What follows belongs to an exercise in optimizing a design on an open flow for small area and a short achievable clock period; a production flow would make more cautious choices.
At most, simulation tests tie the RTL to the original design; equivalence was not proved.
The series may have gaps, and a smaller design here may also do less where the tests do not look.
Function not checked in runs 9 and 10: the RTL went through the layout flow alone.

Run 1, gate families picked out:
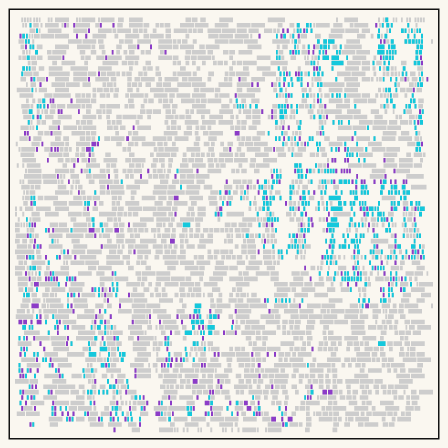
Run 1, routing congestion:
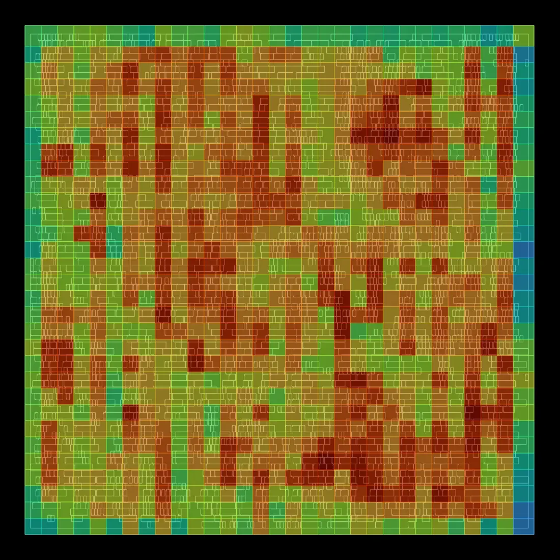
Run 1, signal wires by layer:
The bar under the picture is 50 um long. Only two layers are drawn.
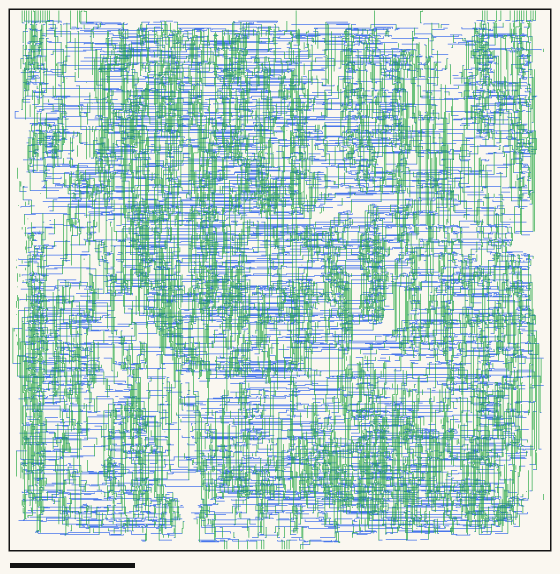
## flow/design.v in outline (module list and top-level ports)
// module cubic_fixed: 882 lines
// module cubic_fa: 7 lines
// module cubic_ha: 7 lines
module cubic_fixed #(
    parameter int WID     = 16,    
    parameter int FBITS   = 8      
)(
    input  logic                        clk,
    input  logic                        rst,
    input  logic signed [WID-1:0]       x,
    input  logic signed [WID-1:0]       a0,
    input  logic signed [WID-1:0]       a1,
    input  logic signed [WID-1:0]       a2,
    output logic signed [WID-1:0]       y
);
  // ...
==> flow/flow/run.sh <==
#!/bin/bash
# Standard ORFS layout (standard.sh) with two changes:
#  - port buffers use buf_1 instead of the default delay-buffer cell;
#  - timing repair (after floorplan, CTS and global routing) aims for
#    9 ns of setup slack at the 15 ns clock, so the resizer sizes the
#    critical paths.  The SDC (clock period, I/O delays, load) is unchanged.
# Each ORFS step writes its own log under orfs/logs/; make's output goes to
# standard.log.
set -euo pipefail
export BUFFER_PORTS_ARGS="-buffer_cell sky130_fd_sc_hd__buf_1"
export SETUP_SLACK_MARGIN=9
bash standard.sh > standard.log 2>&1
==> flow/standard.sh <==
#!/bin/bash
# synth_recipe.tcl (not shown) runs the flow's synth.tcl, then flattens the netlist and writes it again
# the make line also repeats each setting of config.mk as NAME=value (left out here)
make -C /OpenROAD-flow-scripts/flow DESIGN_CONFIG=/design/flow/config.mk WORK_HOME=/design/flow/orfs CLKGATE_MAP_FILE= SYNTH_SCRIPT=/design/flow/synth_recipe.tcl "${@:-finish}"
==> flow/config.mk <==
export PLATFORM = sky130hd
export DESIGN_NAME = cubic_fixed
export DESIGN_NICKNAME = cubic_fixed
export VERILOG_FILES = /design/flow/design.v
export SDC_FILE = /design/flow/constraint.sdc
export NUM_CORES = 4
export LEC_CHECK = 0
export ABC_AREA = 1
export CAP_MARGIN = 20
export CORE_MARGIN = 2
export CORE_UTILIZATION = 55
export GPL_ROUTABILITY_DRIVEN = 0
export SLEW_MARGIN = 20
export SYNTH_HIERARCHICAL = 1
==> flow/constraint.sdc <==
create_clock -name core_clock -period 15.0 [get_ports {clk}]
set_input_delay 3.0000 -clock core_clock [delete_from_list [all_inputs] [get_ports {clk}]]
set_output_delay 3.0000 -clock core_clock [all_outputs]
set_load 0.01 [all_outputs]
==> metrics.cfg, run 1 <==
[status]
status=no timing/DRC/antenna violations

[timing]
finalCritPeriodShare=0.390
fin_crit_ns=5.85
grt_setup_unrepaired=false
finalWorstSetupSlack_ns=9.15
fmax_ghz=0.171
slew_headroom=0.517
worst_slew_pin_slew_ns=0.723
slew_viol_final=0
hold_violations=0
tns_ns=0
setup_viol=0
clock-skew-final_ns=0.0158

[setup_path]
crit_path_max_fanout=15
endpoint_kind=flip-flop
reg2reg_slack_ns=9.24
crit_type=in2reg
cp_data_required_time_ns=15.39
rr_worst_depth=21
arrival_ns=6.25
startpoint_type=input port

[global_routing]
antenna_found_initial=2
grt_pass1_wl_mm=119
grt_pass1_vias=22300
gr-total-overflow=0
track_usage=0.323
grt_max_degree=34

[logic_synthesis]
synthDistinctLibCells=49
yosys_warnings=7
yosys-top-cells-count=nand2_1 (543), xor2_1 (380), inv_1 (379), fa_1 (305), o22ai_1 (301)
yosys.area.top_type=fa_1
synth-seq-cells=129
netlist.area_leader.share=0.247
synthCells=3151
synthesis.area_um2=24700
synth_compound_area_frac=0.139
synth.most_common_cell=nand2_1
synth.avg_cell_area_um2=7.83
synth_xor_area_frac=0.146
ys_seq_area_frac=0.105
synthFlopType=dfxtp_1
synth_edf_count=0
synth_simple_gate_area_frac=0.168
ys_async_sr_fraction=0
synth_area_leaders=fa_1 (25%), xor2_1 (13%), ha_1 (11%), dfxtp_1 (10%), nand2_1 (8.3%)
synthAdderAreaFrac=0.357
synth_mux_area_frac=0
synth_top_family_by_area=adder cells

[detailed_routing]
firstDrtPassIters=5
vias_per_cell=5.91
wl_mm=75.4
ant_nets=0
drc_errors=0
wl_per_cell_um=19.8
drt-initial-drc-count=2081
vias=22500

[placed_design]
place_ws_ns=7.99
place_hpwl_mm=56.9
port_buffers=81
placed_area_um2=25600

[floorplan]
row_count=77
start_util=0.558
io_pins=82
die_w_um=216
die_area_um2=46600
fp.coreArea_um2=44200
die_h_um=216

[finish]
finalNetCount=3786
diodes=0
final_area_um2=27100
fillers=4011
largest_reg_flops=17
drive_gt1_frac=0.0903
area_growth_pct=9.81

[clock_tree]
worstSkewPairLatency_ns=0.47
clk_pin_slew_ns=0.06
cts_made_buffers=17
cts_sinks=129
cts_tree=yes
htreeDepth=4
cts_buffer_depth=2
root_buffer=clkbuf_16

[min_path]
hold_class=reg2reg
hold_path_depth=1

[run]
maxCapViolCount=0

About 'gate families picked out':
- nand cells: cyan (cells 718; where widely spread)
- inv cells: purple (cells 400; where widely spread)

About 'routing congestion':
grt met1 use: 0.432
GR Layer Usage met3: 0.0584
final core utilization: 0.613
gr busiest metal: met2
met2 usage: 0.524

About 'signal wires by layer':
- M1: blue (wire length 32.0 mm)
- M2: green (wire length 34.9 mm)

-- run 1: through the flow --
step | util | hold slack (ns) | cells
final | 0.613 | 0.415 | 3802
after global routing | 0.613 | 0.439 | 3802
after CTS | 0.594 | 0.419 | 3744
after detailed placement | 0.578 | 0.404 | 3711
after global placement | 0.578 | 0.397 | 3711
after floorplan | - | 0.392 | 3151
-- run 1: cells in the final DEF, fill, tap and decap left out, drive strengths merged, types with 129 or more instances in the layout --
cell,n
dfxtp,129
nor2,205
xor2,380
nand3,130
o22ai,301
buf,171
fa,305
nand2,562
inv,382
ha,216
-- run 1: critical path, cell delays in order --
cell and delay, ns:
buf_4 0.22, nand2_1 0.13, nor3_2 0.18, fa_1 0.48
fa_1 0.50, fa_1 0.54, ha_4 0.32, nand2_4 0.08
nor3_2 0.10, inv_1 0.09, nor3_2 0.20, nand4_1 0.14
o2111ai_2 0.10, xor2_1 0.16
-- run 1: layer usage --
metal	GRT usage	vias to the layer above	wire, um
met5	0	-	41
met1	0.432	10900	32000
met3	0.0584	148	6160
li1	-	10400	-
met2	0.524	1037	34900
met4	0.122	6	2230
-- run 1: repair_timing --
action                     in CTS  in global routing
pin swaps                       0                 16
buffers inserted                1                 56
setup endpoints to repair      53                 65
cloned                          2                  2
gates resized for setup        46                117
hold buffers                    0                  0
-- run 1: cell type report --
class | instances | area [um^2] | area share
clock buffer | 19 | 443 | 0.0163
clock inverter | 11 | 130 | 0.00480
inverter | 396 | 1570 | 0.0578
multi-input combinational | 2476 | 20400 | 0.752
sequential | 129 | 2590 | 0.0958
tap | 592 | 741 | 0.0273
timing repair buffer | 175 | 1210 | 0.0447
timing repair inverter | 4 | 22.5 | 0.000831
-- run 1: kinds of logic (layout without fill, tap and decap cells) --
| logic type | count (synthesis) | after routing |
|---|---|---|
| AOI/OAI and AO/OA | 575 | 575 |
| DFF | 129 | 129 |
| and+or+nand+nor | 970 | 970 |
| adders and majority gates | 521 | 521 |
| xor gates and xnor gates | 410 | 410 |
| buffers and inverters | 546 | 605 |
Run 1, ports around the boundary:
The bar under the picture is 50 um long. Pins as bars across the die edge, other pins in grey.
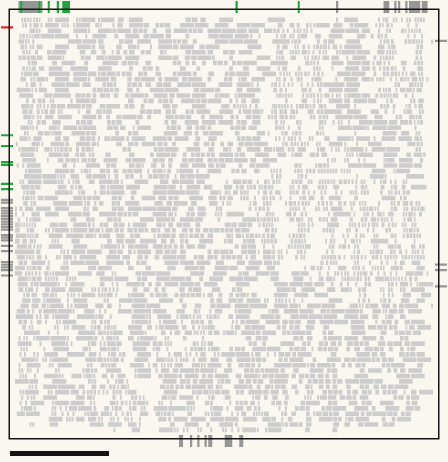

==> run 2, diff against run 1 <==
--- a/flow/config.mk
+++ b/flow/config.mk
@@ -9,6 +9,6 @@
 export CAP_MARGIN = 20
 export CORE_MARGIN = 2
-export CORE_UTILIZATION = 55
-export GPL_ROUTABILITY_DRIVEN = 0
+export CORE_UTILIZATION = 40
+export PLACE_DENSITY = 0.45
 export SLEW_MARGIN = 20
 export SYNTH_HIERARCHICAL = 1
Run 2, ports around the boundary:
The bar under the picture is 100 um long. Pins as bars across the die edge, other pins in grey.
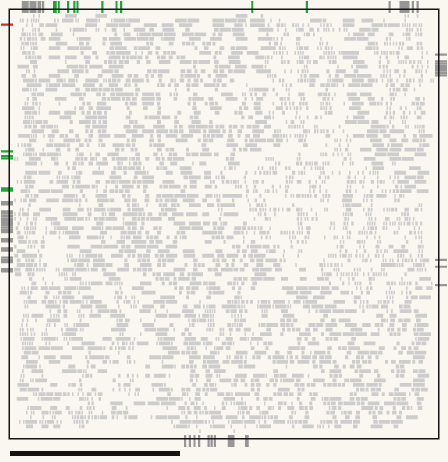
- `a1`: green (pins 16; direction input; edge 11 north, 5 west)
- `clk`: red (pins 1; direction input; edge west)
- all pins by edge: 31 north, 27 west, 13 south, 11 east

Run 2, routing congestion:
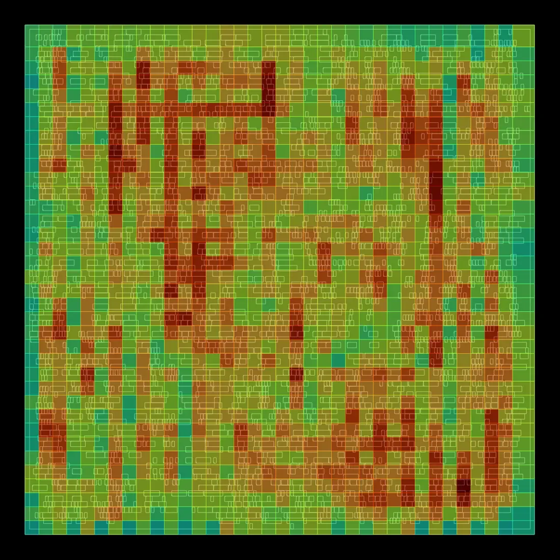
WL per Instance: 20.8 um
grt met1 use: 0.360

==> run 2 against run 1 <==
  * Critical path depth rose by 3
  * Non-clock buffer count rose by 5
  * Worst hold slack got worse by 0.0042 ns
  * Still clean
  * Synthesized cell count did not move
  * First-iteration DRC count fell by 26%
  * Wire length rose by 10%
  * Register-to-register slack got worse by 0.02 ns
  * Clock skew rose by 0.0097 ns
==> metrics.cfg, run 2 <==
[placed_design]
placed_cells=3909  ; was 3711
placed_area_um2=25800  ; was 25600 um^2
place_hpwl_mm=63.6  ; was 56.9 mm
place_ws_ns=7.88  ; was 7.99 ns
gp_congestion=0.863
port_buffers=81  ; unchanged

[timing]
fmax_ghz=0.170  ; was 0.171 GHz
fin_crit_ns=5.88  ; was 5.85 ns
worst_slew_pin_slew_ns=0.739  ; was 0.723 ns
clock-skew-final_ns=0.0255  ; was 0.0158 ns
hold_violations=0  ; unchanged
grt_setup_unrepaired=true  ; was false
slew_viol_final=0  ; unchanged
hold_slack_ns=0.410  ; was 0.415 ns
slew_headroom=0.507  ; was 0.517
setup_viol=0  ; unchanged
finalCritPeriodShare=0.392  ; was 0.390
finalWorstSetupSlack_ns=9.12  ; was 9.15 ns
tns_ns=0  ; unchanged

[finish]
diodes=0  ; unchanged
fillers=6244  ; was 4011
fin_cells=4006  ; was 3802
final_cell_mix=nand2_1 (532), xor2_1 (374), inv_1 (353)  ; was nand2_1 (535), xor2_1 (380), inv_1 (351)
final_common_cell=nand2_1  ; unchanged
final_area_um2=27800  ; was 27100 um^2
drive_gt1_frac=0.103  ; was 0.0903
area_growth_pct=12.7  ; was 9.81%
finalNetCount=3791  ; was 3786
final_core_util=0.453  ; was 0.613
largest_reg_flops=17  ; unchanged

[detailed_routing]
vias_per_cell=5.43  ; was 5.91
vias=21700  ; was 22500
ant_nets=0  ; unchanged
wl_mm=83.2  ; was 75.4 mm
firstDrtPassIters=5  ; unchanged
drt-initial-drc-count=1540  ; was 2081
drc_errors=0  ; unchanged

[setup_path]
reg2reg_slack_ns=9.22  ; was 9.24 ns
rr_worst_depth=24  ; was 21
cp_data_required_time_ns=15.36  ; was 15.39 ns
arrival_ns=6.23  ; was 6.25 ns
endpoint_kind=flip-flop  ; unchanged
startpoint_type=input port  ; unchanged
crit_type=in2reg  ; unchanged
crit_path_max_fanout=16  ; was 15

[global_routing]
track_usage=0.262  ; was 0.323
use_met3=0.0443  ; was 0.0584
antenna_found_initial=0  ; was 2
grt_pass1_wl_mm=129  ; was 119 mm
grt_pass1_vias=22600  ; was 22300
top_usage_layer=met2  ; unchanged
gr-usage-met2=0.424  ; was 0.524
grt_max_degree=34  ; unchanged
gr-total-overflow=0  ; unchanged

[clock_tree]
cts_made_buffers=17  ; unchanged
root_buffer=clkbuf_16  ; unchanged
htreeDepth=4  ; unchanged
cts_sinks=129  ; unchanged
cts_hold_buf=0  ; unchanged
cts_tree=yes  ; unchanged
clk_pin_slew_ns=0.06  ; about the same
cts_buffer_depth=2  ; unchanged
worstSkewPairLatency_ns=0.48  ; was 0.47 ns

[logic_synthesis]
synth_edf_count=0  ; unchanged
synth.most_common_cell=nand2_1  ; unchanged
synth.avg_cell_area_um2=7.83  ; unchanged
synthFlopType=dfxtp_1  ; unchanged
synthCells=3151  ; unchanged
synthesis.area_um2=24700  ; unchanged
yosys_warnings=7  ; unchanged
netlist.area_leader.share=0.247  ; unchanged
synthDistinctLibCells=49  ; unchanged
synth-seq-cells=129  ; unchanged
yosys-top-cells-count=nand2_1 (543), xor2_1 (380), inv_1 (379), fa_1 (305), o22ai_1 (301)  ; unchanged
ys_seq_area_frac=0.105  ; unchanged
synth_area_leaders=fa_1 (25%), xor2_1 (13%), ha_1 (11%), dfxtp_1 (10%), nand2_1 (8.3%)  ; unchanged
ys_async_sr_fraction=0  ; unchanged
yosys.area.top_type=fa_1  ; unchanged

[floorplan]
die_h_um=252  ; was 216 um
row_count=91  ; was 77
start_util=0.402  ; was 0.558
die_w_um=252  ; was 216 um
die_area_um2=63700  ; was 46600 um^2
io_pins=82  ; unchanged
fp.coreArea_um2=61400  ; was 44200 um^2

[status]
status=no timing/DRC/antenna violations  ; unchanged

[min_path]
hold_path_depth=1  ; unchanged
hold_class=reg2reg  ; unchanged

[run]
maxCapViolCount=0  ; unchanged

Run 2, gate families picked out:
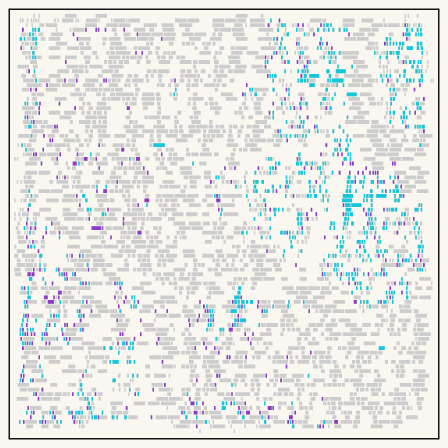
- inv cells: purple (cells 398; where widely spread)
- nand cells: cyan (cells 720; where widely spread)

[run 2: cell count changes in the layout (fill, tap and decap cells not counted), sizes merged]
| cell | delta |
|---|---|
| nand3 | +2 |
| clkinvlp | -6 |
| buf | +3 |
| bufbuf | +1 |
| clkbuf | +2 |
| inv | +2 |
| clkinv | +2 |
[run 2: what timing repair did]
action,in CTS,in global routing
gates cloned,2,5
setup endpoints to repair,52,66
gates resized for setup,77,158
pin swaps,0,25
setup buffers,9,50
[run 2: cell families after synthesis]
kind of cell	synth area share
simple gates	0.168
buf+inv	0.0858
compound gates	0.139
xor+xnor	0.146
flops	0.105
fa+ha+maj	0.357
[run 2: critical path: stages]
cell,delay [ns]
buf_8,0.14
clkinvlp_4,0.17
ha_4,0.26
nand2_1,0.05
inv_1,0.05
fa_2,0.36
fa_1,0.42
fa_1,0.52
ha_4,0.31
a21oi_4,0.17
o221ai_1,0.14
a21oi_1,0.17
nand2_2,0.12
a21oi_2,0.17
inv_1,0.07
nand2_1,0.06
nand2_1,0.04
[run 2: area by class of cell]
class                           instances  area [um^2]  area share
Timing Repair Buffer                  180         1340      0.0483
Clock buffer                           20          467      0.0168
Inverter                              396         1570      0.0565
Timing Repair inverter                  2         16.3    0.000585
Clock inverter                         11          129     0.00463
Sequential cell                       129         2590      0.0933
Multi-Input combinational cell       2478        20700       0.744
Tap cell                              790          988      0.0355
[run 2: metal layers]
| metal | up-vias | routed length (um) |
|---|---|---|
| met2 | 655 | 38700 |
| met5 | - | 0 |
| met4 | 0 | 1580 |
| met1 | 10600 | 38000 |
| met3 | 92 | 4890 |
| li1 | 10400 | - |
==> run 3, diff against run 2 <==
--- a/flow/config.mk
+++ b/flow/config.mk
@@ -10,5 +10,5 @@
 export CORE_MARGIN = 2
 export CORE_UTILIZATION = 40
-export PLACE_DENSITY = 0.45
+export PLACE_DENSITY = 0.8
 export SLEW_MARGIN = 20
 export SYNTH_HIERARCHICAL = 1
Run 3, signal wires by layer:
The bar under the picture is 100 um long. Only two layers are drawn.
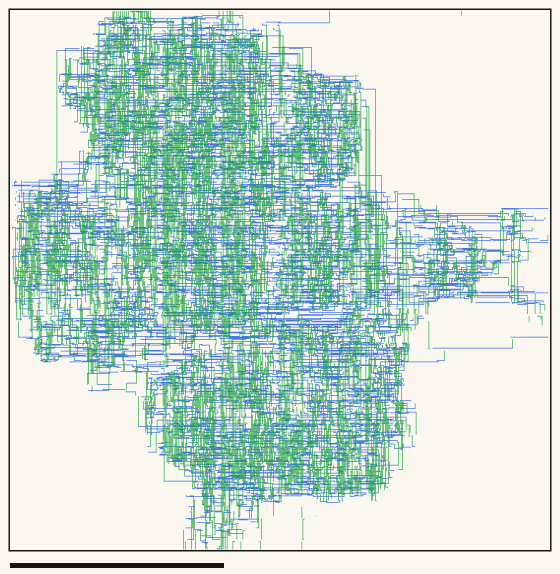
- M2: green (wire length 33.0 mm)
- M1: blue (wire length 30.4 mm)

Run 3, routing congestion:
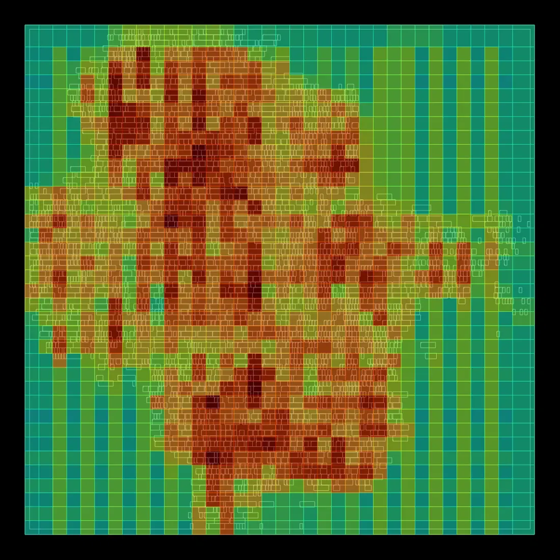
GR Layer Usage met3: 0.0457
grt met1 use: 0.298

Run 3, the whole layout, all layers:
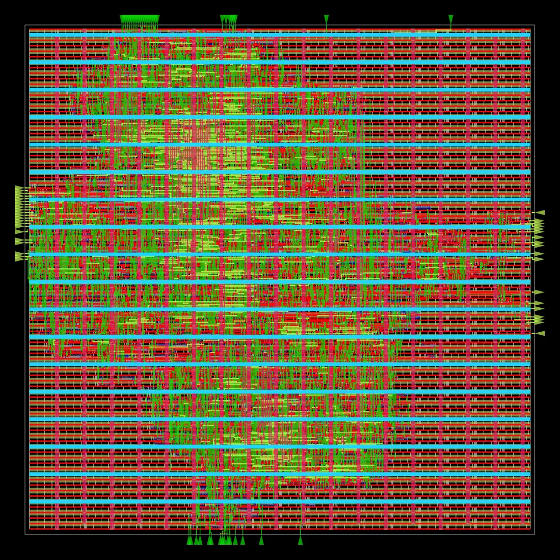
Final Instance Area: 27300 um^2
final core utilization: 0.444

==> run 3 against run 2 <==
  * Die area stayed put
  * Still clean
  * Synthesized area is the same
  * Final cell count decreased by 0.57%
==> metrics.cfg, run 3 <==
[status]
status=no timing/DRC/antenna violations  ; unchanged

[global_routing]
grt_max_degree=34  ; unchanged
gr-total-overflow=0  ; unchanged
antenna_found_initial=0  ; unchanged
grt_pass1_wl_mm=115  ; was 129 mm

[finish]
fillers=5806  ; was 6244
finalNetCount=3767  ; was 3791
area_growth_pct=10.5  ; was 12.7%
largest_reg_flops=17  ; unchanged
final_common_cell=nand2_1  ; unchanged
final_cell_mix=nand2_1 (534), xor2_1 (378), inv_1 (353)  ; was nand2_1 (532), xor2_1 (374), inv_1 (353)

[timing]
grt_setup_unrepaired=false  ; was true
hold_slack_ns=0.413  ; was 0.410 ns
slew_headroom=0.466  ; was 0.507
tns_ns=0  ; unchanged
worst_slew_pin_slew_ns=0.796  ; was 0.739 ns
hold_violations=0  ; unchanged
clock-skew-final_ns=0.0254  ; was 0.0255 ns
fmax_ghz=0.171  ; was 0.170 GHz
finalCritPeriodShare=0.391  ; was 0.392

[detailed_routing]
wl_per_cell_um=18.3  ; was 20.8 um
wl_met2_mm=33.0  ; was 38.7 mm
highest_layer=met4  ; unchanged
firstDrtPassIters=8  ; was 5
wl_mm=73.0  ; was 83.2 mm
vias_per_cell=5.72  ; was 5.43

[logic_synthesis]
synthesis.area_um2=24700  ; unchanged
synthFlopType=dfxtp_1  ; unchanged
synth.avg_cell_area_um2=7.83  ; unchanged
synth_edf_count=0  ; unchanged
synthCells=3151  ; unchanged
synth-seq-cells=129  ; unchanged
yosys_warnings=7  ; unchanged
ys_async_sr_fraction=0  ; unchanged
yosys.area.top_type=fa_1  ; unchanged
ys_seq_area_frac=0.105  ; unchanged
netlist.area_leader.share=0.247  ; unchanged
synth.most_common_cell=nand2_1  ; unchanged

[floorplan]
start_util=0.402  ; unchanged
die_h_um=252  ; unchanged
io_pins=82  ; unchanged
row_count=91  ; unchanged
fp.coreArea_um2=61400  ; unchanged

[setup_path]
worstPathCellList=ha_2, clkinvlp_4, buf_4, o22ai_1, xor2_1, fa_1, fa_1, fa_1, fa_1, ha_1, nand2_1, nor2_1, inv_1, o21ai_1, nand2_1, nand3_1, nand2_1, nand3_4, buf_4, nand2_8, nand2_1, nand2_1, fa_1  ; was buf_8, clkinvlp_4, ha_4, nand2_1, inv_1, fa_2, fa_1, fa_1, ha_4, a21oi_4, o221ai_1, a21oi_1, nand2_2, a21oi_2, inv_1, nand2_1, nand2_1
cp_top_family=adder cells  ; unchanged
critical_path_buf_inv_count=4  ; unchanged
cp_slowest_stage_delay_ns=0.55  ; was 0.52 ns
cp.depth=23  ; was 17
crit_type=reg2reg  ; was in2reg
startpoint_type=flip-flop  ; was input port
cp_slowest_cell=fa_1  ; unchanged
endpoint_kind=flip-flop  ; unchanged
crit_path_max_fanout=15  ; was 16
cp_data_required_time_ns=15.35  ; was 15.36 ns
rr_worst_depth=23  ; was 24
reg2reg_slack_ns=9.14  ; was 9.22 ns
arrival_ns=6.21  ; was 6.23 ns

[placed_design]
port_buffers=81  ; unchanged

[min_path]
hold_path_depth=1  ; unchanged
hold_class=reg2reg  ; unchanged

[clock_tree]
clk_pin_slew_ns=0.08  ; was 0.06 ns
root_buffer=clkbuf_16  ; unchanged
cts_sinks=129  ; unchanged
cts_made_buffers=17  ; unchanged
htreeDepth=4  ; unchanged
worstSkewPairLatency_ns=0.49  ; was 0.48 ns
cts_tree=yes  ; unchanged

==> run 3: cell counts after synthesis <==
Identical to the previous run, type by type.
==> run 3: logic make-up (layout without fill, tap and decap cells) <==
group,after synthesis,in the layout,share of synthesized area
AND/OR/NAND/NOR,970,972,0.168
XOR/XNOR,410,410,0.146
flip-flops,129,129,0.105
adder cells (fa/ha/maj),521,521,0.357
other,0,1,0
AO/OA/AOI/OAI,575,575,0.139
buffers and inverters,546,585,0.0858
==> run 3: timing repair <==
| item | CTS | global route |
|---|---|---|
| resized for setup | 38 | 116 |
| setup buffers | 8 | 31 |
| cloned | 3 | 4 |
| setup endpoints to repair | 49 | 59 |
| pin swaps | 1 | 16 |
==> run 3: per-stage QoR <==
stage	cells	area (um^2)
2_1_floorplan	3151	24900
3_3_place_gp	3905	25800
3_5_place_dp	3905	25800
4_1_cts	3947	26600
5_1_grt	3982	27300
6_report	3983	27300
==> run 3: worst reg2reg max path, stage by stage, from the launching register on <==
cell and delay [ns]:
dfxtp_1 0.36, ha_2 0.41, clkinvlp_4 0.14, buf_4 0.16, o22ai_1 0.22, xor2_1 0.23
fa_1 0.48, fa_1 0.41, fa_1 0.55, fa_1 0.42, ha_1 0.41, nand2_1 0.11
nor2_1 0.14, inv_1 0.09, o21ai_1 0.21, nand2_1 0.12, nand3_1 0.12, nand2_1 0.09
nand3_4 0.09, buf_4 0.19, nand2_8 0.11, nand2_1 0.08, nand2_1 0.10, fa_1 0.48
==> run 3: final cells by class <==
type,instances,area (um^2),share of cell area
repair buffers,153,1010,0.0369
clock buffers,18,439,0.0161
multi-input cells,2478,20500,0.752
flip-flops and latches,129,2590,0.0952
clock inverters,13,128,0.00468
inverters,396,1570,0.0576
diodes,1,2.50,0.0000918
well taps,790,988,0.0362
repair inverters,5,31.3,0.00115
==> run 3: layer usage <==
layer	global-route usage	vias to the layer above
li1	-	10400
met1	0.298	10800
met2	0.354	1307
met5	0	-
met3	0.0457	266
met4	0.0959	0
==> run 4, diff against run 3 <==
--- a/flow/config.mk
+++ b/flow/config.mk
@@ -7,8 +7,7 @@
 export LEC_CHECK = 0
 export ABC_AREA = 1
-export CAP_MARGIN = 20
+export CAP_MARGIN = 5
 export CORE_MARGIN = 2
 export CORE_UTILIZATION = 40
-export PLACE_DENSITY = 0.8
-export SLEW_MARGIN = 20
+export SLEW_MARGIN = 5
 export SYNTH_HIERARCHICAL = 1
==> run 4 against run 3 <==
  * Synthesized area did not move
  * Critical path depth down 8
  * Die area stayed put
  * Wire length up 0.24%
  * Clock-buffer cell count down 1
==> metrics.cfg, run 4 <==
[timing]
tns_ns=0  ; unchanged
finalWorstSetupSlack_ns=9.13  ; was 9.14 ns
hold_violations=0  ; unchanged
fmax_ghz=0.170  ; was 0.171 GHz
worst_slew_pin_slew_ns=0.776  ; was 0.796 ns
grt_setup_unrepaired=true  ; was false
slew_headroom=0.482  ; was 0.466
finalCritPeriodShare=0.391  ; about the same
clock-skew-final_ns=0.0180  ; was 0.0254 ns
fin_crit_ns=5.87  ; was 5.86 ns
slew_viol_final=0  ; unchanged
hold_slack_ns=0.415  ; was 0.413 ns
setup_viol=0  ; unchanged

[detailed_routing]
vias=21800  ; was 22800
drc_errors=0  ; unchanged
vias_per_cell=5.45  ; was 5.72
drt-initial-drc-count=1872  ; was 2564
wl_per_cell_um=18.3  ; about the same
firstDrtPassIters=6  ; was 8
ant_nets=0  ; unchanged

[floorplan]
fp.coreArea_um2=61400  ; unchanged
row_count=91  ; unchanged
start_util=0.402  ; unchanged
io_pins=82  ; unchanged

[finish]
final_cell_mix=nand2_1 (535), xor2_1 (380), inv_1 (359)  ; was nand2_1 (534), xor2_1 (378), inv_1 (353)
finalNetCount=3777  ; was 3767
diodes=0  ; was 1
area_growth_pct=10.4  ; was 10.5%
largest_reg_flops=17  ; unchanged
drive_gt1_frac=0.0862  ; was 0.0855
fillers=6188  ; was 5806
final_common_cell=nand2_1  ; unchanged

[clock_tree]
cts_buffer_depth=2  ; unchanged
cts_sinks=129  ; unchanged
worstSkewPairLatency_ns=0.48  ; was 0.49 ns
htreeDepth=4  ; unchanged
cts_hold_buf=0  ; unchanged
cts_tree=yes  ; unchanged
cts_made_buffers=17  ; unchanged
root_buffer=clkbuf_16  ; unchanged
clk_pin_slew_ns=0.06  ; was 0.08 ns

[setup_path]
rr_worst_depth=22  ; was 23
cp_data_required_time_ns=15.36  ; was 15.35 ns
crit_path_max_fanout=16  ; was 15
crit_type=in2reg  ; was reg2reg
reg2reg_slack_ns=9.30  ; was 9.14 ns
worstPathCellList=buf_6, clkinvlp_4, ha_4, nand2_1, inv_1, fa_2, fa_1, fa_2, ha_4, a21oi_2, o21ai_1, a211oi_2, nand3_1, xor2_1, inv_1  ; was ha_2, clkinvlp_4, buf_4, o22ai_1, xor2_1, fa_1, fa_1, fa_1, fa_1, ha_1, nand2_1, nor2_1, inv_1, o21ai_1, nand2_1, nand3_1, nand2_1, nand3_4, buf_4, nand2_8, nand2_1, nand2_1, fa_1
startpoint_type=input port  ; was flip-flop
arrival_ns=6.22  ; was 6.21 ns
cp_slowest_cell=fa_2  ; was fa_1
cp_slowest_stage_delay_ns=0.58  ; was 0.55 ns
endpoint_kind=flip-flop  ; unchanged

[global_routing]
grt_pass1_vias=21600  ; was 22200
antenna_found_initial=0  ; unchanged
grt_max_degree=36  ; was 34
grt_pass1_wl_mm=116  ; was 115 mm
gr-total-overflow=0  ; unchanged

[logic_synthesis]
ys_seq_area_frac=0.105  ; unchanged
synth-seq-cells=129  ; unchanged
synth_edf_count=0  ; unchanged
synthDistinctLibCells=49  ; unchanged
yosys.area.top_type=fa_1  ; unchanged
yosys-top-cells-count=nand2_1 (543), xor2_1 (380), inv_1 (379), fa_1 (305), o22ai_1 (301)  ; unchanged
netlist.area_leader.share=0.247  ; unchanged
synthCells=3151  ; unchanged
yosys_warnings=7  ; unchanged
ys_async_sr_fraction=0  ; unchanged
synth.avg_cell_area_um2=7.83  ; unchanged
synthFlopType=dfxtp_1  ; unchanged
synth.most_common_cell=nand2_1  ; unchanged
synthesis.area_um2=24700  ; unchanged
synth_area_leaders=fa_1 (25%), xor2_1 (13%), ha_1 (11%), dfxtp_1 (10%), nand2_1 (8.3%)  ; unchanged

[min_path]
hold_class=reg2reg  ; unchanged
hold_path_depth=1  ; unchanged

[placed_design]
place_hpwl_mm=55.1  ; was 53.5 mm
placed_cells=3911  ; was 3905
place_ws_ns=8.01  ; was 8.04 ns
gp_congestion=0.916  ; was 0.940
port_buffers=81  ; unchanged

[run]
maxCapViolCount=0  ; unchanged

[status]
status=no timing/DRC/antenna violations  ; unchanged

-- run 4: area by class of cell --
class	instances	area, um^2	share of cell area
clock inverters	15	143	0.00524
repair buffers	164	1080	0.0398
multi-input cells	2477	20400	0.749
clock buffers	17	425	0.0156
well taps	790	988	0.0363
repair inverters	5	32.5	0.00119
inverters	396	1560	0.0571
flip-flops and latches	129	2600	0.0954
-- run 4: critical path: cells and delay by family --
kind | cells | cell delay, ns
AO/OA/AOI/OAI | 3 | 0.52
XOR/XNOR | 1 | 0.18
adder cells (fa/ha/maj) | 5 | 1.92
buffers and inverters | 4 | 0.46
AND/OR/NAND/NOR | 2 | 0.16
-- run 4: kinds of logic after synthesis --
family / share of synthesized area
flip-flops: 0.105
buffers and inverters: 0.0858
AO/OA/AOI/OAI: 0.139
XOR/XNOR: 0.146
adder cells (fa/ha/maj): 0.357
AND/OR/NAND/NOR: 0.168
-- run 4: per-layer routing --
metal	track usage	wire length, um
met1	0.322	33900
met2	0.358	32600
met3	0.0446	5170
met4	0.0698	1530
met5	0	0
-- run 4: repair_timing --
item	CTS	global route
buffers inserted	5	38
gates resized for setup	27	101
endpoints found under the setup margin	48	56
hold endpoints to repair	0	0
pin swaps	0	4
gates cloned	2	5
-- run 4: through the flow --
stage	cell area, um^2
6_report	27200
5_1_grt	27200
4_1_cts	26500
3_5_place_dp	25800
3_3_place_gp	25800
2_1_floorplan	24900
Run 4, ports around the boundary:
The bar under the picture is 100 um long. Pins as bars across the die edge, other pins in grey.
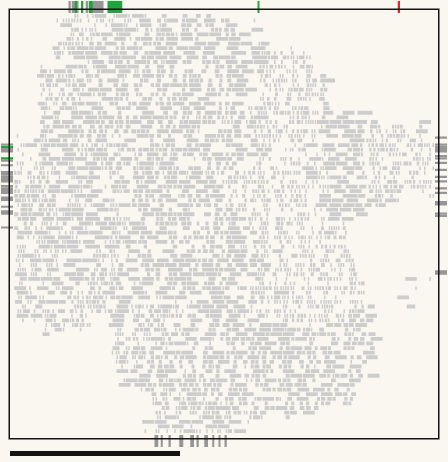
- `a1`: green (pins 16; direction input; edge 14 north, 2 west)
- `clk`: red (pins 1; direction input; edge north)
- all pins by edge: 27 north, 22 west, 19 east, 14 south

Run 4, the whole layout, all layers:
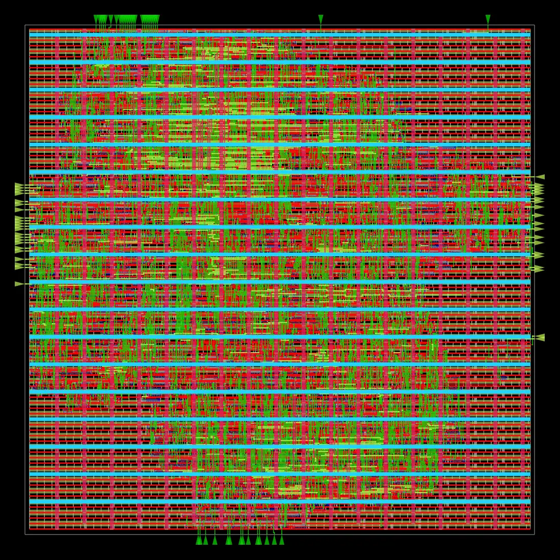
Finished Layout Cells: 3993
die footprint: 63700 um^2
Die X: 252 um
total routed wirelength: 73.2 mm

Run 4, routing congestion:
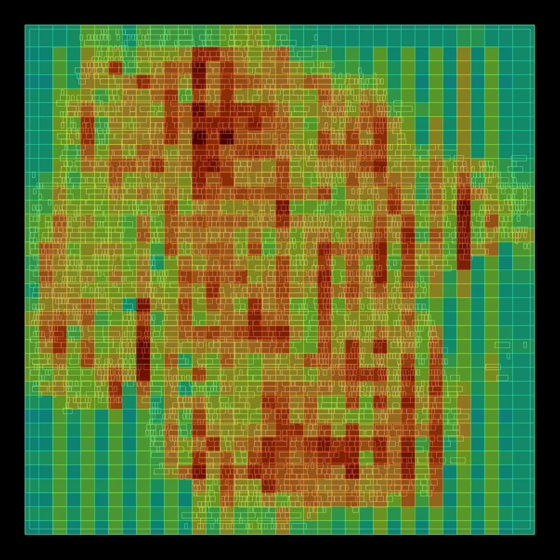
final core utilization: 0.444
GR Layer Usage met3: 0.0446
GRT Total Usage: 0.230
grt met1 use: 0.322

Run 4, gate families picked out:
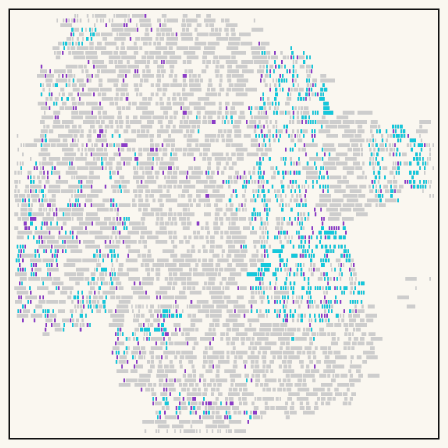

==> run 5, diff against run 4 <==
--- a/flow/config.mk
+++ b/flow/config.mk
@@ -7,7 +7,9 @@
 export LEC_CHECK = 0
 export ABC_AREA = 1
-export CAP_MARGIN = 5
+export CAP_MARGIN = 20
 export CORE_MARGIN = 2
 export CORE_UTILIZATION = 40
-export SLEW_MARGIN = 5
+export CTS_BUF_LIST = sky130_fd_sc_hd__clkbuf_8
+export CTS_CLUSTER_SIZE = 30
+export SLEW_MARGIN = 20
 export SYNTH_HIERARCHICAL = 1
Run 5, gate families picked out:
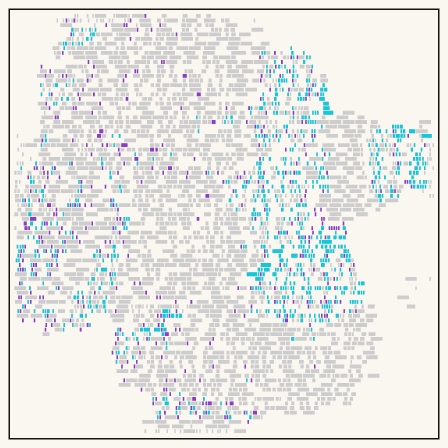
- nand cells: cyan (cells 720)
- inv cells: purple (cells 401; where widely spread)

Run 5, the whole layout, all layers:
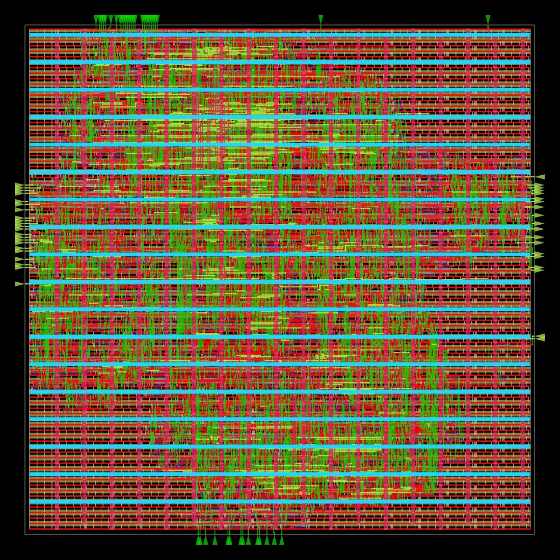
Finished Layout Cells: 3991
Final Instance Area: 27000 um^2
total routed wirelength: 73.1 mm

Run 5, sequential cells grouped by signal name:
Other sequential cells in the stronger grey, the rest of the logic in the fainter grey.
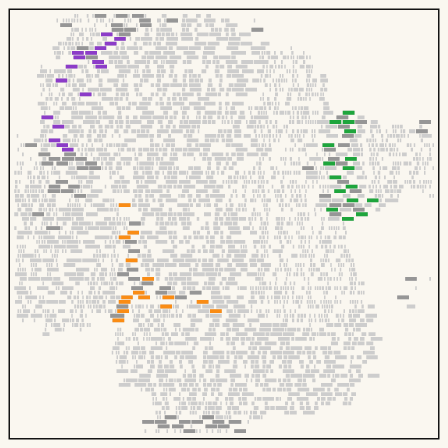
- `cs_s_s1`: green (sequential cells 16)
- `a0n_s0`: purple (sequential cells 17; where north-west)
- `q_s0`: orange (sequential cells 15)
- not coloured: 81

==> run 5 against run 4 <==
  * Fmax grew 0.34%
  * Worst hold slack gained 0.0050 ns
  * Wire length shrank 0.12%
  * Critical path type unchanged
==> metrics.cfg, run 5 <==
[status]
status=no timing/DRC/antenna violations  ; unchanged

[logic_synthesis]
ys_async_sr_fraction=0  ; unchanged
yosys-top-cells-count=nand2_1 (543), xor2_1 (380), inv_1 (379), fa_1 (305), o22ai_1 (301)  ; unchanged
synth.most_common_cell=nand2_1  ; unchanged
synth_edf_count=0  ; unchanged
synth_area_leaders=fa_1 (25%), xor2_1 (13%), ha_1 (11%), dfxtp_1 (10%), nand2_1 (8.3%)  ; unchanged
yosys_warnings=7  ; unchanged
synthCells=3151  ; unchanged
synthFlopType=dfxtp_1  ; unchanged
netlist.area_leader.share=0.247  ; unchanged
synth.avg_cell_area_um2=7.83  ; unchanged
synth-seq-cells=129  ; unchanged

[finish]
final_common_cell=nand2_1  ; unchanged
final_cell_mix=nand2_1 (535), xor2_1 (380), inv_1 (359)  ; unchanged
finalNetCount=3774  ; was 3777
drive_gt1_frac=0.0853  ; was 0.0862
final_core_util=0.440  ; was 0.444
largest_reg_flops=17  ; unchanged
regArea_um2=2600  ; unchanged
fillers=6207  ; was 6188

[detailed_routing]
vias=21800  ; about the same
wl_per_cell_um=18.3  ; about the same
met1Wirelength_mm=33.8  ; was 33.9 mm
ant_nets=0  ; unchanged
vias_per_cell=5.47  ; was 5.45
drc_errors=0  ; unchanged
firstDrtPassIters=6  ; unchanged
wl_met3_mm=5.31  ; was 5.17 mm
highest_layer=met4  ; unchanged
drt-initial-drc-count=1701  ; was 1872

[clock_tree]
cts_buffer_depth=2  ; unchanged
cts_sinks=129  ; unchanged
worstSkewPairLatency_ns=0.54  ; was 0.48 ns
root_buffer=clkbuf_8  ; was clkbuf_16
cts_made_buffers=17  ; unchanged
htreeDepth=4  ; unchanged
clk_pin_slew_ns=0.08  ; was 0.06 ns
cts_tree=yes  ; unchanged

[timing]
fmax_ghz=0.171  ; was 0.170 GHz
slew_headroom=0.497  ; was 0.482
tns_ns=0  ; unchanged
hold_violations=0  ; unchanged
finalCritPeriodShare=0.390  ; was 0.391
clock-skew-final_ns=0.0274  ; was 0.0180 ns

[global_routing]
grt_pass1_wl_mm=116  ; about the same
grt_max_degree=36  ; unchanged
grt_pass1_vias=21600  ; about the same

[setup_path]
critical_path_buf_inv_count=4  ; unchanged
rr_worst_depth=22  ; unchanged
startpoint_type=input port  ; unchanged
crit_type=in2reg  ; unchanged
cp.depth=17  ; was 15
cp_slowest_cell=fa_1  ; was fa_2
reg2reg_slack_ns=9.27  ; was 9.30 ns
crit_top_cell=nand2_1
arrival_ns=6.26  ; was 6.22 ns
crit_path_max_fanout=14  ; was 16
endpoint_kind=flip-flop  ; unchanged
cp_slowest_stage_delay_ns=0.57  ; was 0.58 ns
worstPathCellList=buf_2, inv_4, ha_4, nand2_2, fa_2, inv_2, fa_1, fa_1, ha_4, a21oi_2, o221ai_1, a21oi_1, nand2_1, a21oi_2, inv_1, nand2_1, nand2_1  ; was buf_6, clkinvlp_4, ha_4, nand2_1, inv_1, fa_2, fa_1, fa_2, ha_4, a21oi_2, o21ai_1, a211oi_2, nand3_1, xor2_1, inv_1

[run]
maxCapViolCount=0  ; unchanged

[floorplan]
die_area_um2=63700  ; unchanged
fp.coreArea_um2=61400  ; unchanged
die_w_um=252  ; unchanged
die_h_um=252  ; unchanged
start_util=0.402  ; unchanged
io_pins=82  ; unchanged
row_count=91  ; unchanged

[min_path]
hold_class=reg2reg  ; unchanged
hold_path_depth=1  ; unchanged

[placed_design]
place_hpwl_mm=55.1  ; unchanged
gp_congestion=0.916  ; unchanged

run 5: cell counts after synthesis:
No cell type changed its count.
run 5: logic make-up after synthesis:
logic type / Yosys count / synth area share
simple gates: 970 / 0.168
compound gates: 575 / 0.139
buf+inv: 546 / 0.0858
fa+ha+maj: 521 / 0.357
xor+xnor: 410 / 0.146
flops: 129 / 0.105
run 5: area by class of cell:
class                      instances  area share
clock inverter                    15     0.00529
tap                              790      0.0366
timing repair buffer             160      0.0388
timing repair inverter             5     0.00121
sequential                       129      0.0962
multi-input combinational       2478       0.755
clock buffer                      17     0.00867
antenna                            1   0.0000927
inverter                         396      0.0576
run 5: routing by layer:
layer / track usage / vias up
met5: 0 / -
met2: 0.356 / 817
met3: 0.0447 / 123
met1: 0.322 / 10500
met4: 0.0730 / 0
li1: - / 10400
run 5: through the flow:
stage               setup WS [ns]  hold slack [ns]  std cells
floorplan                    8.99            0.392       3151
global placement             8.13            0.401       3911
detailed placement           8.01            0.406       3911
CTS                          8.99            0.428       3950
global route                 8.98            0.438       3991
finish                       9.15            0.420       3991
run 5: worst register-to-register path, stage by stage (launching register included):
cell and delay [ns]:
dfxtp_1 0.35, ha_2 0.41, clkinvlp_4 0.21, buf_4 0.19, o22ai_1 0.22, xor2_1 0.14
fa_1 0.47, fa_1 0.47, fa_1 0.43, fa_1 0.55, ha_2 0.42, inv_1 0.08
nor3_2 0.21, nand2_1 0.12, nor3_1 0.14, nand2_1 0.11, nand3_1 0.11, nand2_1 0.07
nand3_2 0.13, nand2_4 0.12, nand2_1 0.10, nand2_1 0.08, fa_1 0.49
run 5: timing repair:
action	CTS	global route
buffers inserted	5	34
pin swaps	0	6
endpoints found under the setup margin	60	66
hold buffers	0	0
cloned	2	6
resized for setup	27	98
==> run 6, diff against run 5 <==
--- a/flow/config.mk
+++ b/flow/config.mk
@@ -10,6 +10,5 @@
 export CORE_MARGIN = 2
 export CORE_UTILIZATION = 40
-export CTS_BUF_LIST = sky130_fd_sc_hd__clkbuf_8
-export CTS_CLUSTER_SIZE = 30
+export CTS_BUF_LIST = sky130_fd_sc_hd__clkbuf_4 sky130_fd_sc_hd__clkbuf_8
 export SLEW_MARGIN = 20
 export SYNTH_HIERARCHICAL = 1
Run 6, signal wires by layer:
The bar under the picture is 100 um long. Only two layers are drawn.
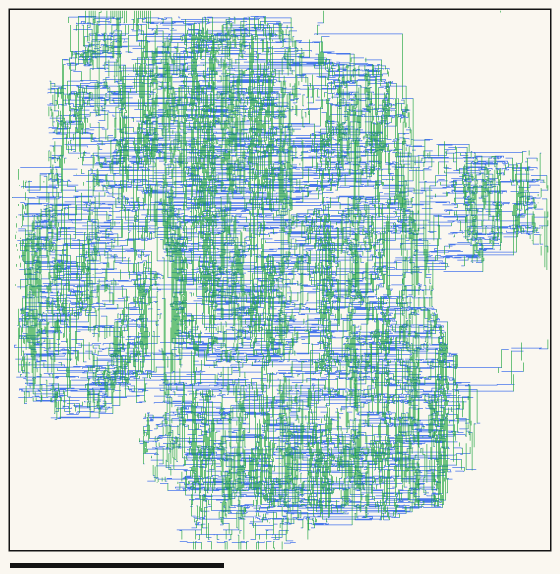
- M1: blue (wire length 33.8 mm)
- M2: green (wire length 32.2 mm)

Run 6, ports around the boundary:
The bar under the picture is 100 um long. Pins as bars across the die edge, other pins in grey.
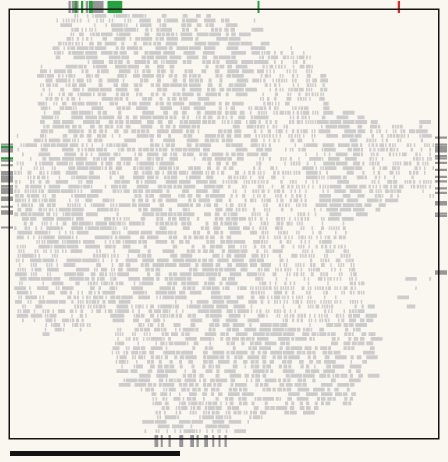
- `a1`: green (pins 16; direction input; edge 14 north, 2 west)
- `clk`: red (pins 1; direction input; edge north)
- all pins by edge: 27 north, 22 west, 19 east, 14 south

==> run 6 against run 5 <==
  * Still clean
  * Final cell count is the same
  * Clock-buffer cell count is the same
  * First-iteration DRC count is the same
  * Critical endpoint unchanged
  * Highest routed layer unchanged
==> metrics.cfg, run 6 <==
[timing]
tns_ns=0  ; unchanged
slew_headroom=0.497  ; unchanged
setup_viol=0  ; unchanged
finalWorstSetupSlack_ns=9.15  ; unchanged
worst_slew_pin_slew_ns=0.754  ; unchanged
slew_viol_final=0  ; unchanged
clock-skew-final_ns=0.0274  ; unchanged
fin_crit_ns=5.85  ; unchanged
grt_setup_unrepaired=true  ; unchanged
fmax_ghz=0.171  ; unchanged
finalCritPeriodShare=0.390  ; unchanged
hold_violations=0  ; unchanged

[floorplan]
row_count=91  ; unchanged
start_util=0.402  ; unchanged
die_w_um=252  ; unchanged
die_h_um=252  ; unchanged
fp.coreArea_um2=61400  ; unchanged
die_area_um2=63700  ; unchanged
io_pins=82  ; unchanged

[placed_design]
place_hpwl_mm=55.1  ; unchanged
gp_congestion=0.916  ; unchanged
place_ws_ns=8.01  ; unchanged
port_buffers=81  ; unchanged

[run]
maxCapViolCount=0  ; unchanged

[logic_synthesis]
synth.avg_cell_area_um2=7.83  ; unchanged
synth_edf_count=0  ; unchanged
yosys-top-cells-count=nand2_1 (543), xor2_1 (380), inv_1 (379), fa_1 (305), o22ai_1 (301)  ; unchanged
synthesis.area_um2=24700  ; unchanged
synth.most_common_cell=nand2_1  ; unchanged
yosys.area.top_type=fa_1  ; unchanged
netlist.area_leader.share=0.247  ; unchanged
synthDistinctLibCells=49  ; unchanged
synth_area_leaders=fa_1 (25%), xor2_1 (13%), ha_1 (11%), dfxtp_1 (10%), nand2_1 (8.3%)  ; unchanged
ys_async_sr_fraction=0  ; unchanged
synth-seq-cells=129  ; unchanged
synthCells=3151  ; unchanged
synthFlopType=dfxtp_1  ; unchanged
yosys_warnings=7  ; unchanged
ys_seq_area_frac=0.105  ; unchanged

[clock_tree]
cts_made_buffers=17  ; unchanged
cts_sinks=129  ; unchanged
worstSkewPairLatency_ns=0.54  ; about the same
htreeDepth=4  ; unchanged
cts_tree=yes  ; unchanged
cts_buffer_depth=2  ; unchanged
root_buffer=clkbuf_8  ; unchanged
cts_hold_buf=0  ; unchanged
clk_pin_slew_ns=0.08  ; about the same

[detailed_routing]
firstDrtPassIters=6  ; unchanged
vias=21800  ; unchanged
ant_nets=0  ; unchanged
vias_per_cell=5.47  ; unchanged
wl_mm=73.1  ; unchanged
drc_errors=0  ; unchanged
drt-initial-drc-count=1701  ; unchanged

[finish]
fillers=6207  ; unchanged
final_cell_mix=nand2_1 (535), xor2_1 (380), inv_1 (359)  ; unchanged
area_growth_pct=9.39  ; unchanged
final_common_cell=nand2_1  ; unchanged
largest_reg_flops=17  ; unchanged
drive_gt1_frac=0.0853  ; unchanged
finalNetCount=3774  ; unchanged

[global_routing]
grt_pass1_wl_mm=116  ; unchanged
grt_max_degree=36  ; unchanged
antenna_found_initial=1  ; unchanged
gr-total-overflow=0  ; unchanged
grt_pass1_vias=21600  ; unchanged

[setup_path]
cp_data_required_time_ns=15.42  ; about the same
crit_type=in2reg  ; unchanged
endpoint_kind=flip-flop  ; unchanged
rr_worst_depth=22  ; unchanged
reg2reg_slack_ns=9.27  ; about the same
startpoint_type=input port  ; unchanged
arrival_ns=6.26  ; about the same
crit_path_max_fanout=14  ; unchanged

[min_path]
hold_class=reg2reg  ; unchanged
hold_path_depth=1  ; unchanged

[status]
status=no timing/DRC/antenna violations  ; unchanged

Run 6, routing congestion:
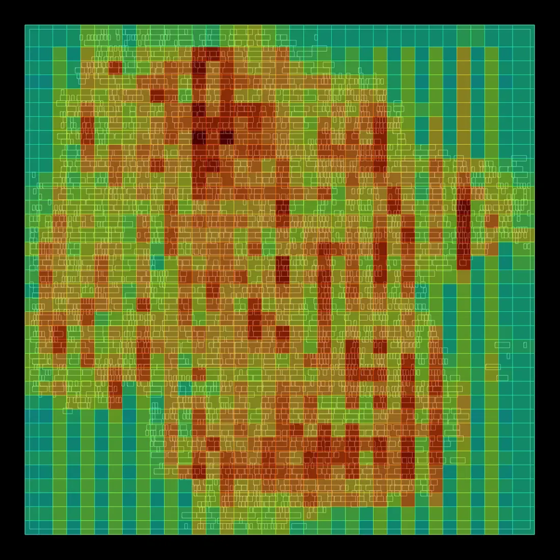
GRT Total Usage: 0.230
GR Layer Usage met3: 0.0447
WL per Instance: 18.3 um
final core utilization: 0.440

run 6: cell counts after synthesis:
No cell type changed its count.
run 6: cell type report:
type,count,area [um^2],share of cell area
multi-input combinational,2478,20400,0.755
sequential,129,2600,0.0962
inverter,396,1560,0.0576
timing repair buffer,160,1050,0.0388
tap,790,988,0.0366
clock buffer,17,234,0.00867
clock inverter,15,143,0.00529
timing repair inverter,5,32.5,0.00121
antenna,1,2.50,0.0000927
run 6: repair_timing:
| item | CTS | global route |
|---|---|---|
| setup buffers | 5 | 34 |
| gates cloned | 2 | 6 |
| endpoints found under the setup margin | 60 | 66 |
| gates resized for setup | 27 | 98 |
| pin swaps | 0 | 6 |
run 6: logic make-up after synthesis:
group | share of synthesized area
and+or+nand+nor | 0.168
AOI/OAI and AO/OA | 0.139
buffers and inverters | 0.0858
adders and majority gates | 0.357
xor gates and xnor gates | 0.146
DFF | 0.105
run 6: metrics by stage:
step                      std cells  instance area, um^2  utilization  hold slack (ns)
final                          3991                27000        0.440            0.420
after global routing           3991                27000        0.440            0.438
after CTS                      3950                26300        0.429            0.428
after detailed placement       3911                25800        0.421            0.406
after global placement         3911                25800        0.421            0.401
after floorplan                3151                24900            -            0.392
run 6: critical path, stage by stage:
cell and delay [ns]:
buf_2 0.27, inv_4 0.08, ha_4 0.27, nand2_2 0.05, fa_2 0.36, inv_2 0.06
fa_1 0.44, fa_1 0.57, ha_4 0.25, a21oi_2 0.16, o221ai_1 0.13, a21oi_1 0.12
nand2_1 0.13, a21oi_2 0.20, inv_1 0.07, nand2_1 0.05, nand2_1 0.04
run 6: routing by layer:
layer,global-route usage,vias up,share of wire
met5,0,-,0
met4,0.0730,0,0.024
met3,0.0447,123,0.073
met2,0.356,817,0.44
met1,0.322,10500,0.46
li1,-,10400,-
==> run 7, diff against run 6 <==
--- a/flow/design.v
+++ b/flow/design.v
@@ -12,6 +12,4 @@
     output logic signed [WID-1:0]       y
 );
-    wire        s_in = x[15];
-    wire [11:0] u = x[11:0] ^ {12{s_in}};
     wire        x2sat_in = (x >= 16'sd2897) || (x <= -16'sd2897);
     wire        x3sat_in = (x >= 16'sd1291) || (x <= -16'sd1291);
Run 7, signal wires by layer:
The bar under the picture is 100 um long. Only two layers are drawn.
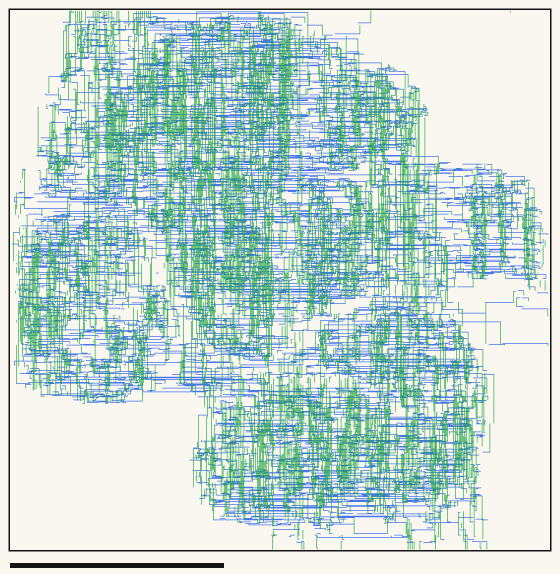
- M1: blue (wire length 34.0 mm)
- M2: green (wire length 33.3 mm)

Run 7, routing congestion:
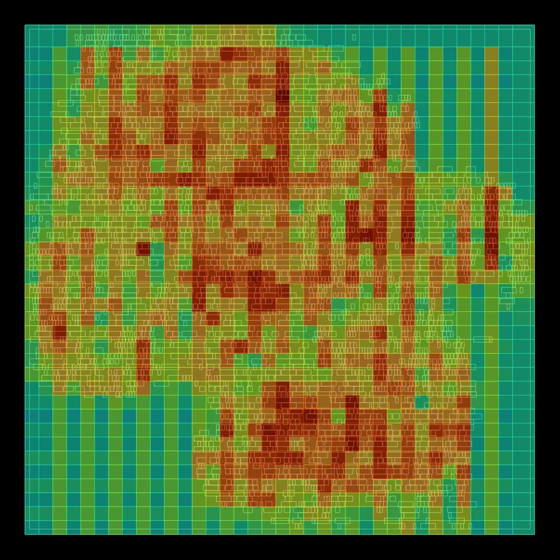
met2 usage: 0.364
GR Layer Usage met3: 0.0428
WL per Instance: 18.6 um
final core utilization: 0.439

==> run 7 against run 6 <==
  * Non-clock buffer count is 9 lower
  * Critical endpoint is now qn_s0[11]
  * Highest routed layer unchanged
  * Worst hold slack about the same
  * Critical path type unchanged
  * Global-route usage is 0.44 points higher
  * Die area is essentially flat
  * Synthesized area about the same
  * Critical path depth is 2 lower
  * Wire length grew 1.5%
==> metrics.cfg, run 7 <==
[status]
status=no timing/DRC/antenna violations  ; unchanged

[logic_synthesis]
ys_seq_area_frac=0.105  ; about the same
synthCells=3154  ; was 3151
netlist.area_leader.share=0.248  ; was 0.247
synthFlopType=dfxtp_1  ; unchanged
synth-seq-cells=129  ; unchanged
yosys.area.top_type=fa_1  ; unchanged
synth_xor_area_frac=0.144  ; was 0.146
synthDistinctLibCells=50  ; was 49
synth_area_leaders=fa_1 (25%), xor2_1 (13%), ha_1 (11%), dfxtp_1 (10%), nand2_1 (8.5%)  ; was fa_1 (25%), xor2_1 (13%), ha_1 (11%), dfxtp_1 (10%), nand2_1 (8.3%)
synth_top_family_by_area=adder cells  ; unchanged
synth.avg_cell_area_um2=7.82  ; was 7.83 um^2
synth_mux_area_frac=0  ; unchanged
synth_compound_area_frac=0.138  ; was 0.139
synth_edf_count=0  ; unchanged
yosys-top-cells-count=nand2_1 (557), xor2_1 (368), inv_1 (364), fa_1 (305), o22ai_1 (302)  ; was nand2_1 (543), xor2_1 (380), inv_1 (379), fa_1 (305), o22ai_1 (301)

[detailed_routing]
drt-initial-drc-count=1945  ; was 1701
vias_per_cell=5.49  ; was 5.47
vias=21900  ; was 21800
firstDrtPassIters=6  ; unchanged

[finish]
final_area_um2=27000  ; about the same
final_cell_mix=nand2_1 (548), xor2_1 (366), inv_1 (346)  ; was nand2_1 (535), xor2_1 (380), inv_1 (359)
final_common_cell=nand2_1  ; unchanged
drive_gt1_frac=0.0868  ; was 0.0853

[setup_path]
critical_path_buf_inv_count=3  ; was 4
arrival_ns=6.27  ; was 6.26 ns
reg2reg_slack_ns=9.27  ; about the same
cp_slowest_stage_delay_ns=0.45  ; was 0.57 ns
crit_type=in2reg  ; unchanged
crit_path_max_fanout=16  ; was 14
worstPathCellList=buf_2, inv_1, ha_1, nand2_1, fa_1, inv_1, fa_1, fa_1, ha_1, nand2_1, nor2_1, nand3_1, nand2_1, a31oi_2, xor2_1  ; was buf_2, inv_4, ha_4, nand2_2, fa_2, inv_2, fa_1, fa_1, ha_4, a21oi_2, o221ai_1, a21oi_1, nand2_1, a21oi_2, inv_1, nand2_1, nand2_1
cp_slowest_cell=fa_1  ; unchanged
startpoint_type=input port  ; unchanged
rr_worst_depth=19  ; was 22

[clock_tree]
htreeDepth=4  ; unchanged
cts_buffer_depth=2  ; unchanged
cts_tree=yes  ; unchanged
clk_pin_slew_ns=0.09  ; was 0.08 ns
root_buffer=clkbuf_8  ; unchanged

[global_routing]
antenna_found_initial=1  ; unchanged
grt_pass1_vias=21300  ; was 21600
grt_pass1_wl_mm=118  ; was 116 mm
grt_max_degree=34  ; was 36
gr-total-overflow=0  ; unchanged

[timing]
slew_headroom=0.496  ; was 0.497
finalCritPeriodShare=0.389  ; was 0.390
tns_ns=0  ; unchanged
grt_setup_unrepaired=true  ; unchanged

[placed_design]
port_buffers=81  ; unchanged
placed_area_um2=25800  ; about the same

[floorplan]
die_w_um=252  ; about the same
die_area_um2=63700  ; about the same
row_count=91  ; unchanged
io_pins=82  ; unchanged
start_util=0.402  ; about the same

[run]
maxCapViolCount=0  ; unchanged

Run 7, ports around the boundary:
The bar under the picture is 100 um long. Pins as bars across the die edge, other pins in grey.
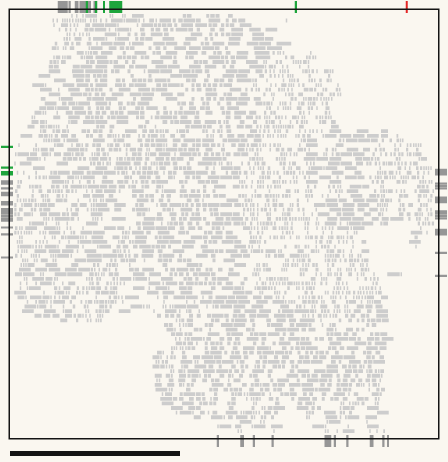
- `clk`: red (pins 1; direction input; edge north)
- `a1`: green (pins 16; direction input; edge 12 north, 4 west)
- all pins by edge: 29 north, 20 west, 18 east, 15 south

==> run 7: final cells by class <==
class                   instances  area, um^2
diodes                          1        2.50
flip-flops and latches        129        2590
well taps                     790         988
repair inverters                2        12.5
clock buffers                  17         234
repair buffers                151         983
clock inverters                15         158
fillers                      6189       34400
inverters                     386        1510
multi-input cells            2490       20500
==> run 7: layer usage <==
metal / up-vias / track usage / part of all wire
li1: 10400 / - / -
met1: 10500 / 0.330 / 0.46
met2: 780 / 0.364 / 0.45
met3: 116 / 0.0428 / 0.069
met4: 0 / 0.0727 / 0.024
met5: - / 0 / 0
==> run 7: cell families after synthesis <==
| family | Yosys count |
|---|---|
| AOI/OAI and AO/OA | 569 |
| adders and majority gates | 521 |
| xor gates and xnor gates | 405 |
| and+or+nand+nor | 993 |
| buffers and inverters | 537 |
| DFF | 129 |
==> run 7: timing repair <==
item | in CTS | in global routing
pin swaps | 3 | 11
setup buffers | 3 | 25
gates cloned | 2 | 4
resized for setup | 31 | 118
setup endpoints to repair | 58 | 66
hold buffers | 0 | 0
==> run 7: per-stage QoR <==
| step | setup WS (ns) | utilization | std cells | hold slack, ns |
|---|---|---|---|---|
| floorplan | 8.93 | - | 3154 | 0.392 |
| global placement | 8.16 | 0.420 | 3914 | 0.406 |
| detailed placement | 8.09 | 0.420 | 3914 | 0.407 |
| CTS | 9.00 | 0.429 | 3951 | 0.428 |
| global route | 8.97 | 0.439 | 3981 | 0.458 |
| finish | 9.17 | 0.439 | 3981 | 0.420 |
==> run 8, diff against run 7 <==
==> flow/run.sh (new file) <==
#!/bin/bash
# synth_recipe.tcl (not shown) runs the flow's synth.tcl, then flattens the netlist and writes it again
# the make line also repeats each setting of config.mk as NAME=value (left out here)
make -C /OpenROAD-flow-scripts/flow DESIGN_CONFIG=/design/flow/config.mk WORK_HOME=/design/flow/orfs CLKGATE_MAP_FILE= SYNTH_SCRIPT=/design/flow/synth_recipe.tcl finish
removed: flow/flow/run.sh
removed: flow/standard.sh
==> run 8 against run 7 <==
  * Global-route usage is 0.54 points lower
  * Utilization is 0.65 points lower
  * Sequential share of layout area is 0.11 points higher
  * Clock-buffer cell count stayed put
  * Worst hold slack worse by 0.0025 ns
  * Critical path depth is 6 higher
  * First-iteration DRC count is 11% lower
  * Via count is 1.8% lower
  * Fmax is 17% lower
==> metrics.cfg, run 8 <==
[status]
status=no timing/DRC/antenna violations  ; unchanged

[finish]
final_cell_mix=nand2_1 (557), xor2_1 (368), inv_1 (364)  ; was nand2_1 (548), xor2_1 (366), inv_1 (346)
regArea_um2=2580  ; was 2590 um^2
multi_input_area_um2=20100  ; was 20500 um^2
area_growth_pct=7.65  ; was 9.28%
finalNetCount=3729  ; was 3764
fillers=6230  ; was 6189
final_common_cell=nand2_1  ; unchanged
fin_cells=3946  ; was 3981
drive_gt1_frac=0.0444  ; was 0.0868
largest_reg_flops=17  ; unchanged

[min_path]
hold_path_depth=1  ; unchanged
hold_class=reg2reg  ; unchanged

[logic_synthesis]
synthCells=3154  ; unchanged
ys_seq_area_frac=0.105  ; unchanged
yosys.area.top_type=fa_1  ; unchanged
synth_edf_count=0  ; unchanged
synth_area_leaders=fa_1 (25%), xor2_1 (13%), ha_1 (11%), dfxtp_1 (10%), nand2_1 (8.5%)  ; unchanged
synthesis.area_um2=24700  ; unchanged
synth-seq-cells=129  ; unchanged
synth_xor_area_frac=0.144  ; unchanged
yosys-top-cells-count=nand2_1 (557), xor2_1 (368), inv_1 (364), fa_1 (305), o22ai_1 (302)  ; unchanged
synthFlopType=dfxtp_1  ; unchanged
yosys_warnings=7  ; unchanged
synth_simple_gate_area_frac=0.172  ; unchanged
ys_async_sr_fraction=0  ; unchanged
synth_compound_area_frac=0.138  ; unchanged
synthDistinctLibCells=50  ; unchanged
synth.avg_cell_area_um2=7.82  ; unchanged
synthAdderAreaFrac=0.357  ; unchanged
netlist.area_leader.share=0.248  ; unchanged
synth_mux_area_frac=0  ; unchanged

[detailed_routing]
drc_errors=0  ; unchanged
firstDrtPassIters=5  ; was 6
vias_per_cell=5.44  ; was 5.49
vias=21500  ; was 21900
wl_per_cell_um=18.2  ; was 18.6 um
ant_nets=0  ; unchanged
drt-initial-drc-count=1735  ; was 1945

[clock_tree]
cts_made_buffers=17  ; unchanged
cts_buffer_depth=2  ; unchanged
htreeDepth=4  ; unchanged
clk_pin_slew_ns=0.10  ; was 0.09 ns
cts-resized-gates=0  ; was 31
cts_hold_buf=0  ; unchanged
post_cts_buffers=0  ; was 3
worstSkewPairLatency_ns=0.56  ; was 0.57 ns
root_buffer=clkbuf_8  ; unchanged
cts_tree=yes  ; unchanged
cts_sinks=129  ; unchanged

[placed_design]
placed_cells=3913  ; was 3914
gp_congestion=0.932  ; was 0.899
place_hpwl_mm=56.2  ; was 56.6 mm
port_buffers=81  ; unchanged

[setup_path]
crit_path_max_fanout=39  ; was 16
worstPathCellList=buf_4, clkinv_1, o21ai_0, o21ai_2, buf_4, o22ai_1, xor2_1, fa_1, fa_1, fa_1, fa_1, ha_1, a21oi_1, o21ai_0, a21oi_1, nand4_1, nand2_1, nand2_1, nand3_2, nand2_1, fa_1  ; was buf_2, inv_1, ha_1, nand2_1, fa_1, inv_1, fa_1, fa_1, ha_1, nand2_1, nor2_1, nand3_1, nand2_1, a31oi_2, xor2_1
crit_top_cell=fa_1
endpoint_kind=flip-flop  ; unchanged
crit_type=reg2reg  ; was in2reg
cp_slowest_cell=clkinv_1  ; was fa_1
rr_worst_depth=21  ; was 19
reg2reg_slack_ns=8.00  ; was 9.27 ns

[floorplan]
row_count=91  ; unchanged
start_util=0.402  ; unchanged
die_area_um2=63700  ; unchanged
die_w_um=252  ; unchanged
fp.coreArea_um2=61400  ; unchanged

[global_routing]
met1_usage=0.329  ; was 0.330
grt_pass1_wl_mm=116  ; was 118 mm
gr-total-overflow=0  ; unchanged
antenna_found_initial=2  ; was 1
track_usage=0.229  ; was 0.234
grt_pass1_vias=20800  ; was 21300
use_met3=0.0425  ; was 0.0428

[timing]
slew_headroom=0.270  ; was 0.496
grt_setup_unrepaired=false  ; was true
hold_violations=0  ; unchanged
setup_viol=0  ; unchanged
finalCritPeriodShare=0.466  ; was 0.389
fmax_ghz=0.143  ; was 0.171 GHz
fin_crit_ns=7.00  ; was 5.83 ns
finalWorstSetupSlack_ns=8.00  ; was 9.17 ns
tns_ns=0  ; unchanged

[run]
maxCapViolCount=0  ; unchanged

==> run 8: cell counts after synthesis <==
No cell type changed its count.
==> run 8: per-stage QoR <==
step	hold slack, ns	instance area [um^2]
2_1_floorplan	0.392	24700
3_3_place_gp	0.396	26200
3_5_place_dp	0.401	26200
4_1_cts	0.422	26500
5_1_grt	0.437	26600
6_report	0.417	26600
==> run 8: logic make-up (layout without fill, tap and decap cells) <==
group | after synthesis | in the layout
xor gates and xnor gates | 405 | 405
adders and majority gates | 521 | 521
other | 0 | 1
AOI/OAI and AO/OA | 569 | 569
buffers and inverters | 537 | 538
DFF | 129 | 129
and+or+nand+nor | 993 | 993
==> run 8: layout make-up <==
cell class | instances | area share
sequential | 129 | 0.0973
multi-input combinational | 2488 | 0.755
antenna | 1 | 0.0000942
clock inverter | 15 | 0.00523
clock buffer | 17 | 0.00881
tap | 790 | 0.0372
inverter | 386 | 0.0546
timing repair buffer | 120 | 0.0416
==> run 8: layer usage <==
metal  share of wire  vias up
li1                -    10400
met1            0.47    10300
met2            0.45      782
met3           0.075       73
met4           0.014        0
met5               0        -
==> run 8: worst max-delay path, delay by kind of cell (launching register included) <==
family          cells  cell delay, ns
flops               1            0.33
compound gates      6            1.30
buf+inv             3            1.30
xor+xnor            1            0.24
fa+ha+maj           6            2.91
simple gates        5            0.79
Run 8, gate families picked out:
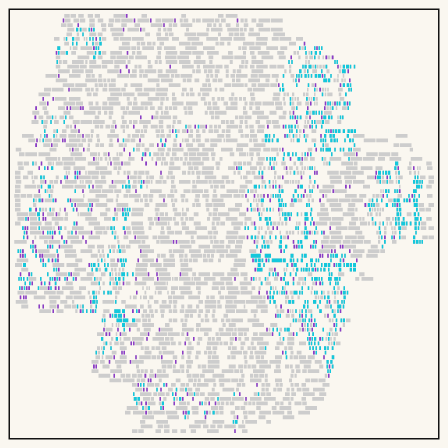
- nand cells: cyan (cells 762)
- inv cells: purple (cells 386)

Run 8, signal wires by layer:
The bar under the picture is 100 um long. Only two layers are drawn.
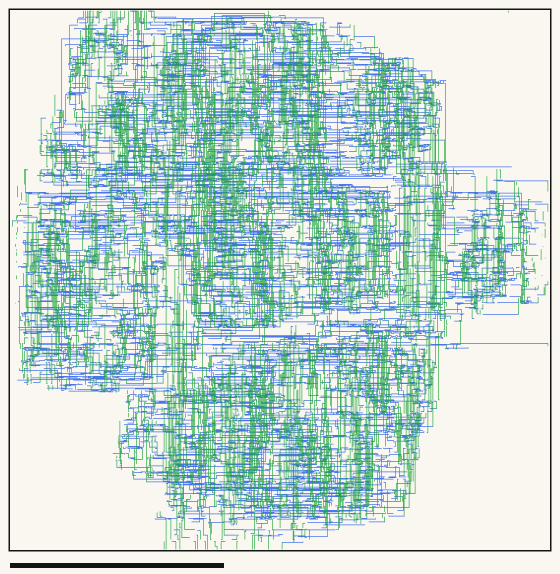
- M2: green (wire length 31.9 mm)
- M1: blue (wire length 33.4 mm)

Run 8, the whole layout, all layers:
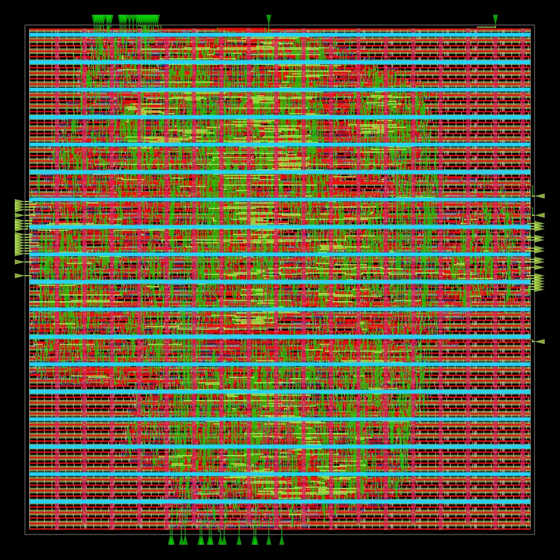
I/O pin cnt: 82
Final Instance Area: 26600 um^2
die height: 252 um
final core utilization: 0.433

==> run 9, diff against run 8 <==
--- a/flow/design.v
+++ b/flow/design.v
@@ -133,5 +133,6 @@
     cubic_fa u_sq_s56 (.a(sq_s37), .b(sq_c21), .c(sq_c36), .s(sq_s56), .co(sq_c56));
     cubic_fa u_sq_s57 (.a((~x[9] & x[12])), .b(sq_c37), .c(sq_s38), .s(sq_s57), .co(sq_c57));
-    assign sq_in = {sq_c56, sq_c55, sq_c54, sq_c53, sq_c52, sq_c51, sq_c50, sq_c49, sq_c48, sq_c47, sq_c46, sq_c45, sq_c44, sq_c43, sq_c42, sq_c41, sq_c40, sq_c39, sq_s39, (x[0] & x[2]), x[1], 1'b0, x[0]} + {sq_s57, sq_s56, sq_s55, sq_s54, sq_s53, sq_s52, sq_s51, sq_s50, sq_s49, sq_s48, sq_s47, sq_s46, sq_s45, sq_s44, sq_s43, sq_s42, sq_s41, sq_s40, (x[1] & x[2]), 1'b0, (x[0] & x[1]), 1'b0, 1'b0};
+    cubic_sqadd u_sqadd (.a({sq_c56, sq_c55, sq_c54, sq_c53, sq_c52, sq_c51, sq_c50, sq_c49, sq_c48, sq_c47, sq_c46, sq_c45, sq_c44, sq_c43, sq_c42, sq_c41, sq_c40, sq_c39, sq_s39, (x[0] & x[2]), x[1], 1'b0, x[0]}), .b({sq_s57, sq_s56, sq_s55, sq_s54, sq_s53, sq_s52, sq_s51, sq_s50, sq_s49, sq_s48, sq_s47, sq_s46, sq_s45, sq_s44, sq_s43, sq_s42, sq_s41, sq_s40, (x[1] & x[2]), 1'b0, (x[0] & x[1]), 1'b0, 1'b0}), .s(sq_in[22:8]));
+    assign sq_in[7:0] = 8'd0;
     logic               x3sat_s0, rst_s0, rst_s1;
     logic signed [15:0] x_s0, a1_s0, a2_s0;
@@ -894,2 +895,10 @@
     assign co = a & b;
 endmodule
+module cubic_sqadd (
+    input  logic [22:0] a, b,
+    output logic [22:8] s
+);
+    logic [22:0] t;
+    assign t = a + b;
+    assign s = t[22:8];
+endmodule
==> flow/flow/run.sh (new file) <==
#!/bin/bash
# Standard ORFS layout (standard.sh) with two changes:
#  - port buffers use buf_1 instead of the default delay-buffer cell;
#  - timing repair (after floorplan, CTS and global routing) aims for
#    9 ns of setup slack at the 15 ns clock, so the resizer sizes the
#    critical paths.  The SDC (clock period, I/O delays, load) is unchanged.
# Each ORFS step writes its own log under orfs/logs/; make's output goes to
# standard.log.
set -euo pipefail
export BUFFER_PORTS_ARGS="-buffer_cell sky130_fd_sc_hd__buf_1"
export SETUP_SLACK_MARGIN=9
bash standard.sh > standard.log 2>&1
==> flow/standard.sh (new file) <==
#!/bin/bash
# synth_recipe.tcl (not shown) runs the flow's synth.tcl, then flattens the netlist and writes it again
# the make line also repeats each setting of config.mk as NAME=value (left out here)
make -C /OpenROAD-flow-scripts/flow DESIGN_CONFIG=/design/flow/config.mk WORK_HOME=/design/flow/orfs CLKGATE_MAP_FILE= SYNTH_SCRIPT=/design/flow/synth_recipe.tcl "${@:-finish}"
--- a/flow/config.mk
+++ b/flow/config.mk
@@ -10,5 +10,4 @@
 export CORE_MARGIN = 2
 export CORE_UTILIZATION = 40
-export CTS_BUF_LIST = sky130_fd_sc_hd__clkbuf_4 sky130_fd_sc_hd__clkbuf_8
 export SLEW_MARGIN = 20
 export SYNTH_HIERARCHICAL = 1
removed: flow/run.sh
Run 9, signal wires by layer:
The bar under the picture is 100 um long. Only two layers are drawn.
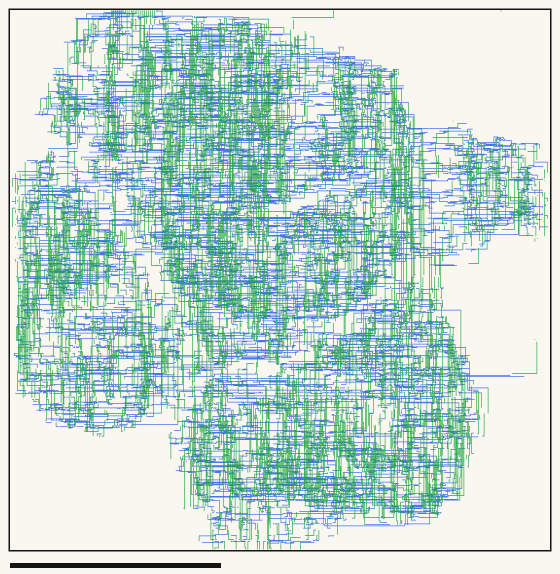
- M1: blue (wire length 34.2 mm)
- M2: green (wire length 33.6 mm)

Run 9, the whole layout, all layers:
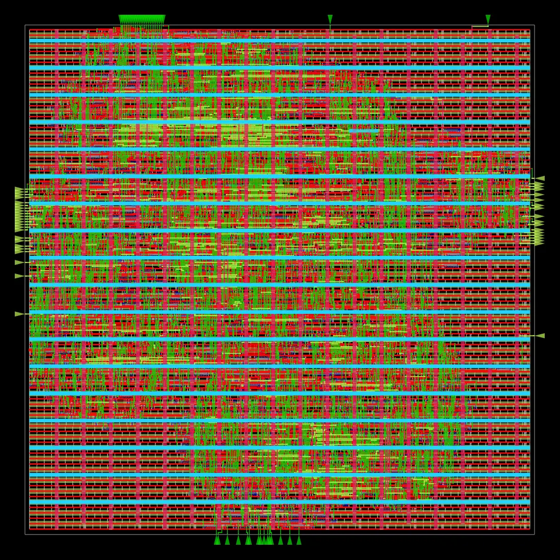
Die X: 255 um
final core utilization: 0.439
die height: 255 um
Final Instance Area: 27600 um^2

==> run 9 against run 8 <==
  * Still clean on timing, DRC and antenna
  * Global-route usage rose by 0.078 points
  * Clock-buffer cell count did not move
  * Clock skew fell by 0.013 ns
  * First-iteration DRC count barely moved
  * Critical path type is now in2reg
  * Critical endpoint is now qn_s0[12]
  * Highest routed layer is now met5
==> metrics.cfg, run 9 <==
[logic_synthesis]
ys_async_sr_fraction=0  ; unchanged
synthFlopType=dfxtp_1  ; unchanged
synth_area_leaders=fa_1 (24%), xor2_1 (13%), ha_1 (11%), dfxtp_1 (10%), nand2_1 (9.7%)  ; was fa_1 (25%), xor2_1 (13%), ha_1 (11%), dfxtp_1 (10%), nand2_1 (8.5%)
synthesis.area_um2=25300  ; was 24700 um^2
synthDistinctLibCells=52  ; was 50
yosys_warnings=7  ; unchanged
synthCells=3335  ; was 3154
yosys-top-cells-count=nand2_1 (651), inv_1 (435), xor2_1 (371), fa_1 (305), o22ai_1 (300)  ; was nand2_1 (557), xor2_1 (368), inv_1 (364), fa_1 (305), o22ai_1 (302)
synth-seq-cells=129  ; unchanged
synth.avg_cell_area_um2=7.58  ; was 7.82 um^2
synth_edf_count=0  ; unchanged
synth.most_common_cell=nand2_1  ; unchanged
ys_seq_area_frac=0.102  ; was 0.105
netlist.area_leader.share=0.242  ; was 0.248
yosys.area.top_type=fa_1  ; unchanged

[timing]
fmax_ghz=0.173  ; was 0.143 GHz
clock-skew-final_ns=0.0221  ; was 0.0346 ns
setup_viol=0  ; unchanged
fin_crit_ns=5.79  ; was 7.00 ns
grt_setup_unrepaired=true  ; was false
slew_viol_final=0  ; unchanged
worst_slew_pin_slew_ns=0.697  ; was 1.09 ns
tns_ns=0  ; unchanged
hold_slack_ns=0.420  ; was 0.417 ns
slew_headroom=0.535  ; was 0.270
hold_violations=0  ; unchanged
finalCritPeriodShare=0.386  ; was 0.466

[finish]
final_common_cell=nand2_1  ; unchanged
final_cell_mix=nand2_1 (645), inv_1 (420), xor2_1 (371)  ; was nand2_1 (557), xor2_1 (368), inv_1 (364)
fillers=6408  ; was 6230
fin_cells=4219  ; was 3946
largest_reg_flops=17  ; unchanged
area_growth_pct=9.04  ; was 7.65%
finalNetCount=3949  ; was 3729
diodes=0  ; was 1
drive_gt1_frac=0.0700  ; was 0.0444

[clock_tree]
cts_hold_buf=0  ; unchanged
root_buffer=clkbuf_16  ; was clkbuf_8
cts_sinks=129  ; unchanged
clk_pin_slew_ns=0.07  ; was 0.10 ns
cts_buffer_depth=2  ; unchanged
cts_tree=yes  ; unchanged
htreeDepth=4  ; unchanged
worstSkewPairLatency_ns=0.50  ; was 0.56 ns
cts_made_buffers=17  ; unchanged

[floorplan]
start_util=0.403  ; was 0.402
fp.coreArea_um2=62700  ; was 61400 um^2
io_pins=82  ; unchanged
row_count=92  ; was 91
die_area_um2=65200  ; was 63700 um^2

[setup_path]
crit_path_max_fanout=19  ; was 39
rr_worst_depth=21  ; unchanged
arrival_ns=6.17  ; was 7.48 ns
worstPathCellList=buf_4, inv_1, nor4_2, fa_1, fa_1, fa_1, ha_1, nand2_2, nor2_2, inv_1, nor2_1, nand3_1, nand3_1, nand2_1, nand2_1, inv_1  ; was buf_4, clkinv_1, o21ai_0, o21ai_2, buf_4, o22ai_1, xor2_1, fa_1, fa_1, fa_1, fa_1, ha_1, a21oi_1, o21ai_0, a21oi_1, nand4_1, nand2_1, nand2_1, nand3_2, nand2_1, fa_1
cp_data_required_time_ns=15.38  ; was 15.48 ns
crit_type=in2reg  ; was reg2reg
endpoint_kind=flip-flop  ; unchanged
reg2reg_slack_ns=9.22  ; was 8.00 ns
cp_slowest_stage_delay_ns=0.47  ; was 0.58 ns
cp_slowest_cell=fa_1  ; was clkinv_1
startpoint_type=input port  ; was flip-flop

[status]
status=no timing/DRC/antenna violations  ; unchanged

[detailed_routing]
drt-initial-drc-count=1734  ; was 1735
firstDrtPassIters=5  ; unchanged
ant_nets=0  ; unchanged
vias_per_cell=5.31  ; was 5.44
wl_mm=74.5  ; was 71.7 mm
vias=22400  ; was 21500
wl_per_cell_um=17.7  ; was 18.2 um
drc_errors=0  ; unchanged

[placed_design]
gp_congestion=0.883  ; was 0.932
placed_cells=4154  ; was 3913
place_hpwl_mm=57.7  ; was 56.2 mm
port_buffers=81  ; unchanged

[global_routing]
grt_pass1_wl_mm=120  ; was 116 mm
grt_pass1_vias=22200  ; was 20800
grt_max_degree=32  ; was 40
gr-total-overflow=0  ; unchanged
antenna_found_initial=1  ; was 2

[min_path]
hold_path_depth=1  ; unchanged
hold_class=reg2reg  ; unchanged

[run]
maxCapViolCount=0  ; unchanged

Run 9, routing congestion:
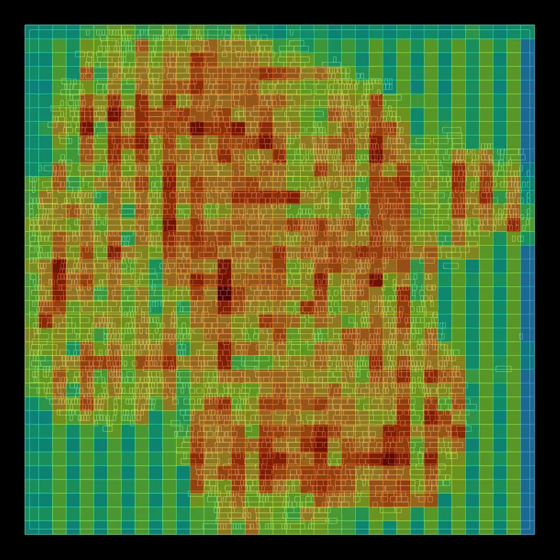
GRT Total Usage: 0.230
met2 usage: 0.361
grt met1 use: 0.317

## run 9: area by class of cell
class,count,area (um^2),share of cell area
repair inverters,3,20.0,0.000727
repair buffers,148,923,0.0335
multi-input cells,2602,20600,0.749
inverters,459,1760,0.0639
clock buffers,17,425,0.0154
well taps,846,1060,0.0384
clock inverters,15,145,0.00527
flip-flops and latches,129,2590,0.0940
## run 9: worst max-delay path, delay by kind of cell
| kind | cells | cell delay (ns) |
|---|---|---|
| buffers and inverters | 4 | 0.42 |
| and+or+nand+nor | 8 | 0.99 |
| adders and majority gates | 4 | 1.74 |
## run 9: layer usage
| layer | track usage | up-vias | part of all wire |
|---|---|---|---|
| met3 | 0.0519 | 91 | 0.072 |
| li1 | - | 10900 | - |
| met1 | 0.317 | 10700 | 0.46 |
| met2 | 0.361 | 705 | 0.45 |
| met4 | 0.0613 | 2 | 0.019 |
| met5 | 0 | - | 0.00016 |
## run 9: metrics by stage
| step | worst slack (ns) | cell area, um^2 |
|---|---|---|
| global route | 8.93 | 27600 |
| finish | 9.21 | 27600 |
| floorplan | 9.00 | 25300 |
| CTS | 9.00 | 27200 |
| global placement | 8.23 | 26400 |
| detailed placement | 8.17 | 26400 |
## run 9: logic make-up after synthesis
family / count (synthesis) / synth area share
other cells: 1 / 0.000148
fa+ha+maj: 523 / 0.350
buf+inv: 610 / 0.0931
compound gates: 559 / 0.131
xor+xnor: 400 / 0.139
flops: 129 / 0.102
simple gates: 1113 / 0.185
## run 9: what timing repair did
action | 4_1_cts | 5_1_grt
pin swaps | 1 | 9
buffers inserted | 6 | 21
resized for setup | 35 | 73
cloned | 3 | 3
setup endpoints to repair | 49 | 66
==> run 10, diff against run 9 <==
--- a/flow/design.v
+++ b/flow/design.v
@@ -12,4 +12,6 @@
     output logic signed [WID-1:0]       y
 );
+    wire        s_in = x[15];
+    wire [11:0] u = x[11:0] ^ {12{s_in}};
     wire        x2sat_in = (x >= 16'sd2897) || (x <= -16'sd2897);
     wire        x3sat_in = (x >= 16'sd1291) || (x <= -16'sd1291);
@@ -73,4 +75,20 @@
     wire sq_s57, sq_c57;
     wire [22:0] sq_in;
+    wire bxi_one0, bxi_two0, bxi_neg0;
+    wire bxi_one1, bxi_two1, bxi_neg1;
+    wire bxi_one2, bxi_two2, bxi_neg2;
+    wire bxi_one3, bxi_two3, bxi_neg3;
+    wire bxi_one4, bxi_two4, bxi_neg4;
+    wire bxi_one5, bxi_two5, bxi_neg5;
+    wire bxi_one6, bxi_two6, bxi_neg6;
+    wire bxi_one7, bxi_two7, bxi_neg7;
+    wire bai_one0, bai_two0, bai_neg0;
+    wire bai_one1, bai_two1, bai_neg1;
+    wire bai_one2, bai_two2, bai_neg2;
+    wire bai_one3, bai_two3, bai_neg3;
+    wire bai_one4, bai_two4, bai_neg4;
+    wire bai_one5, bai_two5, bai_neg5;
+    wire bai_one6, bai_two6, bai_neg6;
+    wire bai_one7, bai_two7, bai_neg7;
     cubic_ha u_sq_s0 (.a(x[4]), .b((x[0] & x[7])), .s(sq_s0), .co(sq_c0));
     cubic_ha u_sq_s1 (.a((x[0] & x[8])), .b((x[1] & x[7])), .s(sq_s1), .co(sq_c1));
@@ -133,15 +151,113 @@
     cubic_fa u_sq_s56 (.a(sq_s37), .b(sq_c21), .c(sq_c36), .s(sq_s56), .co(sq_c56));
     cubic_fa u_sq_s57 (.a((~x[9] & x[12])), .b(sq_c37), .c(sq_s38), .s(sq_s57), .co(sq_c57));
-    cubic_sqadd u_sqadd (.a({sq_c56, sq_c55, sq_c54, sq_c53, sq_c52, sq_c51, sq_c50, sq_c49, sq_c48, sq_c47, sq_c46, sq_c45, sq_c44, sq_c43, sq_c42, sq_c41, sq_c40, sq_c39, sq_s39, (x[0] & x[2]), x[1], 1'b0, x[0]}), .b({sq_s57, sq_s56, sq_s55, sq_s54, sq_s53, sq_s52, sq_s51, sq_s50, sq_s49, sq_s48, sq_s47, sq_s46, sq_s45, sq_s44, sq_s43, sq_s42, sq_s41, sq_s40, (x[1] & x[2]), 1'b0, (x[0] & x[1]), 1'b0, 1'b0}), .s(sq_in[22:8]));
-    assign sq_in[7:0] = 8'd0;
-    logic               x3sat_s0, rst_s0, rst_s1;
-    logic signed [15:0] x_s0, a1_s0, a2_s0;
+    assign sq_in = {sq_c56, sq_c55, sq_c54, sq_c53, sq_c52, sq_c51, sq_c50, sq_c49, sq_c48, sq_c47, sq_c46, sq_c45, sq_c44, sq_c43, sq_c42, sq_c41, sq_c40, sq_c39, sq_s39, (x[0] & x[2]), x[1], 1'b0, x[0]} + {sq_s57, sq_s56, sq_s55, sq_s54, sq_s53, sq_s52, sq_s51, sq_s50, sq_s49, sq_s48, sq_s47, sq_s46, sq_s45, sq_s44, sq_s43, sq_s42, sq_s41, sq_s40, (x[1] & x[2]), 1'b0, (x[0] & x[1]), 1'b0, 1'b0};
+    assign bxi_one0 = x[0] ^ 1'b0;
+    assign bxi_two0 = (x[1] & ~x[0] & ~1'b0) | (~x[1] & x[0] & 1'b0);
+    assign bxi_neg0 = x[1] & ~(x[0] & 1'b0);
+    assign bxi_one1 = x[2] ^ x[1];
+    assign bxi_two1 = (x[3] & ~x[2] & ~x[1]) | (~x[3] & x[2] & x[1]);
+    assign bxi_neg1 = x[3] & ~(x[2] & x[1]);
+    assign bxi_one2 = x[4] ^ x[3];
+    assign bxi_two2 = (x[5] & ~x[4] & ~x[3]) | (~x[5] & x[4] & x[3]);
+    assign bxi_neg2 = x[5] & ~(x[4] & x[3]);
+    assign bxi_one3 = x[6] ^ x[5];
+    assign bxi_two3 = (x[7] & ~x[6] & ~x[5]) | (~x[7] & x[6] & x[5]);
+    assign bxi_neg3 = x[7] & ~(x[6] & x[5]);
+    assign bxi_one4 = x[8] ^ x[7];
+    assign bxi_two4 = (x[9] & ~x[8] & ~x[7]) | (~x[9] & x[8] & x[7]);
+    assign bxi_neg4 = x[9] & ~(x[8] & x[7]);
+    assign bxi_one5 = x[10] ^ x[9];
+    assign bxi_two5 = (x[11] & ~x[10] & ~x[9]) | (~x[11] & x[10] & x[9]);
+    assign bxi_neg5 = x[11] & ~(x[10] & x[9]);
+    assign bxi_one6 = x[12] ^ x[11];
+    assign bxi_two6 = (x[13] & ~x[12] & ~x[11]) | (~x[13] & x[12] & x[11]);
+    assign bxi_neg6 = x[13] & ~(x[12] & x[11]);
+    assign bxi_one7 = x[14] ^ x[13];
+    assign bxi_two7 = (x[15] & ~x[14] & ~x[13]) | (~x[15] & x[14] & x[13]);
+    assign bxi_neg7 = x[15] & ~(x[14] & x[13]);
+    assign bai_one0 = a2[0] ^ 1'b0;
+    assign bai_two0 = (a2[1] & ~a2[0] & ~1'b0) | (~a2[1] & a2[0] & 1'b0);
+    assign bai_neg0 = a2[1] & ~(a2[0] & 1'b0);
+    assign bai_one1 = a2[2] ^ a2[1];
+    assign bai_two1 = (a2[3] & ~a2[2] & ~a2[1]) | (~a2[3] & a2[2] & a2[1]);
+    assign bai_neg1 = a2[3] & ~(a2[2] & a2[1]);
+    assign bai_one2 = a2[4] ^ a2[3];
+    assign bai_two2 = (a2[5] & ~a2[4] & ~a2[3]) | (~a2[5] & a2[4] & a2[3]);
+    assign bai_neg2 = a2[5] & ~(a2[4] & a2[3]);
+    assign bai_one3 = a2[6] ^ a2[5];
+    assign bai_two3 = (a2[7] & ~a2[6] & ~a2[5]) | (~a2[7] & a2[6] & a2[5]);
+    assign bai_neg3 = a2[7] & ~(a2[6] & a2[5]);
+    assign bai_one4 = a2[8] ^ a2[7];
+    assign bai_two4 = (a2[9] & ~a2[8] & ~a2[7]) | (~a2[9] & a2[8] & a2[7]);
+    assign bai_neg4 = a2[9] & ~(a2[8] & a2[7]);
+    assign bai_one5 = a2[10] ^ a2[9];
+    assign bai_two5 = (a2[11] & ~a2[10] & ~a2[9]) | (~a2[11] & a2[10] & a2[9]);
+    assign bai_neg5 = a2[11] & ~(a2[10] & a2[9]);
+    assign bai_one6 = a2[12] ^ a2[11];
+    assign bai_two6 = (a2[13] & ~a2[12] & ~a2[11]) | (~a2[13] & a2[12] & a2[11]);
+    assign bai_neg6 = a2[13] & ~(a2[12] & a2[11]);
+    assign bai_one7 = a2[14] ^ a2[13];
+    assign bai_two7 = (a2[15] & ~a2[14] & ~a2[13]) | (~a2[15] & a2[14] & a2[13]);
+    assign bai_neg7 = a2[15] & ~(a2[14] & a2[13]);
+    logic               x3sat_s0, xneg_s0, a2neg_s0, rst_s0, rst_s1;
+    logic signed [15:0] a1_s0;
     always_ff @(posedge clk) begin
         x3sat_s0 <= x3sat_in;
-        x_s0     <= x;
+        xneg_s0  <= x[15];
+        a2neg_s0 <= a2[15];
         a1_s0    <= a1;
-        a2_s0    <= a2;
         rst_s0   <= rst;
     end
+    logic bx_one0, bx_two0, bx_neg0, bx_one1, bx_two1, bx_neg1, bx_one2, bx_two2, bx_neg2, bx_one3, bx_two3, bx_neg3, bx_one4, bx_two4, bx_neg4, bx_one5, bx_two5, bx_neg5, bx_one6, bx_two6, bx_neg6, bx_one7, bx_two7, bx_neg7, ba_one0, ba_two0, ba_neg0, ba_one1, ba_two1, ba_neg1, ba_one2, ba_two2, ba_neg2, ba_one3, ba_two3, ba_neg3, ba_one4, ba_two4, ba_neg4, ba_one5, ba_two5, ba_neg5, ba_one6, ba_two6, ba_neg6, ba_one7, ba_two7, ba_neg7;
+    always_ff @(posedge clk) begin
+        bx_one0 <= bxi_one0;
+        bx_two0 <= bxi_two0;
+        bx_neg0 <= bxi_neg0;
+        bx_one1 <= bxi_one1;
+        bx_two1 <= bxi_two1;
+        bx_neg1 <= bxi_neg1;
+        bx_one2 <= bxi_one2;
+        bx_two2 <= bxi_two2;
+        bx_neg2 <= bxi_neg2;
+        bx_one3 <= bxi_one3;
+        bx_two3 <= bxi_two3;
+        bx_neg3 <= bxi_neg3;
+        bx_one4 <= bxi_one4;
+        bx_two4 <= bxi_two4;
+        bx_neg4 <= bxi_neg4;
+        bx_one5 <= bxi_one5;
+        bx_two5 <= bxi_two5;
+        bx_neg5 <= bxi_neg5;
+        bx_one6 <= bxi_one6;
+        bx_two6 <= bxi_two6;
+        bx_neg6 <= bxi_neg6;
+        bx_one7 <= bxi_one7;
+        bx_two7 <= bxi_two7;
+        bx_neg7 <= bxi_neg7;
+        ba_one0 <= bai_one0;
+        ba_two0 <= bai_two0;
+        ba_neg0 <= bai_neg0;
+        ba_one1 <= bai_one1;
+        ba_two1 <= bai_two1;
+        ba_neg1 <= bai_neg1;
+        ba_one2 <= bai_one2;
+        ba_two2 <= bai_two2;
+        ba_neg2 <= bai_neg2;
+        ba_one3 <= bai_one3;
+        ba_two3 <= bai_two3;
+        ba_neg3 <= bai_neg3;
+        ba_one4 <= bai_one4;
+        ba_two4 <= bai_two4;
+        ba_neg4 <= bai_neg4;
+        ba_one5 <= bai_one5;
+        ba_two5 <= bai_two5;
+        ba_neg5 <= bai_neg5;
+        ba_one6 <= bai_one6;
+        ba_two6 <= bai_two6;
+        ba_neg6 <= bai_neg6;
+        ba_one7 <= bai_one7;
+        ba_two7 <= bai_two7;
+        ba_neg7 <= bai_neg7;
+    end
     wire [3:0] xneg_hi;
     assign xneg_hi[0] = x[9]  & ~(x[8]  & x[7]);
@@ -162,20 +278,4 @@
     end
     assign x2 = q_s0 | {15{x2sat_s0}};
-    wire bx_one0, bx_two0, bx_neg0;
-    wire bx_one1, bx_two1, bx_neg1;
-    wire bx_one2, bx_two2, bx_neg2;
-    wire bx_one3, bx_two3, bx_neg3;
-    wire bx_one4, bx_two4, bx_neg4;
-    wire bx_one5, bx_two5, bx_neg5;
-    wire bx_one6, bx_two6, bx_neg6;
-    wire bx_one7, bx_two7, bx_neg7;
-    wire ba_one0, ba_two0, ba_neg0;
-    wire ba_one1, ba_two1, ba_neg1;
-    wire ba_one2, ba_two2, ba_neg2;
-    wire ba_one3, ba_two3, ba_neg3;
-    wire ba_one4, ba_two4, ba_neg4;
-    wire ba_one5, ba_two5, ba_neg5;
-    wire ba_one6, ba_two6, ba_neg6;
-    wire ba_one7, ba_two7, ba_neg7;
     wire p1_s58, p1_c58;
     wire p1_s59, p1_c59;
@@ -488,52 +588,4 @@
     wire p3_s360, p3_c360;
     wire [24:0] p3;
-    assign bx_one0 = x_s0[0] ^ 1'b0;
-    assign bx_two0 = (x_s0[1] & ~x_s0[0] & ~1'b0) | (~x_s0[1] & x_s0[0] & 1'b0);
-    assign bx_neg0 = x_s0[1] & ~(x_s0[0] & 1'b0);
-    assign bx_one1 = x_s0[2] ^ x_s0[1];
-    assign bx_two1 = (x_s0[3] & ~x_s0[2] & ~x_s0[1]) | (~x_s0[3] & x_s0[2] & x_s0[1]);
-    assign bx_neg1 = x_s0[3] & ~(x_s0[2] & x_s0[1]);
-    assign bx_one2 = x_s0[4] ^ x_s0[3];
-    assign bx_two2 = (x_s0[5] & ~x_s0[4] & ~x_s0[3]) | (~x_s0[5] & x_s0[4] & x_s0[3]);
-    assign bx_neg2 = x_s0[5] & ~(x_s0[4] & x_s0[3]);
-    assign bx_one3 = x_s0[6] ^ x_s0[5];
-    assign bx_two3 = (x_s0[7] & ~x_s0[6] & ~x_s0[5]) | (~x_s0[7] & x_s0[6] & x_s0[5]);
-    assign bx_neg3 = x_s0[7] & ~(x_s0[6] & x_s0[5]);
-    assign bx_one4 = x_s0[8] ^ x_s0[7];
-    assign bx_two4 = (x_s0[9] & ~x_s0[8] & ~x_s0[7]) | (~x_s0[9] & x_s0[8] & x_s0[7]);
-    assign bx_neg4 = x_s0[9] & ~(x_s0[8] & x_s0[7]);
-    assign bx_one5 = x_s0[10] ^ x_s0[9];
-    assign bx_two5 = (x_s0[11] & ~x_s0[10] & ~x_s0[9]) | (~x_s0[11] & x_s0[10] & x_s0[9]);
-    assign bx_neg5 = x_s0[11] & ~(x_s0[10] & x_s0[9]);
-    assign bx_one6 = x_s0[12] ^ x_s0[11];
-    assign bx_two6 = (x_s0[13] & ~x_s0[12] & ~x_s0[11]) | (~x_s0[13] & x_s0[12] & x_s0[11]);
-    assign bx_neg6 = x_s0[13] & ~(x_s0[12] & x_s0[11]);
-    assign bx_one7 = x_s0[14] ^ x_s0[13];
-    assign bx_two7 = (x_s0[15] & ~x_s0[14] & ~x_s0[13]) | (~x_s0[15] & x_s0[14] & x_s0[13]);
-    assign bx_neg7 = x_s0[15] & ~(x_s0[14] & x_s0[13]);
-    assign ba_one0 = a2_s0[0] ^ 1'b0;
-    assign ba_two0 = (a2_s0[1] & ~a2_s0[0] & ~1'b0) | (~a2_s0[1] & a2_s0[0] & 1'b0);
-    assign ba_neg0 = a2_s0[1] & ~(a2_s0[0] & 1'b0);
-    assign ba_one1 = a2_s0[2] ^ a2_s0[1];
-    assign ba_two1 = (a2_s0[3] & ~a2_s0[2] & ~a2_s0[1]) | (~a2_s0[3] & a2_s0[2] & a2_s0[1]);
-    assign ba_neg1 = a2_s0[3] & ~(a2_s0[2] & a2_s0[1]);
-    assign ba_one2 = a2_s0[4] ^ a2_s0[3];
-    assign ba_two2 = (a2_s0[5] & ~a2_s0[4] & ~a2_s0[3]) | (~a2_s0[5] & a2_s0[4] & a2_s0[3]);
-    assign ba_neg2 = a2_s0[5] & ~(a2_s0[4] & a2_s0[3]);
-    assign ba_one3 = a2_s0[6] ^ a2_s0[5];
-    assign ba_two3 = (a2_s0[7] & ~a2_s0[6] & ~a2_s0[5]) | (~a2_s0[7] & a2_s0[6] & a2_s0[5]);
-    assign ba_neg3 = a2_s0[7] & ~(a2_s0[6] & a2_s0[5]);
-    assign ba_one4 = a2_s0[8] ^ a2_s0[7];
-    assign ba_two4 = (a2_s0[9] & ~a2_s0[8] & ~a2_s0[7]) | (~a2_s0[9] & a2_s0[8] & a2_s0[7]);
-    assign ba_neg4 = a2_s0[9] & ~(a2_s0[8] & a2_s0[7]);
-    assign ba_one5 = a2_s0[10] ^ a2_s0[9];
-    assign ba_two5 = (a2_s0[11] & ~a2_s0[10] & ~a2_s0[9]) | (~a2_s0[11] & a2_s0[10] & a2_s0[9]);
-    assign ba_neg5 = a2_s0[11] & ~(a2_s0[10] & a2_s0[9]);
-    assign ba_one6 = a2_s0[12] ^ a2_s0[11];
-    assign ba_two6 = (a2_s0[13] & ~a2_s0[12] & ~a2_s0[11]) | (~a2_s0[13] & a2_s0[12] & a2_s0[11]);
-    assign ba_neg6 = a2_s0[13] & ~(a2_s0[12] & a2_s0[11]);
-    assign ba_one7 = a2_s0[14] ^ a2_s0[13];
-    assign ba_two7 = (a2_s0[15] & ~a2_s0[14] & ~a2_s0[13]) | (~a2_s0[15] & a2_s0[14] & a2_s0[13]);
-    assign ba_neg7 = a2_s0[15] & ~(a2_s0[14] & a2_s0[13]);
     cubic_ha u_p1_s58 (.a((((bx_one0 & a1_s0[10]) | (bx_two0 & a1_s0[9])) ^ bx_neg0)), .b((((bx_one1 & a1_s0[8]) | (bx_two1 & a1_s0[7])) ^ bx_neg1)), .s(p1_s58), .co(p1_c58));
     cubic_fa u_p1_s59 (.a((((bx_one0 & a1_s0[11]) | (bx_two0 & a1_s0[10])) ^ bx_neg0)), .b((((bx_one1 & a1_s0[9]) | (bx_two1 & a1_s0[8])) ^ bx_neg1)), .c((((bx_one2 & a1_s0[7]) | (bx_two2 & a1_s0[6])) ^ bx_neg2)), .s(p1_s59), .co(p1_c59));
@@ -862,7 +914,7 @@
     assign p3 = {p3_c360, p3_c359, p3_c358, p3_c357, p3_c356, p3_c355, p3_c354, p3_c353, p3_c352, p3_c351, p3_c350, p3_c349, p3_c348, p3_c347, p3_c346, p3_c345, p3_c344, p3_c343, p3_c342, p3_c341, p3_c340, p3_c339, p3_s339, (((bx_one0 & ~qn_s0[1]) | (bx_two0 & ~qn_s0[0])) ^ bx_neg0), ((bx_one0 & ~qn_s0[0]) ^ bx_neg0)} + {~(bx_neg5), p3_s360, p3_s359, p3_s358, p3_s357, p3_s356, p3_s355, p3_s354, p3_s353, p3_s352, p3_s351, p3_s350, p3_s349, p3_s348, p3_s347, p3_s346, p3_s345, p3_s344, p3_s343, p3_s342, p3_s341, p3_s340, bx_neg1, 1'b0, bx_neg0};
     logic signed [15:0] ax1_n, ax2_n, x3_n;
-    assign ax1_n = p1_ok ? p1_t[23:8] : {(a1_s0[15] ^ x_s0[15]), {15{~(a1_s0[15] ^ x_s0[15])}}};
-    assign ax2_n = p2_ok ? p2_t[23:8] : {a2_s0[15], {15{~a2_s0[15]}}};
-    assign x3_n  = x3sat_s0 ? {x_s0[15], {15{~x_s0[15]}}} : p3[23:8];
+    assign ax1_n = p1_ok ? p1_t[23:8] : {(a1_s0[15] ^ xneg_s0), {15{~(a1_s0[15] ^ xneg_s0)}}};
+    assign ax2_n = p2_ok ? p2_t[23:8] : {a2neg_s0, {15{~a2neg_s0}}};
+    assign x3_n  = x3sat_s0 ? {xneg_s0, {15{~xneg_s0}}} : p3[23:8];
     wire [15:0] cs_s = ax1_n ^ ax2_n ^ x3_n;
     wire [16:1] cs_c = (ax1_n & ax2_n) | (ax1_n & x3_n) | (ax2_n & x3_n);
@@ -895,10 +947,2 @@
     assign co = a & b;
 endmodule
-module cubic_sqadd (
-    input  logic [22:0] a, b,
-    output logic [22:8] s
-);
-    logic [22:0] t;
-    assign t = a + b;
-    assign s = t[22:8];
-endmodule
Run 10, routing congestion:
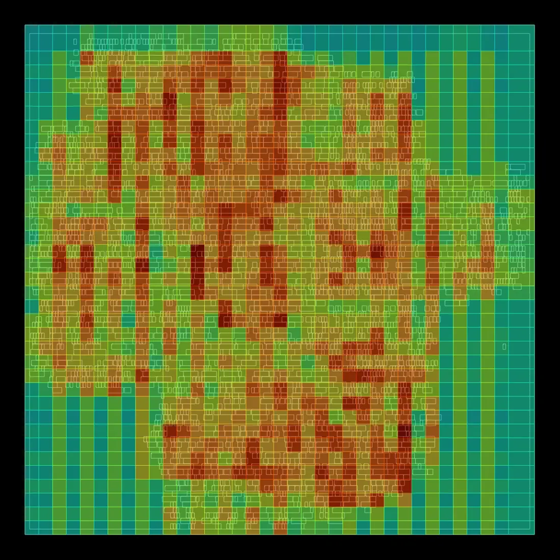
WL per Instance: 18.0 um
met2 usage: 0.351

Run 10, gate families picked out:
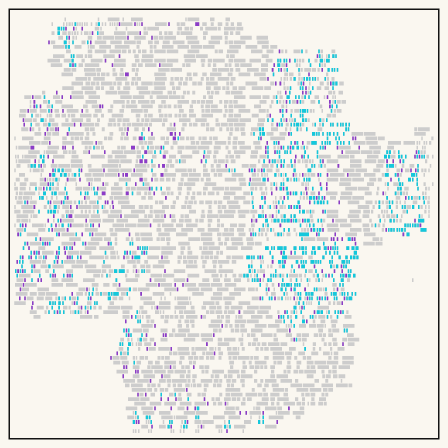
- nand cells: cyan (cells 742)
- inv cells: purple (cells 411)

==> run 10 against run 9 <==
  * Still clean
  * Largest cell class unchanged
  * Global-route usage hardly changed
  * Critical path type unchanged
  * Register-to-register slack gained 0.07 ns
  * Final cell count decreased by 4.1%
  * Synthesized cell count decreased by 4.2%
  * Flip-flop and latch count rose by 18
  * Clock-buffer cell count is the same
  * Clock skew is 0.0019 ns higher
==> metrics.cfg, run 10 <==
[setup_path]
cp_slowest_cell=fa_1  ; unchanged
startpoint_type=input port  ; unchanged
worstPathCellList=clkbuf_4, inv_2, ha_1, nand2_1, fa_2, inv_1, fa_1, fa_1, ha_4, nand4_1, nor3_2, nand3_1, nand3_2, a21oi_2, xor2_1  ; was buf_4, inv_1, nor4_2, fa_1, fa_1, fa_1, ha_1, nand2_2, nor2_2, inv_1, nor2_1, nand3_1, nand3_1, nand2_1, nand2_1, inv_1
reg2reg_slack_ns=9.29  ; was 9.22 ns
rr_worst_depth=21  ; unchanged
endpoint_kind=flip-flop  ; unchanged
crit_top_cell=fa_1
crit_path_max_fanout=16  ; was 19
cp_data_required_time_ns=15.36  ; was 15.38 ns
cp_slowest_stage_delay_ns=0.49  ; was 0.47 ns
crit_type=in2reg  ; unchanged
arrival_ns=6.24  ; was 6.17 ns

[detailed_routing]
drc_errors=0  ; unchanged
vias=21600  ; was 22400
vias_per_cell=5.34  ; was 5.31
wl_mm=72.8  ; was 74.5 mm
drt-initial-drc-count=1870  ; was 1734
firstDrtPassIters=5  ; unchanged
ant_nets=0  ; unchanged

[logic_synthesis]
synthFlopType=dfxtp_1  ; unchanged
synth_simple_gate_area_frac=0.167  ; was 0.185
synth-seq-cells=147  ; was 129
synth_area_leaders=fa_1 (24%), xor2_1 (14%), dfxtp_1 (12%), ha_1 (11%), nand2_1 (8.5%)  ; was fa_1 (24%), xor2_1 (13%), ha_1 (11%), dfxtp_1 (10%), nand2_1 (9.7%)
synth.most_common_cell=nand2_1  ; unchanged
synth_edf_count=0  ; unchanged
synth_mux_area_frac=0  ; unchanged
yosys.area.top_type=fa_1  ; unchanged
yosys-top-cells-count=nand2_1 (570), xor2_1 (389), inv_1 (382), fa_1 (305), o22ai_1 (301)  ; was nand2_1 (651), inv_1 (435), xor2_1 (371), fa_1 (305), o22ai_1 (300)
netlist.area_leader.share=0.243  ; was 0.242
synthesis.area_um2=25100  ; was 25300 um^2
ys_async_sr_fraction=0  ; unchanged
synthAdderAreaFrac=0.354  ; was 0.350
synth_top_family_by_area=adder cells  ; unchanged
synth_xor_area_frac=0.143  ; was 0.139
ys_seq_area_frac=0.117  ; was 0.102
synthCells=3194  ; was 3335
synth.avg_cell_area_um2=7.86  ; was 7.58 um^2
yosys_warnings=7  ; unchanged
synth_compound_area_frac=0.132  ; was 0.131
synthDistinctLibCells=50  ; was 52

[min_path]
hold_path_depth=1  ; unchanged
hold_class=reg2reg  ; unchanged

[floorplan]
fp.coreArea_um2=61800  ; was 62700 um^2
start_util=0.406  ; was 0.403
die_area_um2=64800  ; was 65200 um^2
die_w_um=255  ; about the same
row_count=91  ; was 92
io_pins=82  ; unchanged
die_h_um=255  ; about the same

[clock_tree]
cts_made_buffers=17  ; unchanged
cts_sinks=147  ; was 129
cts_tree=yes  ; unchanged
worstSkewPairLatency_ns=0.50  ; about the same
clk_pin_slew_ns=0.07  ; about the same
root_buffer=clkbuf_16  ; unchanged
cts_buffer_depth=2  ; unchanged
htreeDepth=4  ; unchanged
cts_hold_buf=0  ; unchanged

[timing]
tns_ns=0  ; unchanged
grt_setup_unrepaired=true  ; unchanged
hold_slack_ns=0.426  ; was 0.420 ns
finalCritPeriodShare=0.392  ; was 0.386
hold_violations=0  ; unchanged
worst_slew_pin_slew_ns=1.11  ; was 0.697 ns
clock-skew-final_ns=0.0240  ; was 0.0221 ns
slew_viol_final=0  ; unchanged
fin_crit_ns=5.88  ; was 5.79 ns
fmax_ghz=0.170  ; was 0.173 GHz
slew_headroom=0.258  ; was 0.535
setup_viol=0  ; unchanged

[finish]
fillers=6252  ; was 6408
final_common_cell=nand2_1  ; unchanged
regArea_um2=2970  ; was 2590 um^2
diodes=0  ; unchanged
multi_input_area_um2=20200  ; was 20600 um^2
final_cell_mix=nand2_1 (565), xor2_1 (388), inv_1 (371)  ; was nand2_1 (645), inv_1 (420), xor2_1 (371)
area_growth_pct=8.44  ; was 9.04%
final_area_um2=27200  ; was 27600 um^2
finalNetCount=3787  ; was 3949
drive_gt1_frac=0.0658  ; was 0.0700
largest_reg_flops=17  ; unchanged

[global_routing]
antenna_found_initial=0  ; was 1
grt_max_degree=33  ; was 32
gr-total-overflow=0  ; unchanged
track_usage=0.229  ; was 0.230
grt_pass1_wl_mm=117  ; was 120 mm
grt_pass1_vias=21000  ; was 22200

[run]
maxCapViolCount=0  ; unchanged

[placed_design]
placed_area_um2=26100  ; was 26400 um^2
port_buffers=81  ; unchanged
place_hpwl_mm=56.2  ; was 57.7 mm
gp_congestion=0.898  ; was 0.883

[status]
status=no timing/DRC/antenna violations  ; unchanged

Run 10, signal wires by layer:
The bar under the picture is 100 um long. Only two layers are drawn.
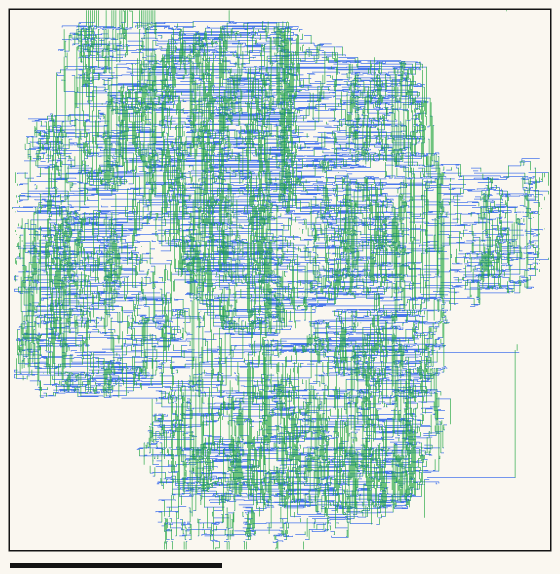
- M2: green (wire length 32.1 mm)
- M1: blue (wire length 34.2 mm)

==> run 10: changes by cell type in the layout (fill, tap and decap cells not counted), sizes merged, moves of 10 or more <==
cell	change
xor2	+18
buf	-24
nand2	-88
nand3	-29
xnor2	-10
dfxtp	+18
nor2	-14
inv	-50
==> run 10: logic make-up (layout without fill, tap and decap cells) <==
group,Yosys count,after routing
AOI/OAI and AO/OA,561,561
adders and majority gates,527,527
DFF,147,147
xor gates and xnor gates,408,408
and+or+nand+nor,991,991
buffers and inverters,560,573
==> run 10: worst max-delay path: cells and delay by family <==
kind	cells	cell delay, ns
AND/OR/NAND/NOR	5	0.76
buffers and inverters	3	0.40
adder cells (fa/ha/maj)	5	1.89
XOR/XNOR	1	0.14
AO/OA/AOI/OAI	1	0.06
==> run 10: final cells by class <==
class                   count  share of cell area
inverters                 411              0.0587
repair buffers            130              0.0286
flip-flops and latches    147               0.109
multi-input cells        2487               0.743
clock buffers              17              0.0156
well taps                 837              0.0385
clock inverters            15             0.00685
==> run 10: layer usage <==
| metal | vias up | routed length [um] | GRT usage |
|---|---|---|---|
| met5 | - | 0 | 0 |
| met4 | 0 | 1190 | 0.0556 |
| li1 | 10400 | - | - |
| met3 | 85 | 5360 | 0.0416 |
| met2 | 774 | 32100 | 0.351 |
| met1 | 10300 | 34200 | 0.333 |
==> run 10: stage by stage <==
step	worst slack [ns]	std cells	util
floorplan	8.96	3194	-
global placement	7.72	3985	0.422
detailed placement	7.72	3985	0.422
CTS	8.95	4022	0.434
global route	8.96	4044	0.440
finish	9.12	4044	0.440
==> run 10: what timing repair did <==
| action | 4_1_cts | 5_1_grt |
|---|---|---|
| resized for setup | 33 | 67 |
| setup buffers | 5 | 21 |
| pin swaps | 0 | 21 |
| endpoints found under the setup margin | 51 | 60 |
| gates cloned | 0 | 1 |

==> notes/layouts.md <==
Pictures saved along the way, in no particular order.

The whole layout, all layers.
shot_01.png
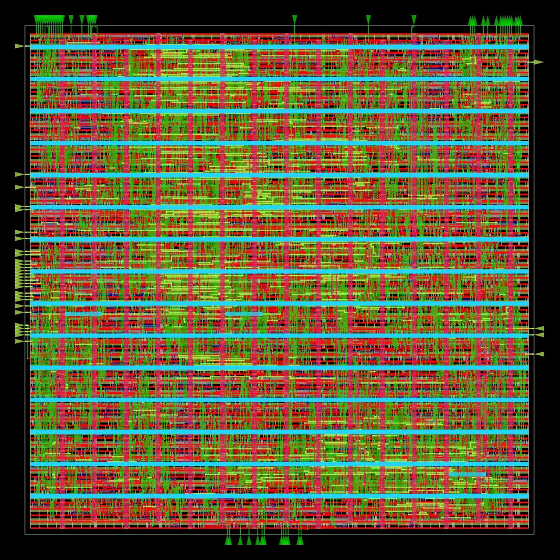
shot_02.png
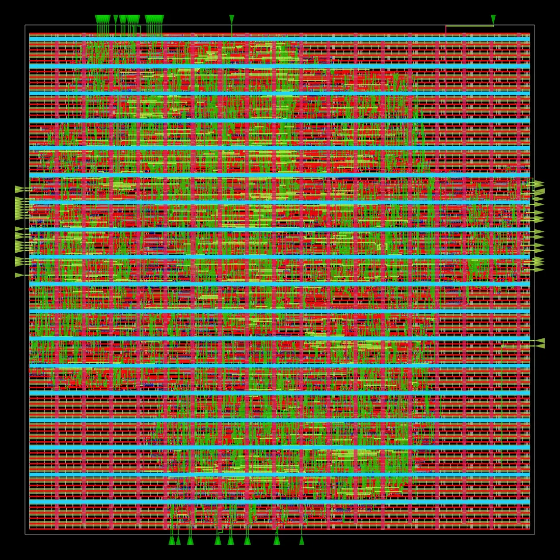
| picture | from |
|---|---|
| shot_02.png | run 10 |
| shot_01.png | run 1 |
The one with the highest utilization is shot_01.png.

[what the ideal ports hide]
In the flow no input, the clock included, has a driving cell. The finished layouts below were timed again as built, in two steps. Step 1 sets driving cells, clkbuf_16 on the clock port and buf_2 on the other inputs (assumed; they add their load-dependent delay and slew). Step 2, shift: input delay + t, output delay - t, t = (earliest + latest rising clock arrival at the registers) / 2. This alone moves slack from input paths to output paths. a / b / c = ideal / step 1 / step 2; a / b = the first two.
run | t, ns | setup WS [ns] | clock arrival spread, ns | slew at the worst register clock pin (ns) | cell pins on the clock port's net
run 1 | 0.524 | 9.149 / 9.181 / 8.657 | 0.018 / 0.017 | 0.07 / 0.07 | 1
run 2 | 0.532 | 9.123 / 9.138 / 8.605 | 0.025 / 0.025 | 0.08 / 0.08 | 1
run 3 | 0.536 | 9.139 / 9.139 / 8.642 | 0.025 / 0.026 | 0.08 / 0.08 | 1
run 4 | 0.532 | 9.133 / 9.155 / 8.623 | 0.020 / 0.020 | 0.08 / 0.08 | 1
run 5 | 0.587 | 9.153 / 9.173 / 8.604 | 0.028 / 0.027 | 0.11 / 0.11 | 1
run 6 | 0.587 | 9.153 / 9.173 / 8.604 | 0.028 / 0.027 | 0.11 / 0.11 | 1
run 7 | 0.616 | 9.165 / 9.205 / 8.589 | 0.036 / 0.036 | 0.12 / 0.12 | 1
run 8 | 0.597 | 8.003 / 8.003 / 7.650 | 0.035 / 0.034 | 0.11 / 0.11 | 1
run 9 | 0.542 | 9.210 / 9.164 / 8.694 | 0.022 / 0.022 | 0.08 / 0.08 | 1
run 10 | 0.547 | 9.115 / 9.150 / 8.603 | 0.026 / 0.026 | 0.09 / 0.09 | 1
After both steps every run listed still meets setup and hold. The setup slack of run 7, which loses most, moves by +0.040 ns with the drivers and by -0.576 ns with both steps.
